This design comes from an exercise in tuning for small area on the open sky130 flow, not from production work. The RTL was checked by simulation tests, not by an equivalence proof against the original design. Some runs may be left out. An edit can pass the tests and still lose a function that they never use. Power is estimated from default activity; no workload was simulated.

--- flow/design.v: outline only ---
// module top_mac_bfusion: 29 lines
// module bf_prod: 544 lines
module top_mac_bfusion (clk, rst, accu_rst, a, w, config_aw, z);
  // ...
==> flow/flow/run.sh <==
#!/bin/bash
# Standard ORFS layout with a different synthesis of the same design:
#  1. the standard synthesis runs first; its flip-flop names are kept;
#  3. ports are buffered with the smallest buffer, and the clock tree is
#     built without dummy loads.
set -euo pipefail
W=$PWD
R=$W/orfs/results/${FLOW_PLATFORM}/top_mac_bfusion/base
LIB=$FLOW_HOME/platforms/${FLOW_PLATFORM}/lib/sky130_fd_sc_hd__tt_025C_1v80.lib
YOSYS=$FLOW_HOME/../tools/install/yosys/bin/yosys
[ -x "$YOSYS" ] || YOSYS=yosys
DU="-dont_use *probe* -dont_use *lpflow* -dont_use *clkdly* -dont_use *dlygate* -dont_use *dlymetal*"
export BUFFER_PORTS_ARGS="-buffer_cell sky130_fd_sc_hd__buf_1"
export CTS_ARGS="-sink_clustering_enable -repair_clock_nets -buf_list sky130_fd_sc_hd__clkbuf_8 -dont_use_dummy_load"
bash standard.sh "$R/1_2_yosys.v" > synth.log 2>&1
cp "$R/1_2_yosys.v" "$W/1_2_yosys.std.v"
printf 'strash\n&get -n\n&st\n&dch -f\n&nf -R 1000\n&put\ntopo\n' > "$W/area.script"
cat > "$W/struct.ys" <<EOT
read_liberty -lib $LIB
read_verilog -sv $W/flow/struct.v
synth -top $FLOW_TOP -flatten -nofsm -noshare
extract_fa
techmap -map $FLOW_HOME/platforms/${FLOW_PLATFORM}/cells_adders_hd.v
techmap
opt -fast -purge
dfflibmap -liberty $LIB
opt -purge
abc -liberty $LIB -script $W/area.script $DU
opt_clean -purge
hilomap -singleton -hicell sky130_fd_sc_hd__conb_1 HI -locell sky130_fd_sc_hd__conb_1 LO
setundef -zero
splitnets
opt_clean -purge
write_verilog -noattr -noexpr -nohex -nodec $W/struct_net.v
EOT
if "$YOSYS" -l struct_yosys.log -q "$W/struct.ys" > /dev/null 2>&1 \
   && python3 flow/flopname.py "$W/1_2_yosys.std.v" "$W/struct_net.v" > flopname.log 2>&1; then
  cp "$W/struct_net.v" "$R/1_2_yosys.v"
  python3 flow/fixpol.py "$R/1_2_yosys.v" > fixpol.log 2>&1
else
  python3 flow/fixpol.py "$R/1_2_yosys.v" --free-logic > fixpol.log 2>&1
  mkdir -p "$W/reabc"
  python3 flow/reabc.py "$LIB" "$R/1_2_yosys.v" "$W/reabc/mid.v" > reabc_py.log 2>&1
  cat > "$W/reabc/r.ys" <<EOT
read_liberty -lib $LIB
read_verilog $W/reabc/mid.v
hierarchy -top $FLOW_TOP
proc; opt -fast; techmap; opt -fast
abc -liberty $LIB -script $W/area.script $DU
opt_clean -purge
hilomap -singleton -hicell sky130_fd_sc_hd__conb_1 HI -locell sky130_fd_sc_hd__conb_1 LO
setundef -zero
splitnets
opt_clean -purge
write_verilog -noattr -noexpr -nohex -nodec $W/reabc/out.v
EOT
  "$YOSYS" -l reabc_yosys.log -q "$W/reabc/r.ys" > /dev/null 2>&1
  cp "$W/reabc/out.v" "$R/1_2_yosys.v"
  python3 flow/fixpol.py "$R/1_2_yosys.v" > fixpol2.log 2>&1
fi
bash standard.sh > layout.log 2>&1
==> flow/flow/fixpol.py <==
"""Re-polarise full adders in a mapped sky130 netlist to remove inverters.

A full adder is self-dual: FA(~a,~b,~c) = (~sum, ~cout). For each fa cell we
choose whether it works on the complements of its signals, so that as few
inverters as possible are needed between cells. The logic function of every
net that leaves the adders (flip-flop inputs, ports, other gates) is kept.
usage: fixpol.py netlist.v  (rewrites the file in place)
"""
import re, sys, random

path = sys.argv[1]
FREE = '--free-logic' in sys.argv[2:]
src = open(path).read()
inst_re = re.compile(r'^(\s*)(sky130_fd_sc_hd__\w+)\s+(\S+)\s*\((.*?)\);\n', re.S | re.M)
pin_re = re.compile(r'\.(\w+)\(\s*([^()]*?)\s*\)')
OUTS = {'X', 'Y', 'SUM', 'COUT', 'Q', 'Q_N', 'HI', 'LO'}

cells = []
for m in inst_re.finditer(src):
    pins = [(p, n.strip()) for p, n in pin_re.findall(m.group(4))]
    cells.append(dict(span=m.span(), ind=m.group(1), type=m.group(2), name=m.group(3), pins=pins))

drv = {}
for i, c in enumerate(cells):
    for p, n in c['pins']:
        if p in OUTS and n: drv[n] = (i, p)

def is_inv(c):
    return re.match(r'sky130_fd_sc_hd__(inv|clkinv)_\d+$', c['type']) is not None
def is_fa(c):
    return re.match(r'sky130_fd_sc_hd__fa_\d+$', c['type']) is not None

def is_logic(c):
    return not re.match(r'sky130_fd_sc_hd__(fa|ha|df|sdf|edf|dl|conb|inv|clkinv)', c['type'])

def pin(c, p):
    for q, n in c['pins']:
        if q == p: return n
    return None

# literal of a net: (base net, polarity) following inverters
def lit(n):
    pol = 0
    seen = 0
    while n in drv and is_inv(cells[drv[n][0]]) and seen < 50:
        n = pin(cells[drv[n][0]], 'A'); pol ^= 1; seen += 1
    return (n, pol)

fas = [i for i, c in enumerate(cells) if is_fa(c)]
fa_out = {}  # base net -> fa index (nets driven by fa outputs)
for i in fas:
    for p in ('SUM', 'COUT'):
        n = pin(cells[i], p)
        if n: fa_out[n] = i

# consumers: list of (kind, cellidx or None, pin, wanted literal)
# kind 'fa' -> wanted polarity toggles with flip of that fa; else fixed.
cons = []
port_outs = set()
for i, c in enumerate(cells):
    if is_inv(c): continue
    for p, n in c['pins']:
        if p in OUTS or not n: continue
        if n.startswith("1'b") or re.match(r"^\d+'", n): 
            continue
        kind = 'fa' if is_fa(c) else ('free' if FREE and is_logic(c) else 'fix')
        cons.append((kind, i, p, lit(n)))
# inverter outputs that feed ports/other non-cell sinks: keep inverters whose output
# is a module output port net (not consumed by cells). Find port names.
hdr = src[:cells[0]['span'][0]] if cells else src
outports = set()
for m in re.finditer(r'^\s*output\s+(\[(\d+):(\d+)\]\s*)?(\S+);', hdr, re.M):
    if m.group(1):
        for k in range(int(m.group(3)), int(m.group(2)) + 1): outports.add(f'{m.group(4)}[{k}]')
    else: outports.add(m.group(4))
for i, c in enumerate(cells):
    if is_inv(c):
        y = pin(c, 'Y')
        if y in outports: cons.append(('fix', None, None, lit(y)))
for n in outports:
    if n in drv and not is_inv(cells[drv[n][0]]):
        pass

flip = {i: 0 for i in fas}

def prod_pol(base):
    i = fa_out.get(base)
    return flip[i] if i is not None else 0

def need_set():
    s = set()
    for kind, i, p, (b, q) in cons:
        if kind == 'fa': q ^= flip[i]
        if b in fa_out or True:
            if q != prod_pol(b): s.add((b, q))
    return s

def cost():
    return len(need_set())

# local search
by_base = {}
for k, (kind, i, p, (b, q)) in enumerate(cons):
    by_base.setdefault(b, []).append(k)
def inv_needed_for(b):
    if FREE and b in drv and is_logic(cells[drv[b][0]]): return 0
    pp = prod_pol(b)
    qs = set()
    for k in by_base.get(b, []):
        kind, i, p, (bb, q) = cons[k]
        if kind == 'free': continue
        if kind == 'fa': q ^= flip[i]
        qs.add(q)
    return 1 if (pp ^ 1) in qs else 0
def touched(i):
    c = cells[i]
    bs = set()
    for p in ('SUM', 'COUT'):
        n = pin(c, p)
        if n: bs.add(n)
    for p in ('A', 'B', 'CIN'):
        bs.add(lit(pin(c, p))[0])
    return bs
T = {i: touched(i) for i in fas}
start = cost()
rnd = random.Random(1)
import math
cur = sum(inv_needed_for(b) for b in by_base)
best = cur; bestflip = dict(flip)
N = max(1, len(fas))
iters = 4000 * N
for it in range(iters):
    T0 = 2.0 * (0.02/2.0) ** (it/iters)
    i = fas[rnd.randrange(N)]
    before = sum(inv_needed_for(b) for b in T[i])
    flip[i] ^= 1
    d = sum(inv_needed_for(b) for b in T[i]) - before
    if d <= 0 or rnd.random() < math.exp(-d/T0):
        cur += d
        if cur < best: best = cur; bestflip = dict(flip)
    else:
        flip[i] ^= 1
flip.update(bestflip)
end = cost()

# rewrite
names = set(re.findall(r'^\s*wire\s+(?:\[[^\]]*\]\s*)?(\S+);', src, re.M))
cnt = [0]
def newnet():
    while True:
        cnt[0] += 1
        n = f'_pol{cnt[0]}_'
        if n not in names: names.add(n); return n
phys = {}     # base -> physical net carrying produced polarity
for i in fas:
    if flip[i]:
        for p in ('SUM', 'COUT'):
            n = pin(cells[i], p)
            if n: phys[n] = newnet()
lits = {}     # (base, pol) -> net carrying that literal
new_invs = []
def get(b, q):
    if (b, q) in lits: return lits[(b, q)]
    pp = prod_pol(b)
    pn = phys.get(b, b)
    if q == pp: lits[(b, q)] = pn; return pn
    # need an inverter from pn
    if pp == 1 and q == 0: out = b            # restore original net name
    else: out = newnet()
    new_invs.append((pn, out))
    lits[(b, q)] = out
    return out

edits = {}
for idx, c in enumerate(cells):
    if is_inv(c): continue
    newpins = []
    for p, n in c['pins']:
        if p in OUTS:
            if is_fa(c) and flip[idx] and n: n = phys[n]
            newpins.append((p, n)); continue
        if not n or n.startswith("1'b") or re.match(r"^\d+'", n):
            newpins.append((p, n)); continue
        b, q = lit(n)
        if is_fa(c): q ^= flip[idx]
        newpins.append((p, get(b, q)))
    edits[idx] = newpins
for n in outports:
    if n in drv and is_inv(cells[drv[n][0]]):
        b, q = lit(n)
        got = get(b, q)
        if got != n: new_invs.append((got, n)); 
# make sure flipped fa outputs that are original nets with consumers wanting pol 0 exist
for b in phys:
    pass

def fmt(n):
    return n + ' ' if n.startswith('\\') else n
out = []
pos = 0
first = cells[0]['span'][0]
decl = ''.join(f'  wire {n};\n' for n in sorted(names - set(re.findall(r'^\s*wire\s+(?:\[[^\]]*\]\s*)?(\S+);', src, re.M))))
out.append(src[:first]); out.append(decl)
pos = first
k = 0
for idx, c in enumerate(cells):
    s, e = c['span']
    out.append(src[pos:s]); pos = e
    if is_inv(c): continue
    body = ',\n'.join(f'    .{p}({fmt(n)})' for p, n in edits[idx])
    out.append(f"{c['ind']}{c['type']} {c['name']} (\n{body}\n  );\n")
for a, y in new_invs:
    k += 1
    out.append(f'  sky130_fd_sc_hd__inv_1 _polinv{k}_ (\n    .A({fmt(a)}),\n    .Y({fmt(y)})\n  );\n')
out.append(src[pos:])
open(path, 'w').write(''.join(out))
ninv_old = sum(1 for c in cells if is_inv(c))
print(f'fixpol: {len(fas)} full adders, {sum(flip.values())} flipped; inverters {ninv_old} -> {len(new_invs)} (needed literals {start} -> {end})')
==> flow/flow/flopname.py <==
"""Give the flip-flops of netlist B the instance names that netlist A (the
standard synthesis) gives the same registers. A flip-flop of A is known by
its instance name up to the '$' Yosys appends; one of B by the net it drives.
usage: flopname.py A.v B.v   (rewrites B.v; exits 1 unless every flip-flop pairs up)"""
import re, sys
inst_re = re.compile(r'^(\s*)(sky130_fd_sc_hd__\w+)\s+(\S+)\s*\((.*?)\);', re.S | re.M)
def clean(n):
    return n.strip().lstrip('\\').strip()
def flops(v, by_name):
    out = {}
    for m in inst_re.finditer(v):
        if re.match(r'sky130_fd_sc_hd__(df|sdf|edf)', m.group(2)):
            if by_name:
                key = clean(m.group(3)).split('$')[0]
            else:
                key = clean(re.search(r'\.Q\(\s*([^()]*?)\s*\)', m.group(4)).group(1))
            if key in out: print('duplicate register', key); sys.exit(1)
            out[key] = (m.group(2), m.group(3))
    return out
A = open(sys.argv[1]).read(); B = open(sys.argv[2]).read()
fa, fb = flops(A, True), flops(B, False)
if set(fa) != set(fb) or any(fa[k][0] != fb[k][0] for k in fa):
    print('flip-flops do not pair up:', sorted(set(fa) ^ set(fb))[:10]); sys.exit(1)
names = {fb[k][1]: fa[k][1] for k in fb}
def repl(m):
    n = m.group(3)
    if n in names:
        new = names[n]
        if new.startswith('\\') and not new.endswith(' '): new += ' '
        return f'{m.group(1)}{m.group(2)} {new} ({m.group(4)});'
    return m.group(0)
open(sys.argv[2], 'w').write(inst_re.sub(repl, B))
print(f'flopname: renamed {len(names)} flip-flops')
==> flow/flow/reabc.py <==
"""Turn every plain logic cell of a mapped sky130 netlist back into a Boolean
assign (from the liberty functions), keeping flip-flops, full and half adders
and tie cells as instances, so ABC can map that logic again.
usage: reabc.py lib in.v out.v"""
import re, sys
lib, src, dst = sys.argv[1:4]
L = open(lib).read()
func = {}
parts = re.split(r'\n\s*cell\s*\(\s*"?(sky130_fd_sc_hd__\w+)"?\s*\)', L)
for i in range(1, len(parts), 2):
    body = parts[i + 1]
    outs = {}
    for m in re.finditer(r'pin\s*\(\s*"?(\w+)"?\s*\)\s*\{', body):
        seg = body[m.end():m.end() + 4000]
        d = re.search(r'direction\s*:\s*"?(\w+)"?', seg)
        f = re.search(r'function\s*:\s*"([^"]*)"', seg.split('pin (')[0] if 'pin (' in seg else seg)
        if d and d.group(1) == 'output' and f:
            outs[m.group(1)] = f.group(1)
    func[parts[i]] = outs
KEEP = re.compile(r'sky130_fd_sc_hd__(fa|ha|df|conb|sdf|edf|dl)')
def conv(f, pins):
    f = f.replace('!', '~').replace('+', '|').replace('*', '&')
    toks = re.findall(r"[A-Za-z_][A-Za-z0-9_]*|[~&|^()]|'", f)
    out = []
    prev = None
    for t in toks:
        operand_start = re.match(r'[A-Za-z_]', t) or t in ('(', '~')
        if prev is not None and operand_start and (re.match(r'[A-Za-z_]', prev) or prev == ')' or prev == "'"):
            out.append('&')
        if t == "'":
            # postfix complement: wrap previous operand
            out[-1] = '~' + out[-1]; prev = "'"; continue
        out.append(f'({pins[t]})' if re.match(r'[A-Za-z_]', t) else t)
        prev = t
    return ' '.join(out)
v = open(src).read()
inst_re = re.compile(r'^(\s*)(sky130_fd_sc_hd__\w+)\s+(\S+)\s*\((.*?)\);\n', re.S | re.M)
pin_re = re.compile(r'\.(\w+)\(\s*([^()]*?)\s*\)')
def fmt(n): return n + ' ' if n.startswith('\\') else n
def repl(m):
    t = m.group(2)
    if KEEP.match(t) or t not in func or not func[t]:
        return m.group(0)
    pins = {p: fmt(n.strip()) for p, n in pin_re.findall(m.group(4))}
    s = ''
    for o, f in func[t].items():
        if o in pins and pins[o].strip():
            s += f'  assign {pins[o]} = {conv(f, pins)};\n'
    return s
open(dst, 'w').write(inst_re.sub(repl, v))
==> flow/standard.sh <==
#!/bin/bash
# synth_recipe.tcl (not shown) runs the flow's synth.tcl, then flattens the netlist and writes it again
# the make line also repeats each setting of config.mk as NAME=value (left out here)
make -C /OpenROAD-flow-scripts/flow DESIGN_CONFIG=/design/flow/config.mk WORK_HOME=/design/flow/orfs CLKGATE_MAP_FILE= SYNTH_SCRIPT=/design/flow/synth_recipe.tcl "${@:-finish}"
==> flow/config.mk <==
export PLATFORM = sky130hd
export DESIGN_NAME = top_mac_bfusion
export DESIGN_NICKNAME = top_mac_bfusion
export VERILOG_FILES = /design/flow/design.v
export SDC_FILE = /design/flow/constraint.sdc
export NUM_CORES = 4
export LEC_CHECK = 0
export CAP_MARGIN = 5
export CORE_MARGIN = 2
export CORE_UTILIZATION = 60
export CTS_BUF_LIST = sky130_fd_sc_hd__clkbuf_8
export GPL_ROUTABILITY_DRIVEN = 0
export GPL_TIMING_DRIVEN = 0
export SLEW_MARGIN = 5
==> flow/constraint.sdc <==
create_clock -name core_clock -period 10.0 [get_ports {clk}]
set_input_delay 2.0000 -clock core_clock [delete_from_list [all_inputs] [get_ports {clk}]]
set_output_delay 2.0000 -clock core_clock [all_outputs]
set_load 0.01 [all_outputs]
Not shown: flow/flow/struct.v
**Run 1: signal wires on met1**

Supply wires on this layer in grey.
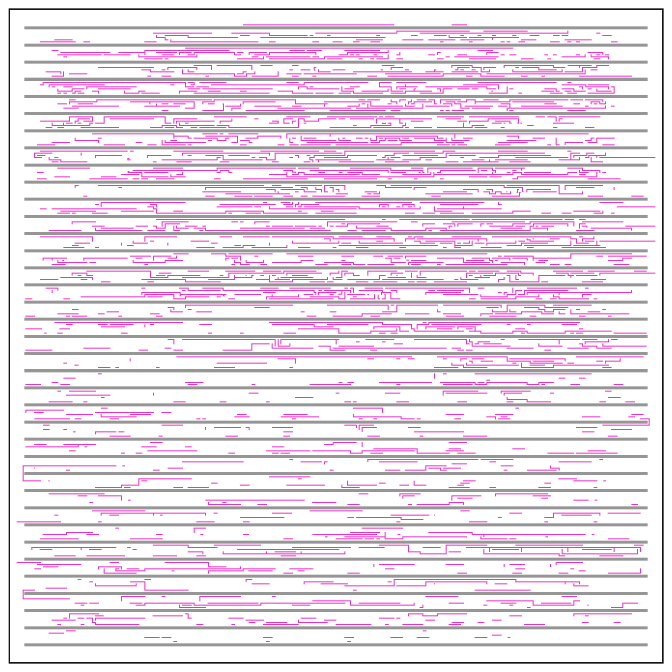
longest straight run: 52.0 um
wire length on this layer: 6110 um
main direction: horizontal

**Run 1: M2 wires**

Cells faint in the background.
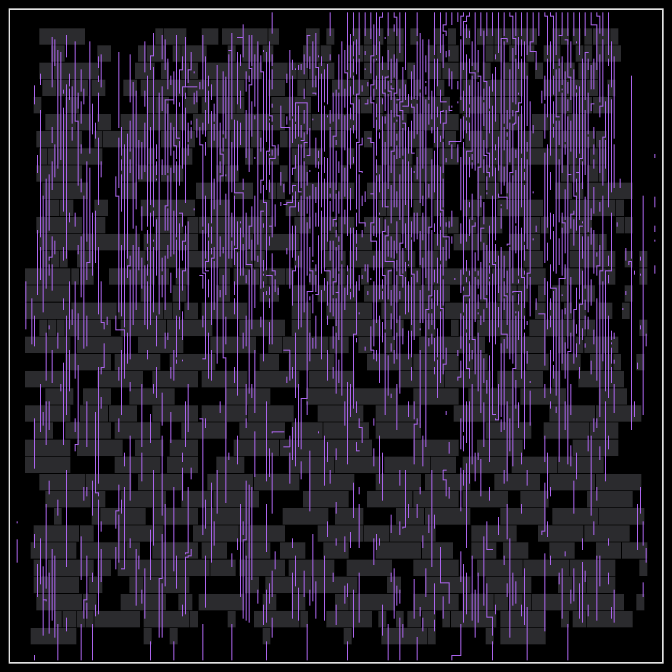
wire length on this layer: 7670 um
longest straight run: 47.3 um
main direction: vertical
nets with wire on the layer: 787

**Run 1: metal 3**

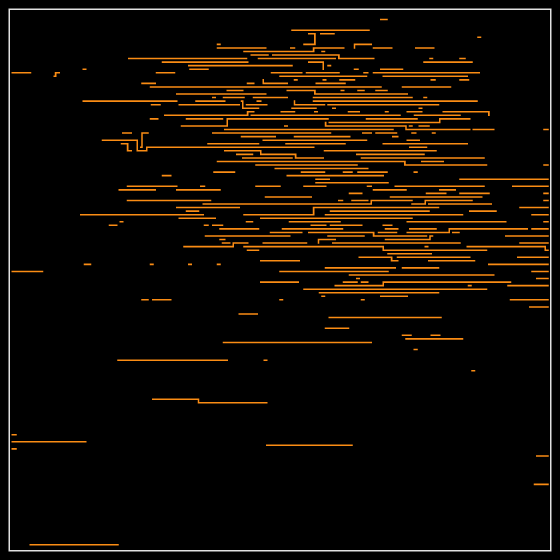
nets with wire on the layer: 145
share of all routed wire: 13%
main direction: horizontal
longest straight run: 44.2 um

==> impl_table.tex, run 1 <==
\begin{tabular}{lr}
\hline
Metric & Value \\
\hline
\multicolumn{2}{l}{\textbf{Min path}} \\
Worst hold-check path type & reg2reg \\
Number of cells on the worst hold path & 0 \\
\multicolumn{2}{l}{\textbf{Clock tree}} \\
Maximum level of the CTS H-tree & 2 \\
Clock tree from TritonCTS & yes \\
Cell at the root of the clock tree & sky130\_fd\_sc\_hd\_\_clkbuf\_8 \\
Clock latency of the later-clocked register in the worst-skew pair & 0.31 ns \\
Number of buffers created by CTS & 5 \\
Max Buffers Root-to-Sink & 2 \\
Hold Buf Count CTS & 0 \\
CTS clock-pin slew for the worst setup and hold paths & 0.10 ns \\
Total number of clock tree sinks & 55 \\
\multicolumn{2}{l}{\textbf{Route}} \\
Initial detailed-routing violation count & 598 \\
Post-DR wirelength/cell & 21.8 um \\
DR pass1 iterations & 5 \\
Post-detailed-route DRC marker count & 0 \\
Count of vias placed by the detailed router & 5020 \\
Post-Route WL & 17500 um \\
Post-route antenna net violation count & 0 \\
Vias per Instance & 6.25 \\
\multicolumn{2}{l}{\textbf{Final layout}} \\
Filler Cell Count & 805 \\
Summed area of non-filler cells in the final layout & 6730 um\^{}2 \\
\# nets final & 886 \\
Fraction of final layout cells with drive strength greater than 1 & 5.07\% \\
Number of antenna repair diodes & 0 \\
Max FFs per register & 20 \\
Synthesis-to-layout area growth & 13.3\% \\
\multicolumn{2}{l}{\textbf{Placed design}} \\
Port Buffers & 89 \\
Sum of net half-perimeters after detailed placement & 13400 um \\
Placement-stage worst setup slack & -1.80 ns \\
Area after DPL & 6480 um\^{}2 \\
\multicolumn{2}{l}{\textbf{Worst setup path}} \\
Type of element capturing the critical path & register \\
Worst Setup Path Type & in2reg \\
Cell breakdown of the critical path & clkbuf\_4 -> clkinvlp\_4 -> buf\_4 -> nand2\_2 -> nor2\_4 -> nor2\_1 -> nand2\_1 -> fa\_1 -> fa\_1 -> fa\_1 -> fa\_1 -> fa\_1 -> fa\_1 -> fa\_1 -> fa\_1 -> fa\_1 -> fa\_1 -> fa\_1 -> fa\_1 -> fa\_1 -> fa\_1 -> ha\_1 -> xnor2\_1 \\
Critical-path cell with the highest stage delay & sky130\_fd\_sc\_hd\_\_fa\_1 \\
Arrival time of the worst setup path & 10.01 ns \\
Highest net fanout along the worst path & 14 \\
R2R depth & 22 \\
Slowest Stage Delay on Critical Path & 0.51 ns \\
Required time at the worst-slack endpoint & 10.21 ns \\
Cell with the most instances on the worst path & sky130\_fd\_sc\_hd\_\_fa\_1 \\
Kind of start point of the critical path & primary input \\
Slack of the worst reg-to-reg path & 0.94 ns \\
\multicolumn{2}{l}{\textbf{STA}} \\
Transition time at the pin with the least slew margin & 0.856 ns \\
Final setup viols & 0 \\
Setup TNS & 0 ns \\
Time the final worst path needs with I/O delays and setup & 9.80 ns \\
Count of endpoints failing hold in the final timing report & 0 \\
FMAX & 0.102 GHz \\
Worst setup slack after layout & 0.204 ns \\
Max-Slew Margin vs Limit & 42.8\% \\
Max-slew violations & 0 \\
Setup repair after global routing missed its margin & false \\
Final setup skew & 0.0275 ns \\
Share of the clock period used by the worst path & 98.0\% \\
\multicolumn{2}{l}{\textbf{Floorplanning}} \\
Area of the core & 9680 um\^{}2 \\
Initial cell density of the core & 61.3\% \\
Number of primary I/O pins & 90 \\
Full die area & 10700 um\^{}2 \\
Chip height & 103 um \\
Number of rows in the core area & 36 \\
Die width & 103 um \\
\multicolumn{2}{l}{\textbf{Power}} \\
Worst ir drop on vdd & 0.000313 V \\
Final Total Pwr & 1.66 mW \\
Ratio of total power to cell area & 247 nW/um\^{}2 \\
Static leakage power & 2.71 nW \\
\multicolumn{2}{l}{\textbf{Synthesis}} \\
Synthesized area per cell & 10.6 um\^{}2 \\
Net count after synthesis & 772 \\
Number of standard cells after synthesis & 558 \\
Number of synthesis warnings & 1 \\
Netlist area before placement & 5940 um\^{}2 \\
\multicolumn{2}{l}{\textbf{Run}} \\
Count of maximum capacitance violations & 0 \\
\multicolumn{2}{l}{\textbf{GRT}} \\
Global-route usage over all layers & 34.0\% \\
First-pass GRT wire length & 26600 um \\
Number of global-route vias before repair & 5047 \\
Global route total overflow & 0 \\
Antenna violations before repair & 0 \\
Largest net degree at the start of global routing & 29 \\
\multicolumn{2}{l}{\textbf{Run status}} \\
Result of the run & complete, no violations \\
\hline
\end{tabular}
[run 1: per-stage QoR]
| step | cells | util, % | hold slack (ns) |
|---|---|---|---|
| after CTS | 797 | 68.9 | 0.326 |
| after global routing | 803 | 69.5 | 0.330 |
| after detailed placement | 781 | 67.0 | 0.314 |
| final | 803 | 69.5 | 0.321 |
| after global placement | 780 | 66.6 | 0.312 |
| after floorplan | 558 | - | 0.310 |
[run 1: where the power goes]
group	internal (mW)	leakage, nW	switching (mW)
sequential	0.337	0.458	0.0405
combinational	0.572	2.22	0.606
clock	0.0453	0.0359	0.0619
total	0.955	2.71	0.708
[run 1: critical path: cells and delay by family]
kind	cells	cell delay, ns
adder cells (fa/ha/maj)	15	6.21
buffers and inverters	3	0.60
XOR/XNOR	1	0.12
AND/OR/NAND/NOR	4	1.07
[run 1: area by class of cell]
type | count | area (um^2) | share of cell area, %
flip-flops and latches | 55 | 1100 | 16.4
inverters | 11 | 52.6 | 0.781
well taps | 133 | 166 | 2.47
repair buffers | 103 | 468 | 6.96
clock buffers | 5 | 68.8 | 1.02
multi-input cells | 494 | 4850 | 72.2
repair inverters | 2 | 15.0 | 0.223
[run 1: cells in the final DEF (no fill, tap or decap), types with 10 or more instances in the layout]
cell	n
sky130_fd_sc_hd__and2_0	17
sky130_fd_sc_hd__buf_4	14
sky130_fd_sc_hd__o21ai_0	11
sky130_fd_sc_hd__and3_1	11
sky130_fd_sc_hd__nor2_1	36
sky130_fd_sc_hd__nor2b_1	31
sky130_fd_sc_hd__dfxtp_1	55
sky130_fd_sc_hd__ha_1	13
sky130_fd_sc_hd__nand2_1	84
sky130_fd_sc_hd__a21oi_1	31
sky130_fd_sc_hd__fa_1	131
sky130_fd_sc_hd__a31oi_1	10
sky130_fd_sc_hd__buf_1	86
sky130_fd_sc_hd__mux2_1	12
sky130_fd_sc_hd__nand3_1	16
sky130_fd_sc_hd__a22oi_1	11
sky130_fd_sc_hd__xnor2_1	22
[run 1: what timing repair did]
item                       CTS  global route
setup endpoints to repair    5             2
cloned                       3             1
resized for setup           14             3
setup buffers                8             5
pin swaps                    2             2
[run 1: layer usage]
layer	track usage [%]	wire length, um	share of wire, %
met5	0	0	0
met3	11.4	2250	13
met1	45.7	6110	35
met4	20.1	1450	8.3
met2	48.3	7670	44
==> run 2: changes to the inputs <==
--- a/flow/flow/struct.v
+++ b/flow/flow/struct.v
@@ -595,69 +595,48 @@
 	wire s461;
 	wire c462;
 	sky130_fd_sc_hd__fa_1 fa83 (.A(s459), .B(c442), .CIN(c444), .COUT(c462), .SUM(s461));
-	wire s463;
-	wire c464;
-	sky130_fd_sc_hd__fa_1 fa84 (.A(pp240), .B(pp243), .CIN(pp244), .COUT(c464), .SUM(s463));
-	wire s465;
-	wire c466;
-	sky130_fd_sc_hd__fa_1 fa85 (.A(pp247), .B(pp250), .CIN(pp251), .COUT(c466), .SUM(s465));
-	wire s467;
-	wire c468;
-	sky130_fd_sc_hd__fa_1 fa86 (.A(pp252), .B(c446), .CIN(c448), .COUT(c468), .SUM(s467));
-	wire s469;
-	wire c470;
-	sky130_fd_sc_hd__fa_1 fa87 (.A(s463), .B(s465), .CIN(c450), .COUT(c470), .SUM(s469));
-	wire s471;
-	wire c472;
-	sky130_fd_sc_hd__fa_1 fa88 (.A(c452), .B(s467), .CIN(s469), .COUT(c472), .SUM(s471));
-	wire s473;
-	wire c474;
-	sky130_fd_sc_hd__fa_1 fa89 (.A(c454), .B(s471), .CIN(c456), .COUT(c474), .SUM(s473));
-	wire s475;
-	wire c476;
-	sky130_fd_sc_hd__fa_1 fa90 (.A(s473), .B(c458), .CIN(c460), .COUT(c476), .SUM(s475));
-	wire s477;
-	wire c478;
-	sky130_fd_sc_hd__ha_1 ha5 (.A(s475), .B(c462), .COUT(c478), .SUM(s477));
-	wire s479;
-	wire c480;
-	sky130_fd_sc_hd__fa_1 fa91 (.A(pp254), .B(pp256), .CIN(pp258), .COUT(c480), .SUM(s479));
-	wire s481;
-	wire c482;
-	sky130_fd_sc_hd__fa_1 fa92 (.A(pp260), .B(pp262), .CIN(pp264), .COUT(c482), .SUM(s481));
-	wire s483;
-	wire c484;
-	sky130_fd_sc_hd__fa_1 fa93 (.A(c464), .B(c466), .CIN(s479), .COUT(c484), .SUM(s483));
-	wire s485;
-	wire c486;
-	sky130_fd_sc_hd__fa_1 fa94 (.A(s481), .B(c468), .CIN(s483), .COUT(c486), .SUM(s485));
-	wire s487;
-	wire c488;
-	sky130_fd_sc_hd__fa_1 fa95 (.A(c470), .B(s485), .CIN(c472), .COUT(c488), .SUM(s487));
-	wire s489;
-	wire c490;
-	sky130_fd_sc_hd__fa_1 fa96 (.A(s487), .B(c474), .CIN(c476), .COUT(c490), .SUM(s489));
-	wire s491;
-	wire c492;
-	sky130_fd_sc_hd__ha_1 ha6 (.A(s489), .B(c478), .COUT(c492), .SUM(s491));
-	wire s493;
-	wire c494;
-	sky130_fd_sc_hd__fa_1 fa97 (.A(pp265), .B(pp266), .CIN(pp267), .COUT(c494), .SUM(s493));
-	wire s495;
-	wire c496;
-	sky130_fd_sc_hd__fa_1 fa98 (.A(pp269), .B(pp271), .CIN(c480), .COUT(c496), .SUM(s495));
-	wire s497;
-	wire c498;
-	sky130_fd_sc_hd__fa_1 fa99 (.A(c482), .B(s493), .CIN(s495), .COUT(c498), .SUM(s497));
-	wire s499;
-	wire c500;
-	sky130_fd_sc_hd__fa_1 fa100 (.A(c484), .B(s497), .CIN(c486), .COUT(c500), .SUM(s499));
-	wire s501;
-	wire c502;
-	sky130_fd_sc_hd__fa_1 fa101 (.A(s499), .B(c488), .CIN(c490), .COUT(c502), .SUM(s501));
-	wire s503;
-	wire c504;
-	sky130_fd_sc_hd__ha_1 ha7 (.A(s501), .B(c492), .COUT(c504), .SUM(s503));
+	wire s463 = pp240 ^ pp243 ^ pp244;
+	wire c464 = (pp240 & pp243) | (pp244 & (pp240 ^ pp243));
+	wire s465 = pp247 ^ pp250 ^ pp251;
+	wire c466 = (pp247 & pp250) | (pp251 & (pp247 ^ pp250));
+	wire s467 = pp252 ^ c446 ^ c448;
+	wire c468 = (pp252 & c446) | (c448 & (pp252 ^ c446));
+	wire s469 = s463 ^ s465 ^ c450;
+	wire c470 = (s463 & s465) | (c450 & (s463 ^ s465));
+	wire s471 = c452 ^ s467 ^ s469;
+	wire c472 = (c452 & s467) | (s469 & (c452 ^ s467));
+	wire s473 = c454 ^ s471 ^ c456;
+	wire c474 = (c454 & s471) | (c456 & (c454 ^ s471));
+	wire s475 = s473 ^ c458 ^ c460;
+	wire c476 = (s473 & c458) | (c460 & (s473 ^ c458));
+	wire s477 = s475 ^ c462;
+	wire c478 = s475 & c462;
+	wire s479 = pp254 ^ pp256 ^ pp258;
+	wire c480 = (pp254 & pp256) | (pp258 & (pp254 ^ pp256));
+	wire s481 = pp260 ^ pp262 ^ pp264;
+	wire c482 = (pp260 & pp262) | (pp264 & (pp260 ^ pp262));
+	wire s483 = c464 ^ c466 ^ s479;
+	wire c484 = (c464 & c466) | (s479 & (c464 ^ c466));
+	wire s485 = s481 ^ c468 ^ s483;
+	wire c486 = (s481 & c468) | (s483 & (s481 ^ c468));
+	wire s487 = c470 ^ s485 ^ c472;
+	wire c488 = (c470 & s485) | (c472 & (c470 ^ s485));
+	wire s489 = s487 ^ c474 ^ c476;
+	wire c490 = (s487 & c474) | (c476 & (s487 ^ c474));
+	wire s491 = s489 ^ c478;
+	wire c492 = s489 & c478;
+	wire s493 = pp265 ^ pp266 ^ pp267;
+	wire c494 = (pp265 & pp266) | (pp267 & (pp265 ^ pp266));
+	wire s495 = pp269 ^ pp271 ^ c480;
+	wire c496 = (pp269 & pp271) | (c480 & (pp269 ^ pp271));
+	wire s497 = c482 ^ s493 ^ s495;
+	wire c498 = (c482 & s493) | (s495 & (c482 ^ s493));
+	wire s499 = c484 ^ s497 ^ c486;
+	wire c500 = (c484 & s497) | (c486 & (c484 ^ s497));
+	wire s501 = s499 ^ c488 ^ c490;
+	wire c502 = (s499 & c488) | (c490 & (s499 ^ c488));
+	wire s503 = s501 ^ c492;
+	wire c504 = s501 & c492;
 	wire s505 = pp273 ^ pp274 ^ pp276;
 	wire c506 = (pp273 & pp274) | (pp276 & (pp273 ^ pp274));
 	wire s507 = pp277 ^ c494 ^ s505;
**Run 2: M2 wires**

Cells faint in the background.
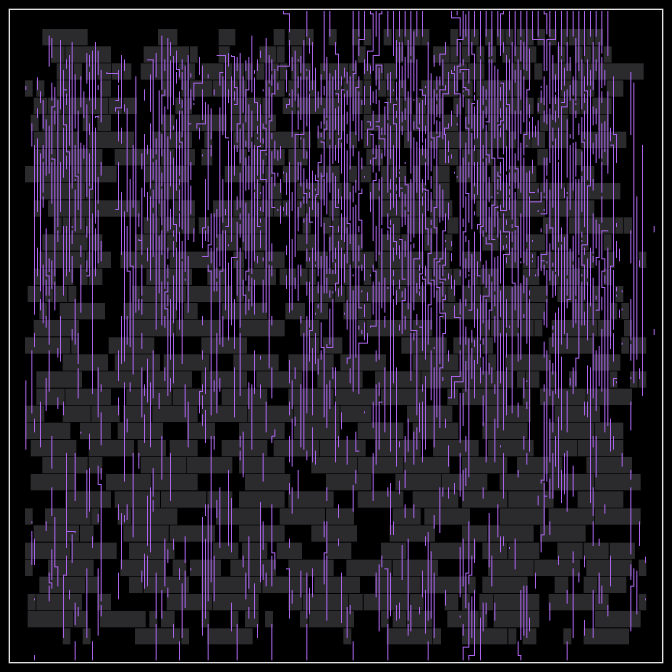
share of all routed wire: 45%
wire length on this layer: 7690 um
nets with wire on the layer: 810
main direction: vertical
longest straight run: 47.6 um

**Run 2: metal 3**

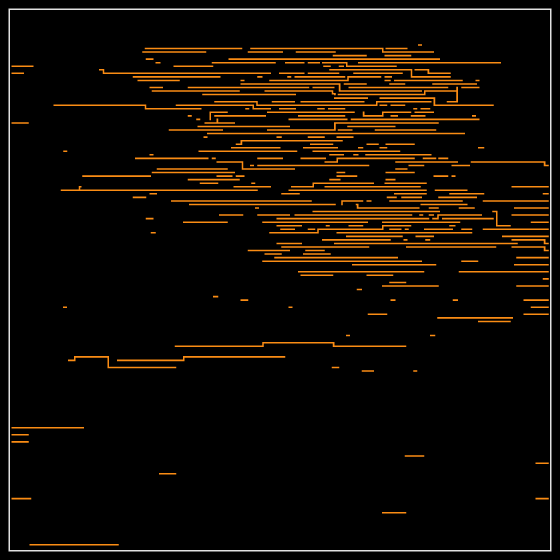
count of vias placed by the detailed router: 5132
M3 GR Usage: 11.1%
Post-Route WL: 17100 um

==> run 2 against run 1 <==
Via count rose by 2.2%. Maximum frequency increased by 0.56%. Clock power hardly changed. Clock-buffer cell count unchanged. Hold slack better by 0.0064 ns. Wire length is 2.0% lower. Design area about the same. Non-clock buffer count decreased by 2.
==> impl_table.tex, run 2 <==
\begin{tabular}{lr}
\hline
Metric & Value \\
\hline
\multicolumn{2}{l}{\textbf{Run status}} \\
Result of the run & complete, no violations \\
\multicolumn{2}{l}{\textbf{STA}} \\
Final setup viols & 0 \\
FMAX & 0.103 GHz \\
Share of the clock period used by the worst path & 97.4\% \\
Time the final worst path needs with I/O delays and setup & 9.74 ns \\
Transition time at the pin with the least slew margin & 0.957 ns \\
Max-Slew Margin vs Limit & 36.0\% \\
Final setup skew & 0.00992 ns \\
Max-slew violations & 0 \\
Setup repair after global routing missed its margin & false \\
Count of endpoints failing hold in the final timing report & 0 \\
\multicolumn{2}{l}{\textbf{Worst setup path}} \\
Critical-path cell with the highest stage delay & sky130\_fd\_sc\_hd\_\_fa\_1 \\
Buffering stage count on the worst path with inverters included & 4 \\
Worst Setup Path Type & in2reg \\
Arrival time of the worst setup path & 9.96 ns \\
Type of element capturing the critical path & register \\
R2R depth & 22 \\
Slowest Stage Delay on Critical Path & 0.46 ns \\
Slack of the worst reg-to-reg path & 1.09 ns \\
Highest net fanout along the worst path & 21 \\
Required time at the worst-slack endpoint & 10.21 ns \\
Worst path top cell family by delay & adder cells \\
Kind of start point of the critical path & primary input \\
Stages on the worst setup path & 25 \\
Cell with the most instances on the worst path & sky130\_fd\_sc\_hd\_\_fa\_1 \\
\multicolumn{2}{l}{\textbf{Power}} \\
Seq pwr share & 22.5\% \\
Clock network power share & 6.4\% \\
Switching part of the total & 42.8\% \\
Worst ir drop on vdd & 0.000327 V \\
Combinational cell fraction of total power & 71.1\% \\
Static leakage power & 2.72 nW \\
\multicolumn{2}{l}{\textbf{Clock tree}} \\
Clock tree from TritonCTS & yes \\
Max Buffers Root-to-Sink & 2 \\
CTS clock-pin slew for the worst setup and hold paths & 0.09 ns \\
Clock latency of the later-clocked register in the worst-skew pair & 0.31 ns \\
Maximum level of the CTS H-tree & 2 \\
Cell at the root of the clock tree & sky130\_fd\_sc\_hd\_\_clkbuf\_8 \\
Number of buffers created by CTS & 5 \\
Hold Buf Count CTS & 0 \\
Total number of clock tree sinks & 55 \\
\multicolumn{2}{l}{\textbf{Floorplanning}} \\
Die width & 104 um \\
Chip height & 104 um \\
Area of the core & 9680 um\^{}2 \\
Number of primary I/O pins & 90 \\
Full die area & 10700 um\^{}2 \\
Number of rows in the core area & 36 \\
Initial cell density of the core & 61.5\% \\
\multicolumn{2}{l}{\textbf{Min path}} \\
Number of cells on the worst hold path & 0 \\
Worst hold-check path type & reg2reg \\
\multicolumn{2}{l}{\textbf{GRT}} \\
Antenna violations before repair & 0 \\
Met1 Use GR & 42.5\% \\
Met2 usage & 50.5\% \\
Number of global-route vias before repair & 5237 \\
Global-route usage over all layers & 33.1\% \\
Global-route layer with the greatest usage & met2 \\
First-pass GRT wire length & 27400 um \\
Global route total overflow & 0 \\
Largest net degree at the start of global routing & 27 \\
\multicolumn{2}{l}{\textbf{Final layout}} \\
Filler Cell Count & 784 \\
Fraction of final layout cells with drive strength greater than 1 & 4.60\% \\
Max FFs per register & 20 \\
Fin cells & 807 \\
Area taken by flip-flops and latches & 1100 um\^{}2 \\
Synthesis-to-layout area growth & 12.9\% \\
Most used cells in the layout excluding fill and tap cells & 131 x sky130\_fd\_sc\_hd\_\_fa\_1, 87 x sky130\_fd\_sc\_hd\_\_nand2\_1, 86 x sky130\_fd\_sc\_hd\_\_buf\_1, 55 x sky130\_fd\_sc\_hd\_\_dfxtp\_1, 37 x sky130\_fd\_sc\_hd\_\_nor2\_1 \\
\# nets final & 890 \\
Share of the core filled with cells & 69.4\% \\
Number of antenna repair diodes & 0 \\
Most common library cell in the layout ignoring fill and taps & sky130\_fd\_sc\_hd\_\_fa\_1 \\
Multi-input combinational cell area & 4840 um\^{}2 \\
\multicolumn{2}{l}{\textbf{Route}} \\
Post-detailed-route DRC marker count & 0 \\
Vias per Instance & 6.36 \\
Post-route antenna net violation count & 0 \\
Met3 wire len & 2270 um \\
DR pass1 iterations & 6 \\
Detailed-routing wirelength on met1 & 5860 um \\
Post-DR wirelength/cell & 21.2 um \\
Initial detailed-routing violation count & 587 \\
Total met2 wirelength after detailed routing & 7690 um \\
Highest signal layer in the routed design & met4 \\
\multicolumn{2}{l}{\textbf{Synthesis}} \\
Number of standard cells after synthesis & 565 \\
Netlist area before placement & 5950 um\^{}2 \\
Net count after synthesis & 779 \\
Number of synthesis warnings & 1 \\
Synthesized area per cell & 10.5 um\^{}2 \\
\multicolumn{2}{l}{\textbf{Placed design}} \\
Sum of net half-perimeters after detailed placement & 13400 um \\
Cells after DPL & 789 \\
Port Buffers & 89 \\
\multicolumn{2}{l}{\textbf{Run}} \\
Count of maximum capacitance violations & 0 \\
\hline
\end{tabular}
**Run 2: IR drop over the die**

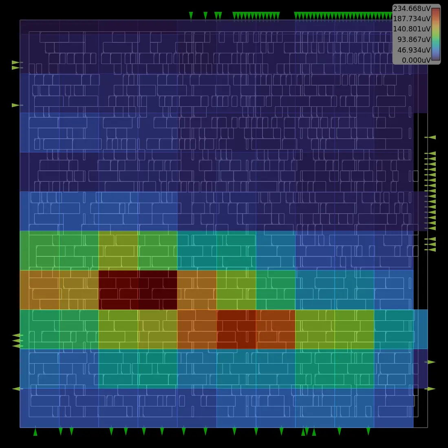
Final Total Pwr: 1.68 mW
internal power of the cells: 0.958 mW
Switch Pwr: 0.718 mW
ratio of total power to cell area: 249 nW/um^2

## run 2: timing repair
item | 4_1_cts | 5_1_grt
endpoints found under the setup margin | 5 | 2
setup buffers | 4 | 6
cloned | 2 | 1
gates resized for setup | 13 | 6
pin swaps | 1 | 3
## run 2: layout make-up
class,count,area share [%]
sequential,55,16.4
inverter,17,1.12
timing repair inverter,2,0.223
multi-input combinational,494,71.9
tap,133,2.48
timing repair buffer,101,6.85
clock buffer,5,1.02
## run 2: power groups by stage
stage	Sequential [mW]	Combinational, mW	Clock, mW
2_1_floorplan	0.376	0.889	0
3_3_place_gp	0.382	1.16	0
3_5_place_dp	0.383	1.23	0
5_1_grt	0.387	1.44	0.122
4_1_cts	0.379	1.24	0.113
6_report	0.376	1.19	0.108
## run 2: worst reg2reg max path, stage by stage, from the launching register on
cell and delay, ns:
sky130_fd_sc_hd__dfxtp_1 0.65, sky130_fd_sc_hd__mux2_1 0.38, sky130_fd_sc_hd__ha_1 0.19, sky130_fd_sc_hd__fa_1 0.37
sky130_fd_sc_hd__fa_1 0.39, sky130_fd_sc_hd__fa_1 0.39, sky130_fd_sc_hd__fa_1 0.39, sky130_fd_sc_hd__fa_1 0.39
sky130_fd_sc_hd__fa_1 0.39, sky130_fd_sc_hd__fa_1 0.39, sky130_fd_sc_hd__fa_1 0.38, sky130_fd_sc_hd__fa_1 0.39
sky130_fd_sc_hd__fa_1 0.38, sky130_fd_sc_hd__fa_1 0.38, sky130_fd_sc_hd__fa_1 0.39, sky130_fd_sc_hd__fa_1 0.39
sky130_fd_sc_hd__fa_1 0.39, sky130_fd_sc_hd__fa_1 0.39, sky130_fd_sc_hd__fa_1 0.39, sky130_fd_sc_hd__fa_1 0.39
sky130_fd_sc_hd__fa_1 0.39, sky130_fd_sc_hd__fa_1 0.42, sky130_fd_sc_hd__nor2b_1 0.14
## run 2: metrics by stage
step	hold WS [ns]	area (um^2)	setup TNS (ns)	setup slack (ns)	total power, mW
2_1_floorplan	0.310	5960	0	0.103	1.26
3_3_place_gp	0.313	6460	-7.06	-1.83	1.54
3_5_place_dp	0.312	6500	-6.74	-1.80	1.62
4_1_cts	0.331	6640	0	0.109	1.73
5_1_grt	0.341	6720	0	0.00338	1.94
6_report	0.328	6720	0	0.258	1.68
==> run 3: changes to the inputs <==
--- a/flow/design.v
+++ b/flow/design.v
@@ -8,8 +8,8 @@
 	bf_prod prod (.a(a), .w(w), .cfg(config_aw), .p(p));
 	reg [15:0] m1, m2;
 	reg        rst_d, clr;
-	reg         m011_q;
-	wire [19:0] addend = {{4{m2[15]}}, m2[15:12], m011_q ? m2[13:2] : m2[11:0]};
+	wire        m011   = ~config_aw[2] & config_aw[0];
+	wire [19:0] addend = {{4{m2[15]}}, m2[15:12], m011 ? m2[13:2] : m2[11:0]};
 	wire [20:0] cy;
 	wire [19:0] sum;
 	assign cy[0] = 1'b0;
@@ -21,7 +21,6 @@
 	always @(posedge clk) begin
 		m1    <= p;
 		m2    <= m1;
-		m011_q <= ~config_aw[2] & config_aw[0];
 		rst_d <= rst;
 		clr   <= rst | accu_rst | rst_d;
 		z     <= clr ? 20'd0 : sum;
--- a/flow/flow/struct.v
+++ b/flow/flow/struct.v
@@ -11,15 +11,15 @@
 	reg [15:0] m1, m2;
 	reg        rst_d, clr;
 
-	reg         m011_q;
+	wire        m011   = ~config_aw[2] & config_aw[0];
 	wire [20:0] cy;
 	wire [19:0] sum;
 	genvar i;
 	generate for (i = 0; i < 20; i = i + 1) begin : acc
 		if (i == 0) begin : h
-			sky130_fd_sc_hd__ha_1 ha (.A(z[i]), .B(m011_q ? m2[i+2] : m2[i]), .COUT(cy[i+1]), .SUM(sum[i]));
+			sky130_fd_sc_hd__ha_1 ha (.A(z[i]), .B(m011 ? m2[i+2] : m2[i]), .COUT(cy[i+1]), .SUM(sum[i]));
 		end else if (i < 12) begin : f
-			sky130_fd_sc_hd__fa_1 fa (.A(z[i]), .B(m011_q ? m2[i+2] : m2[i]), .CIN(cy[i]), .COUT(cy[i+1]), .SUM(sum[i]));
+			sky130_fd_sc_hd__fa_1 fa (.A(z[i]), .B(m011 ? m2[i+2] : m2[i]), .CIN(cy[i]), .COUT(cy[i+1]), .SUM(sum[i]));
 		end else if (i < 16) begin : g
 			sky130_fd_sc_hd__fa_1 fa (.A(z[i]), .B(m2[i]), .CIN(cy[i]), .COUT(cy[i+1]), .SUM(sum[i]));
 		end else begin : s
@@ -30,7 +30,6 @@
 	always @(posedge clk) begin
 		m1    <= p;
 		m2    <= m1;
-		m011_q <= ~config_aw[2] & config_aw[0];
 		rst_d <= rst;
 		clr   <= rst | accu_rst | rst_d;
 		z     <= clr ? 20'd0 : sum;
**Run 3: IR drop over the die**

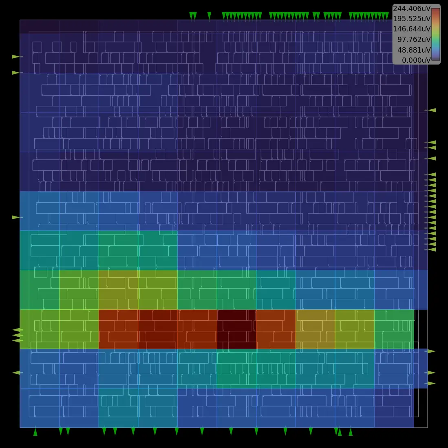
internal power of the cells: 0.952 mW
ratio of total power to cell area: 244 nW/um^2
Final Total Pwr: 1.67 mW
Switch Pwr: 0.717 mW

**Run 3: signal wires on met4**

Supply wires on this layer in grey.
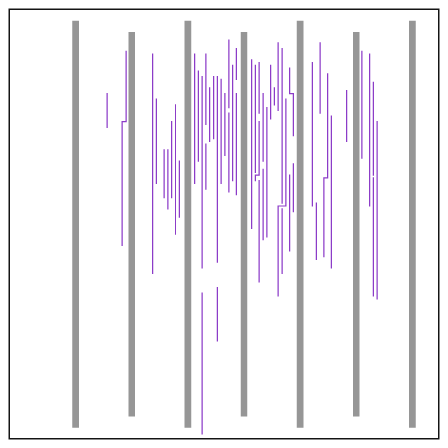
longest straight run: 53.0 um
wire length on this layer: 1280 um
main direction: vertical
nets with wire on the layer: 50

==> run 3 against run 2 <==
Synthesized cell count rose by 3.4%. Largest power group unchanged. Critical path depth rose by 2. Sequential power barely moved. Utilization rose by 1.1 points. Register-to-register slack improved by 0.97 ns.
==> impl_table.tex, run 3 <==
\begin{tabular}{lr}
\hline
Metric & Value \\
\hline
\multicolumn{2}{l}{\textbf{Run}} \\
Count of maximum capacitance violations & 0 \\
\multicolumn{2}{l}{\textbf{Final layout}} \\
Most used cells in the layout excluding fill and tap cells & 122 x sky130\_fd\_sc\_hd\_\_fa\_1, 86 x sky130\_fd\_sc\_hd\_\_buf\_1, 74 x sky130\_fd\_sc\_hd\_\_nand2\_1, 72 x sky130\_fd\_sc\_hd\_\_nor2\_1, 54 x sky130\_fd\_sc\_hd\_\_dfxtp\_1 \\
Fraction of final layout cells with drive strength greater than 1 & 7.43\% \\
Filler Cell Count & 811 \\
Most common library cell in the layout ignoring fill and taps & sky130\_fd\_sc\_hd\_\_fa\_1 \\
\# nets final & 916 \\
Number of antenna repair diodes & 0 \\
Max FFs per register & 20 \\
Synthesis-to-layout area growth & 15.1\% \\
\multicolumn{2}{l}{\textbf{GRT}} \\
First-pass GRT wire length & 27300 um \\
Number of global-route vias before repair & 5187 \\
Global route total overflow & 0 \\
Largest net degree at the start of global routing & 23 \\
Antenna violations before repair & 0 \\
Global-route usage over all layers & 35.1\% \\
\multicolumn{2}{l}{\textbf{STA}} \\
Max-Slew Margin vs Limit & 38.4\% \\
Final setup skew & 0.00801 ns \\
FMAX & 0.102 GHz \\
Setup repair after global routing missed its margin & false \\
Share of the clock period used by the worst path & 97.6\% \\
Final setup viols & 0 \\
Time the final worst path needs with I/O delays and setup & 9.76 ns \\
Transition time at the pin with the least slew margin & 0.921 ns \\
Post-Route Hold Slack & 0.330 ns \\
Max-slew violations & 0 \\
\multicolumn{2}{l}{\textbf{Placed design}} \\
Port Buffers & 89 \\
\multicolumn{2}{l}{\textbf{Worst setup path}} \\
Worst Setup Path Type & in2reg \\
Slack of the worst reg-to-reg path & 2.06 ns \\
R2R depth & 23 \\
Kind of start point of the critical path & primary input \\
Arrival time of the worst setup path & 9.92 ns \\
Required time at the worst-slack endpoint & 10.16 ns \\
Slowest Stage Delay on Critical Path & 0.42 ns \\
Buffering stage count on the worst path with inverters included & 3 \\
Cell with the most instances on the worst path & sky130\_fd\_sc\_hd\_\_fa\_1 \\
Critical-path cell with the highest stage delay & sky130\_fd\_sc\_hd\_\_fa\_1 \\
Stages on the worst setup path & 27 \\
Type of element capturing the critical path & register \\
Worst path top cell family by delay & adder cells \\
Highest net fanout along the worst path & 23 \\
\multicolumn{2}{l}{\textbf{Route}} \\
Initial detailed-routing violation count & 603 \\
DR pass1 iterations & 7 \\
Vias per Instance & 6.22 \\
Post-DR wirelength/cell & 21.6 um \\
Post-detailed-route DRC marker count & 0 \\
Post-route antenna net violation count & 0 \\
\multicolumn{2}{l}{\textbf{Floorplanning}} \\
Full die area & 10700 um\^{}2 \\
Chip height & 103 um \\
Area of the core & 9680 um\^{}2 \\
Initial cell density of the core & 61.3\% \\
Number of rows in the core area & 36 \\
Number of primary I/O pins & 90 \\
Die width & 103 um \\
\multicolumn{2}{l}{\textbf{Min path}} \\
Worst hold-check path type & reg2reg \\
Number of cells on the worst hold path & 0 \\
\multicolumn{2}{l}{\textbf{Power}} \\
Static leakage power & 2.76 nW \\
Worst ir drop on vdd & 0.000230 V \\
\multicolumn{2}{l}{\textbf{Synthesis}} \\
Number of synthesis warnings & 1 \\
Netlist area before placement & 5940 um\^{}2 \\
Net count after synthesis & 798 \\
Number of standard cells after synthesis & 584 \\
Synthesized area per cell & 10.2 um\^{}2 \\
\multicolumn{2}{l}{\textbf{Clock tree}} \\
Number of buffers created by CTS & 5 \\
Clock latency of the later-clocked register in the worst-skew pair & 0.30 ns \\
Max Buffers Root-to-Sink & 2 \\
Clock tree from TritonCTS & yes \\
Total number of clock tree sinks & 54 \\
CTS clock-pin slew for the worst setup and hold paths & 0.08 ns \\
Maximum level of the CTS H-tree & 2 \\
\multicolumn{2}{l}{\textbf{Run status}} \\
Result of the run & complete, no violations \\
\hline
\end{tabular}
**Run 3: M2 wires**

Cells faint in the background.
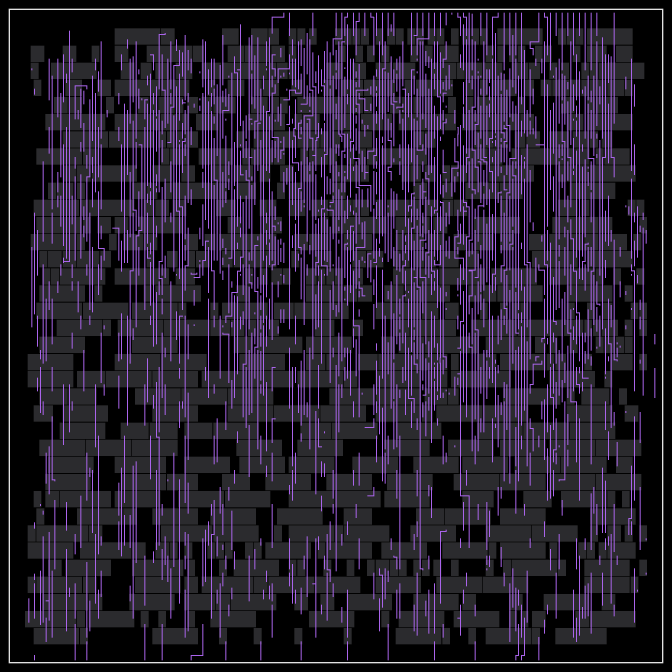
met2 usage: 50.9%
count of vias placed by the detailed router: 5179
Post-Route WL: 18000 um

## run 3: stage by stage
step,cells,area [um^2],util [%],TNS (ns),worst slack [ns]
4_1_cts,826,6720,69.4,0,0.0180
5_1_grt,833,6830,70.6,0,0.0345
6_report,833,6830,70.6,0,0.240
3_5_place_dp,808,6510,67.2,-11.73,-2.01
3_3_place_gp,806,6470,66.9,-11.69,-2.13
2_1_floorplan,584,5970,-,0,0.0223
## run 3: cell type report
class | count | area, um^2 | share of cell area, %
flip-flops and latches | 54 | 1080 | 15.8
well taps | 133 | 166 | 2.44
repair buffers | 106 | 528 | 7.73
clock buffers | 5 | 68.8 | 1.01
multi-input cells | 519 | 4920 | 72.0
inverters | 16 | 71.3 | 1.04
## run 3: what timing repair did
action / 4_1_cts / 5_1_grt
gates resized for setup: 17 / 15
pin swaps: 3 / 5
setup endpoints to repair: 9 / 3
hold buffers: 0 / 0
setup buffers: 9 / 6
gates cloned: 4 / 1
## run 3: power breakdown
part | internal [mW] | total [mW] | switching (mW)
Combinational | 0.574 | 1.19 | 0.616
Clock | 0.0452 | 0.106 | 0.0607
Sequential | 0.333 | 0.373 | 0.0402
## run 3: layer usage
metal / wire [um] / part of all wire [%] / track usage, % / up-vias
met5: 0 / 0 / 2.40 / -
met2: 8220 / 46 / 50.9 / 395
li1: - / - / - / 2208
met3: 2160 / 12 / 10.2 / 123
met4: 1280 / 7.1 / 20.5 / 0
met1: 6300 / 35 / 47.0 / 2453
==> run 4: changes to the inputs <==
--- a/flow/design.v
+++ b/flow/design.v
@@ -8,8 +8,8 @@
 	bf_prod prod (.a(a), .w(w), .cfg(config_aw), .p(p));
 	reg [15:0] m1, m2;
 	reg        rst_d, clr;
-	wire        m011   = ~config_aw[2] & config_aw[0];
-	wire [19:0] addend = {{4{m2[15]}}, m2[15:12], m011 ? m2[13:2] : m2[11:0]};
+	reg         m011_q;
+	wire [19:0] addend = {{4{m2[15]}}, m2[15:12], m011_q ? m2[13:2] : m2[11:0]};
 	wire [20:0] cy;
 	wire [19:0] sum;
 	assign cy[0] = 1'b0;
@@ -21,6 +21,7 @@
 	always @(posedge clk) begin
 		m1    <= p;
 		m2    <= m1;
+		m011_q <= ~config_aw[2] & config_aw[0];
 		rst_d <= rst;
 		clr   <= rst | accu_rst | rst_d;
 		z     <= clr ? 20'd0 : sum;
--- a/flow/flow/struct.v
+++ b/flow/flow/struct.v
@@ -11,15 +11,15 @@
 	reg [15:0] m1, m2;
 	reg        rst_d, clr;
 
-	wire        m011   = ~config_aw[2] & config_aw[0];
+	reg         m011_q;
 	wire [20:0] cy;
 	wire [19:0] sum;
 	genvar i;
 	generate for (i = 0; i < 20; i = i + 1) begin : acc
 		if (i == 0) begin : h
-			sky130_fd_sc_hd__ha_1 ha (.A(z[i]), .B(m011 ? m2[i+2] : m2[i]), .COUT(cy[i+1]), .SUM(sum[i]));
+			sky130_fd_sc_hd__ha_1 ha (.A(z[i]), .B(m011_q ? m2[i+2] : m2[i]), .COUT(cy[i+1]), .SUM(sum[i]));
 		end else if (i < 12) begin : f
-			sky130_fd_sc_hd__fa_1 fa (.A(z[i]), .B(m011 ? m2[i+2] : m2[i]), .CIN(cy[i]), .COUT(cy[i+1]), .SUM(sum[i]));
+			sky130_fd_sc_hd__fa_1 fa (.A(z[i]), .B(m011_q ? m2[i+2] : m2[i]), .CIN(cy[i]), .COUT(cy[i+1]), .SUM(sum[i]));
 		end else if (i < 16) begin : g
 			sky130_fd_sc_hd__fa_1 fa (.A(z[i]), .B(m2[i]), .CIN(cy[i]), .COUT(cy[i+1]), .SUM(sum[i]));
 		end else begin : s
@@ -30,6 +30,7 @@
 	always @(posedge clk) begin
 		m1    <= p;
 		m2    <= m1;
+		m011_q <= ~config_aw[2] & config_aw[0];
 		rst_d <= rst;
 		clr   <= rst | accu_rst | rst_d;
 		z     <= clr ? 20'd0 : sum;
@@ -495,105 +496,72 @@
 	wire s395;
 	wire c396;
 	sky130_fd_sc_hd__fa_1 fa52 (.A(c358), .B(s393), .CIN(c360), .COUT(c396), .SUM(s395));
-	wire s397;
-	wire c398;
-	sky130_fd_sc_hd__fa_1 fa53 (.A(pp186), .B(pp189), .CIN(pp192), .COUT(c398), .SUM(s397));
-	wire s399;
-	wire c400;
-	sky130_fd_sc_hd__fa_1 fa54 (.A(pp195), .B(pp198), .CIN(pp201), .COUT(c400), .SUM(s399));
-	wire s401;
-	wire c402;
-	sky130_fd_sc_hd__fa_1 fa55 (.A(pp204), .B(pp207), .CIN(c362), .COUT(c402), .SUM(s401));
-	wire s403;
-	wire c404;
-	sky130_fd_sc_hd__fa_1 fa56 (.A(c364), .B(c366), .CIN(c368), .COUT(c404), .SUM(s403));
-	wire s405;
-	wire c406;
-	sky130_fd_sc_hd__fa_1 fa57 (.A(c370), .B(s397), .CIN(s399), .COUT(c406), .SUM(s405));
-	wire s407;
-	wire c408;
-	sky130_fd_sc_hd__fa_1 fa58 (.A(s401), .B(c372), .CIN(c374), .COUT(c408), .SUM(s407));
-	wire s409;
-	wire c410;
-	sky130_fd_sc_hd__fa_1 fa59 (.A(c376), .B(c378), .CIN(c380), .COUT(c410), .SUM(s409));
-	wire s411;
-	wire c412;
-	sky130_fd_sc_hd__fa_1 fa60 (.A(s403), .B(s405), .CIN(c382), .COUT(c412), .SUM(s411));
-	wire s413;
-	wire c414;
-	sky130_fd_sc_hd__fa_1 fa61 (.A(c384), .B(c386), .CIN(s407), .COUT(c414), .SUM(s413));
-	wire s415;
-	wire c416;
-	sky130_fd_sc_hd__fa_1 fa62 (.A(s409), .B(c388), .CIN(s411), .COUT(c416), .SUM(s415));
-	wire s417;
-	wire c418;
-	sky130_fd_sc_hd__fa_1 fa63 (.A(c390), .B(s413), .CIN(c392), .COUT(c418), .SUM(s417));
-	wire s419;
-	wire c420;
-	sky130_fd_sc_hd__fa_1 fa64 (.A(s415), .B(c394), .CIN(s417), .COUT(c420), .SUM(s419));
-	wire s421;
-	wire c422;
-	sky130_fd_sc_hd__ha_1 ha3 (.A(c396), .B(s419), .COUT(c422), .SUM(s421));
-	wire s423;
-	wire c424;
-	sky130_fd_sc_hd__fa_1 fa65 (.A(k284), .B(pp208), .CIN(pp209), .COUT(c424), .SUM(s423));
-	wire s425;
-	wire c426;
-	sky130_fd_sc_hd__fa_1 fa66 (.A(pp212), .B(pp215), .CIN(pp216), .COUT(c426), .SUM(s425));
-	wire s427;
-	wire c428;
-	sky130_fd_sc_hd__fa_1 fa67 (.A(pp217), .B(pp220), .CIN(pp223), .COUT(c428), .SUM(s427));
-	wire s429;
-	wire c430;
-	sky130_fd_sc_hd__fa_1 fa68 (.A(c398), .B(c400), .CIN(s423), .COUT(c430), .SUM(s429));
-	wire s431;
-	wire c432;
-	sky130_fd_sc_hd__fa_1 fa69 (.A(s425), .B(s427), .CIN(c402), .COUT(c432), .SUM(s431));
-	wire s433;
-	wire c434;
-	sky130_fd_sc_hd__fa_1 fa70 (.A(c404), .B(c406), .CIN(s429), .COUT(c434), .SUM(s433));
-	wire s435;
-	wire c436;
-	sky130_fd_sc_hd__fa_1 fa71 (.A(s431), .B(c408), .CIN(c410), .COUT(c436), .SUM(s435));
-	wire s437;
-	wire c438;
-	sky130_fd_sc_hd__fa_1 fa72 (.A(s433), .B(c412), .CIN(c414), .COUT(c438), .SUM(s437));
-	wire s439;
-	wire c440;
-	sky130_fd_sc_hd__fa_1 fa73 (.A(s435), .B(c416), .CIN(s437), .COUT(c440), .SUM(s439));
-	wire s441;
-	wire c442;
-	sky130_fd_sc_hd__fa_1 fa74 (.A(c418), .B(s439), .CIN(c420), .COUT(c442), .SUM(s441));
-	wire s443;
-	wire c444;
-	sky130_fd_sc_hd__ha_1 ha4 (.A(c422), .B(s441), .COUT(c444), .SUM(s443));
-	wire s445;
-	wire c446;
-	sky130_fd_sc_hd__fa_1 fa75 (.A(pp225), .B(pp227), .CIN(pp229), .COUT(c446), .SUM(s445));
-	wire s447;
-	wire c448;
-	sky130_fd_sc_hd__fa_1 fa76 (.A(pp231), .B(pp233), .CIN(pp235), .COUT(c448), .SUM(s447));
-	wire s449;
-	wire c450;
-	sky130_fd_sc_hd__fa_1 fa77 (.A(pp237), .B(pp239), .CIN(c424), .COUT(c450), .SUM(s449));
-	wire s451;
-	wire c452;
-	sky130_fd_sc_hd__fa_1 fa78 (.A(c426), .B(c428), .CIN(s445), .COUT(c452), .SUM(s451));
-	wire s453;
-	wire c454;
-	sky130_fd_sc_hd__fa_1 fa79 (.A(s447), .B(s449), .CIN(c430), .COUT(c454), .SUM(s453));
-	wire s455;
-	wire c456;
-	sky130_fd_sc_hd__fa_1 fa80 (.A(s451), .B(c432), .CIN(s453), .COUT(c456), .SUM(s455));
-	wire s457;
-	wire c458;
-	sky130_fd_sc_hd__fa_1 fa81 (.A(c434), .B(s455), .CIN(c436), .COUT(c458), .SUM(s457));
-	wire s459;
-	wire c460;
-	sky130_fd_sc_hd__fa_1 fa82 (.A(c438), .B(s457), .CIN(c440), .COUT(c460), .SUM(s459));
-	wire s461;
-	wire c462;
-	sky130_fd_sc_hd__fa_1 fa83 (.A(s459), .B(c442), .CIN(c444), .COUT(c462), .SUM(s461));
+	wire s397 = pp186 ^ pp189 ^ pp192;
+	wire c398 = (pp186 & pp189) | (pp192 & (pp186 ^ pp189));
+	wire s399 = pp195 ^ pp198 ^ pp201;
+	wire c400 = (pp195 & pp198) | (pp201 & (pp195 ^ pp198));
+	wire s401 = pp204 ^ pp207 ^ c362;
+	wire c402 = (pp204 & pp207) | (c362 & (pp204 ^ pp207));
+	wire s403 = c364 ^ c366 ^ c368;
+	wire c404 = (c364 & c366) | (c368 & (c364 ^ c366));
+	wire s405 = c370 ^ s397 ^ s399;
+	wire c406 = (c370 & s397) | (s399 & (c370 ^ s397));
+	wire s407 = s401 ^ c372 ^ c374;
+	wire c408 = (s401 & c372) | (c374 & (s401 ^ c372));
+	wire s409 = c376 ^ c378 ^ c380;
+	wire c410 = (c376 & c378) | (c380 & (c376 ^ c378));
+	wire s411 = s403 ^ s405 ^ c382;
+	wire c412 = (s403 & s405) | (c382 & (s403 ^ s405));
+	wire s413 = c384 ^ c386 ^ s407;
+	wire c414 = (c384 & c386) | (s407 & (c384 ^ c386));
+	wire s415 = s409 ^ c388 ^ s411;
+	wire c416 = (s409 & c388) | (s411 & (s409 ^ c388));
+	wire s417 = c390 ^ s413 ^ c392;
+	wire c418 = (c390 & s413) | (c392 & (c390 ^ s413));
+	wire s419 = s415 ^ c394 ^ s417;
+	wire c420 = (s415 & c394) | (s417 & (s415 ^ c394));
+	wire s421 = c396 ^ s419;
+	wire c422 = c396 & s419;
+	wire s423 = k284 ^ pp208 ^ pp209;
+	wire c424 = (k284 & pp208) | (pp209 & (k284 ^ pp208));
+	wire s425 = pp212 ^ pp215 ^ pp216;
+	wire c426 = (pp212 & pp215) | (pp216 & (pp212 ^ pp215));
+	wire s427 = pp217 ^ pp220 ^ pp223;
+	wire c428 = (pp217 & pp220) | (pp223 & (pp217 ^ pp220));
+	wire s429 = c398 ^ c400 ^ s423;
+	wire c430 = (c398 & c400) | (s423 & (c398 ^ c400));
+	wire s431 = s425 ^ s427 ^ c402;
+	wire c432 = (s425 & s427) | (c402 & (s425 ^ s427));
+	wire s433 = c404 ^ c406 ^ s429;
+	wire c434 = (c404 & c406) | (s429 & (c404 ^ c406));
+	wire s435 = s431 ^ c408 ^ c410;
+	wire c436 = (s431 & c408) | (c410 & (s431 ^ c408));
+	wire s437 = s433 ^ c412 ^ c414;
+	wire c438 = (s433 & c412) | (c414 & (s433 ^ c412));
+	wire s439 = s435 ^ c416 ^ s437;
+	wire c440 = (s435 & c416) | (s437 & (s435 ^ c416));
+	wire s441 = c418 ^ s439 ^ c420;
+	wire c442 = (c418 & s439) | (c420 & (c418 ^ s439));
+	wire s443 = c422 ^ s441;
+	wire c444 = c422 & s441;
+	wire s445 = pp225 ^ pp227 ^ pp229;
+	wire c446 = (pp225 & pp227) | (pp229 & (pp225 ^ pp227));
+	wire s447 = pp231 ^ pp233 ^ pp235;
+	wire c448 = (pp231 & pp233) | (pp235 & (pp231 ^ pp233));
+	wire s449 = pp237 ^ pp239 ^ c424;
+	wire c450 = (pp237 & pp239) | (c424 & (pp237 ^ pp239));
+	wire s451 = c426 ^ c428 ^ s445;
+	wire c452 = (c426 & c428) | (s445 & (c426 ^ c428));
+	wire s453 = s447 ^ s449 ^ c430;
+	wire c454 = (s447 & s449) | (c430 & (s447 ^ s449));
+	wire s455 = s451 ^ c432 ^ s453;
+	wire c456 = (s451 & c432) | (s453 & (s451 ^ c432));
+	wire s457 = c434 ^ s455 ^ c436;
+	wire c458 = (c434 & s455) | (c436 & (c434 ^ s455));
+	wire s459 = c438 ^ s457 ^ c440;
+	wire c460 = (c438 & s457) | (c440 & (c438 ^ s457));
+	wire s461 = s459 ^ c442 ^ c444;
+	wire c462 = (s459 & c442) | (c444 & (s459 ^ c442));
 	wire s463 = pp240 ^ pp243 ^ pp244;
 	wire c464 = (pp240 & pp243) | (pp244 & (pp240 ^ pp243));
 	wire s465 = pp247 ^ pp250 ^ pp251;
**Run 4: metal 3**

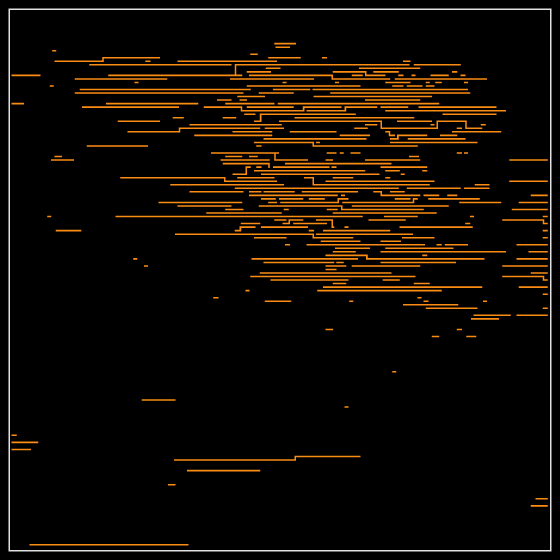
M3 GR Usage: 11.7%
Post-Route WL: 17100 um
count of vias placed by the detailed router: 5083

**Run 4: signal wires on met4**

Supply wires on this layer in grey.
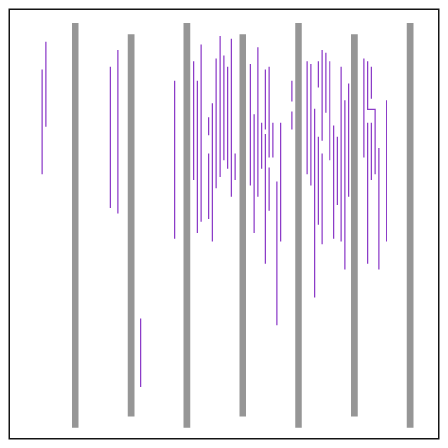
main direction: vertical
nets with wire on the layer: 44
share of all routed wire: 7.6%
wire length on this layer: 1290 um
longest straight run: 45.6 um

==> run 4 against run 3 <==
Cell count fell by 2.5%. Clock power is essentially flat. Total power rose by 0.49%. Maximum frequency increased by 0.15%. Sequential share of layout area is 0.60 points higher. Register-to-register slack got worse by 0.98 ns. Non-clock buffer count is 11 lower. Worst setup slack gained 0.015 ns. Design area down 1.8%. Synthesized cell count is 1.7% lower. Utilization fell by 1.6 points. Clock skew about the same. Largest power group unchanged. Highest routed layer unchanged.
==> impl_table.tex, run 4 <==
\begin{tabular}{lr}
\hline
Metric & Value \\
\hline
\multicolumn{2}{l}{\textbf{Final layout}} \\
Filler Cell Count & 811 \\
Most used cells in the layout excluding fill and tap cells & 131 x sky130\_fd\_sc\_hd\_\_fa\_1, 88 x sky130\_fd\_sc\_hd\_\_nand2\_1, 86 x sky130\_fd\_sc\_hd\_\_buf\_1, 55 x sky130\_fd\_sc\_hd\_\_dfxtp\_1, 32 x sky130\_fd\_sc\_hd\_\_nor2\_1 \\
Fin cells & 812 \\
Synthesis-to-layout area growth & 11.7\% \\
Most common library cell in the layout ignoring fill and taps & sky130\_fd\_sc\_hd\_\_fa\_1 \\
Share of the core filled with cells & 68.9\% \\
Fraction of final layout cells with drive strength greater than 1 & 3.69\% \\
Summed area of non-filler cells in the final layout & 6710 um\^{}2 \\
\# nets final & 893 \\
Max FFs per register & 20 \\
\multicolumn{2}{l}{\textbf{Route}} \\
Met3 wire len & 2280 um \\
Post-DR wirelength/cell & 21.0 um \\
Post-detailed-route DRC marker count & 0 \\
DR pass1 iterations & 10 \\
Detailed-routing wirelength on met1 & 5760 um \\
Total met2 wirelength after detailed routing & 7750 um \\
Vias per Instance & 6.26 \\
Post-route antenna net violation count & 0 \\
Highest signal layer in the routed design & met4 \\
Initial detailed-routing violation count & 590 \\
\multicolumn{2}{l}{\textbf{Clock tree}} \\
Max Buffers Root-to-Sink & 2 \\
Total number of clock tree sinks & 55 \\
CTS clock-pin slew for the worst setup and hold paths & 0.09 ns \\
Hold Buf Count CTS & 0 \\
Maximum level of the CTS H-tree & 2 \\
Clock latency of the later-clocked register in the worst-skew pair & 0.30 ns \\
Cell at the root of the clock tree & sky130\_fd\_sc\_hd\_\_clkbuf\_8 \\
Number of buffers created by CTS & 5 \\
Clock tree from TritonCTS & yes \\
\multicolumn{2}{l}{\textbf{Worst setup path}} \\
Slack of the worst reg-to-reg path & 1.08 ns \\
R2R depth & 22 \\
Worst Setup Path Type & in2reg \\
Kind of start point of the critical path & primary input \\
Highest net fanout along the worst path & 24 \\
Type of element capturing the critical path & register \\
Arrival time of the worst setup path & 9.94 ns \\
Required time at the worst-slack endpoint & 10.19 ns \\
\multicolumn{2}{l}{\textbf{STA}} \\
Share of the clock period used by the worst path & 97.5\% \\
Max-Slew Margin vs Limit & 46.0\% \\
Setup repair after global routing missed its margin & false \\
Setup TNS & 0 ns \\
Transition time at the pin with the least slew margin & 0.810 ns \\
Final setup skew & 0.00845 ns \\
Post-Route Hold Slack & 0.325 ns \\
Max-slew violations & 0 \\
Worst setup slack after layout & 0.255 ns \\
Count of endpoints failing hold in the final timing report & 0 \\
FMAX & 0.103 GHz \\
Time the final worst path needs with I/O delays and setup & 9.75 ns \\
Final setup viols & 0 \\
\multicolumn{2}{l}{\textbf{Min path}} \\
Worst hold-check path type & reg2reg \\
Number of cells on the worst hold path & 0 \\
\multicolumn{2}{l}{\textbf{Placed design}} \\
Sum of net half-perimeters after detailed placement & 13400 um \\
Placement-stage worst setup slack & -1.88 ns \\
Area after DPL & 6550 um\^{}2 \\
Cells after DPL & 798 \\
Port Buffers & 89 \\
\multicolumn{2}{l}{\textbf{GRT}} \\
Number of global-route vias before repair & 5236 \\
Global route total overflow & 0 \\
Antenna violations before repair & 1 \\
First-pass GRT wire length & 26700 um \\
Largest net degree at the start of global routing & 29 \\
Global-route usage over all layers & 32.1\% \\
Met2 usage & 49.1\% \\
Global-route layer with the greatest usage & met2 \\
\multicolumn{2}{l}{\textbf{Floorplanning}} \\
Initial cell density of the core & 61.7\% \\
Number of rows in the core area & 36 \\
Number of primary I/O pins & 90 \\
Chip height & 104 um \\
Area of the core & 9730 um\^{}2 \\
Full die area & 10800 um\^{}2 \\
Die width & 104 um \\
\multicolumn{2}{l}{\textbf{Power}} \\
Final Total Pwr & 1.68 mW \\
Ratio of total power to cell area & 250 nW/um\^{}2 \\
Internal power of the cells & 0.960 mW \\
Seq pwr share & 22.5\% \\
Static leakage power & 2.77 nW \\
Switch Pwr & 0.718 mW \\
Combinational cell fraction of total power & 71.2\% \\
Clock network power share & 6.3\% \\
Switching part of the total & 42.8\% \\
Worst ir drop on vdd & 0.000278 V \\
\multicolumn{2}{l}{\textbf{Synthesis}} \\
Netlist area before placement & 6010 um\^{}2 \\
Number of synthesis warnings & 1 \\
Synthesized area per cell & 10.5 um\^{}2 \\
Number of standard cells after synthesis & 574 \\
Net count after synthesis & 788 \\
\multicolumn{2}{l}{\textbf{Run}} \\
Count of maximum capacitance violations & 0 \\
\multicolumn{2}{l}{\textbf{Run status}} \\
Result of the run & complete, no violations \\
\hline
\end{tabular}
**Run 4: signal wires on met1**

Supply wires on this layer in grey.
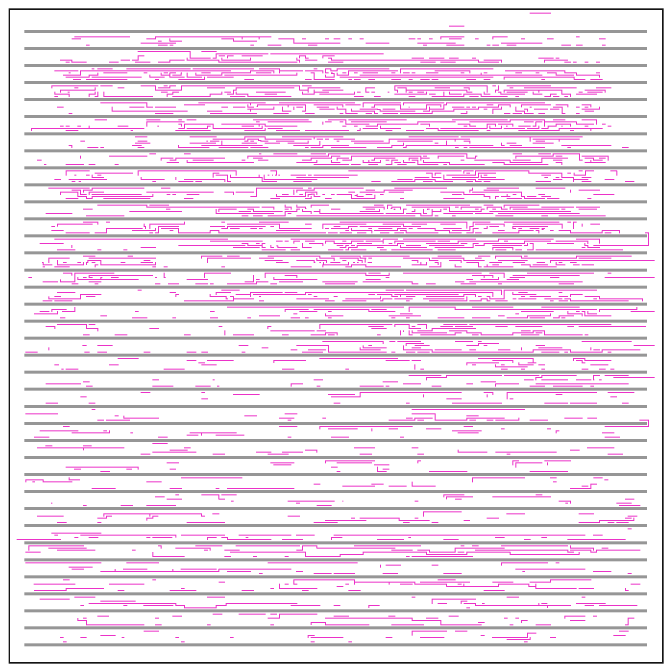
met1 Use GR: 40.4%

## run 4: cell types whose count changed in the layout (fill, tap and decap cells not counted), sizes merged, moves of 12 or more
cell and delta:
nor2 -49, buf -12, mux2 +12, nand2 +12, inv +12
## run 4: timing repair
action	in CTS	in global routing
buffers inserted	4	0
setup endpoints to repair	6	2
pin swaps	1	0
gates resized for setup	13	7
cloned	3	0
## run 4: layout make-up
class | instances | area, um^2 | share of cell area (%)
Antenna cell | 2 | 5.00 | 0.0746
Clock buffer | 5 | 68.8 | 1.03
Inverter | 26 | 101 | 1.51
Multi-Input combinational cell | 494 | 4850 | 72.3
Sequential cell | 55 | 1100 | 16.4
Tap cell | 133 | 166 | 2.48
Timing Repair Buffer | 95 | 400 | 5.97
Timing Repair inverter | 2 | 15.0 | 0.224
## run 4: power groups by stage
| stage | clock [mW] | sequential [mW] | combinational, mW |
|---|---|---|---|
| after floorplan | 0 | 0.376 | 0.892 |
| after global placement | 0 | 0.382 | 1.17 |
| after detailed placement | 0 | 0.384 | 1.24 |
| after CTS | 0.111 | 0.379 | 1.25 |
| after global routing | 0.118 | 0.388 | 1.45 |
| final | 0.105 | 0.378 | 1.19 |
## run 4: worst max-delay path, cell delays in order
cell and delay (ns):
sky130_fd_sc_hd__clkbuf_4 0.26, sky130_fd_sc_hd__nand2b_2 0.40, sky130_fd_sc_hd__nor2_4 0.35, sky130_fd_sc_hd__buf_8 0.22, sky130_fd_sc_hd__nand2_1 0.12, sky130_fd_sc_hd__a21oi_1 0.23
sky130_fd_sc_hd__xnor2_1 0.12, sky130_fd_sc_hd__fa_1 0.46, sky130_fd_sc_hd__fa_1 0.48, sky130_fd_sc_hd__fa_1 0.42, sky130_fd_sc_hd__fa_1 0.41, sky130_fd_sc_hd__fa_1 0.45
sky130_fd_sc_hd__fa_1 0.41, sky130_fd_sc_hd__fa_1 0.40, sky130_fd_sc_hd__fa_1 0.44, sky130_fd_sc_hd__fa_1 0.42, sky130_fd_sc_hd__fa_1 0.39, sky130_fd_sc_hd__fa_1 0.38
sky130_fd_sc_hd__fa_1 0.39, sky130_fd_sc_hd__fa_1 0.39, sky130_fd_sc_hd__fa_1 0.45, sky130_fd_sc_hd__ha_1 0.20, sky130_fd_sc_hd__xnor2_1 0.12

## static timing again, ports no longer ideal
How much do the figures lean on ideal ports? The routed layouts below were timed once more, with nothing changed but the port constraints. Step 1, drivers: a clkbuf_16 drives clk and a buf_2 each remaining input, both assumed. Step 2 moves the port delays by t, midway between the first and last clock arrival at a register: inputs arrive t later, outputs are due t later. That takes back most of the time a late clock gives input paths. Slacks: no drivers / after step 1 / after step 2; pairs: no drivers / after step 1.
| run | t, ns | setup slack, ns | hold WS [ns] | worst data-port slew with drivers (ns) |
|---|---|---|---|---|
| run 1 | 0.323 | 0.204 / 0.209 / -0.114 | 0.321 / 0.321 / 0.321 | 0.04 |
| run 2 | 0.338 | 0.258 / 0.266 / -0.072 | 0.328 / 0.328 / 0.328 | 0.04 |
| run 3 | 0.323 | 0.240 / 0.222 / -0.101 | 0.330 / 0.330 / 0.330 | 0.07 |
| run 4 | 0.317 | 0.255 / 0.257 / -0.060 | 0.325 / 0.325 / 0.325 | 0.04 |
With both steps, setup timing fails in every run listed, where it was met with ideal ports. For run 3, which loses most, drivers alone change the setup slack by -0.018 ns; drivers and shift together by -0.341 ns.
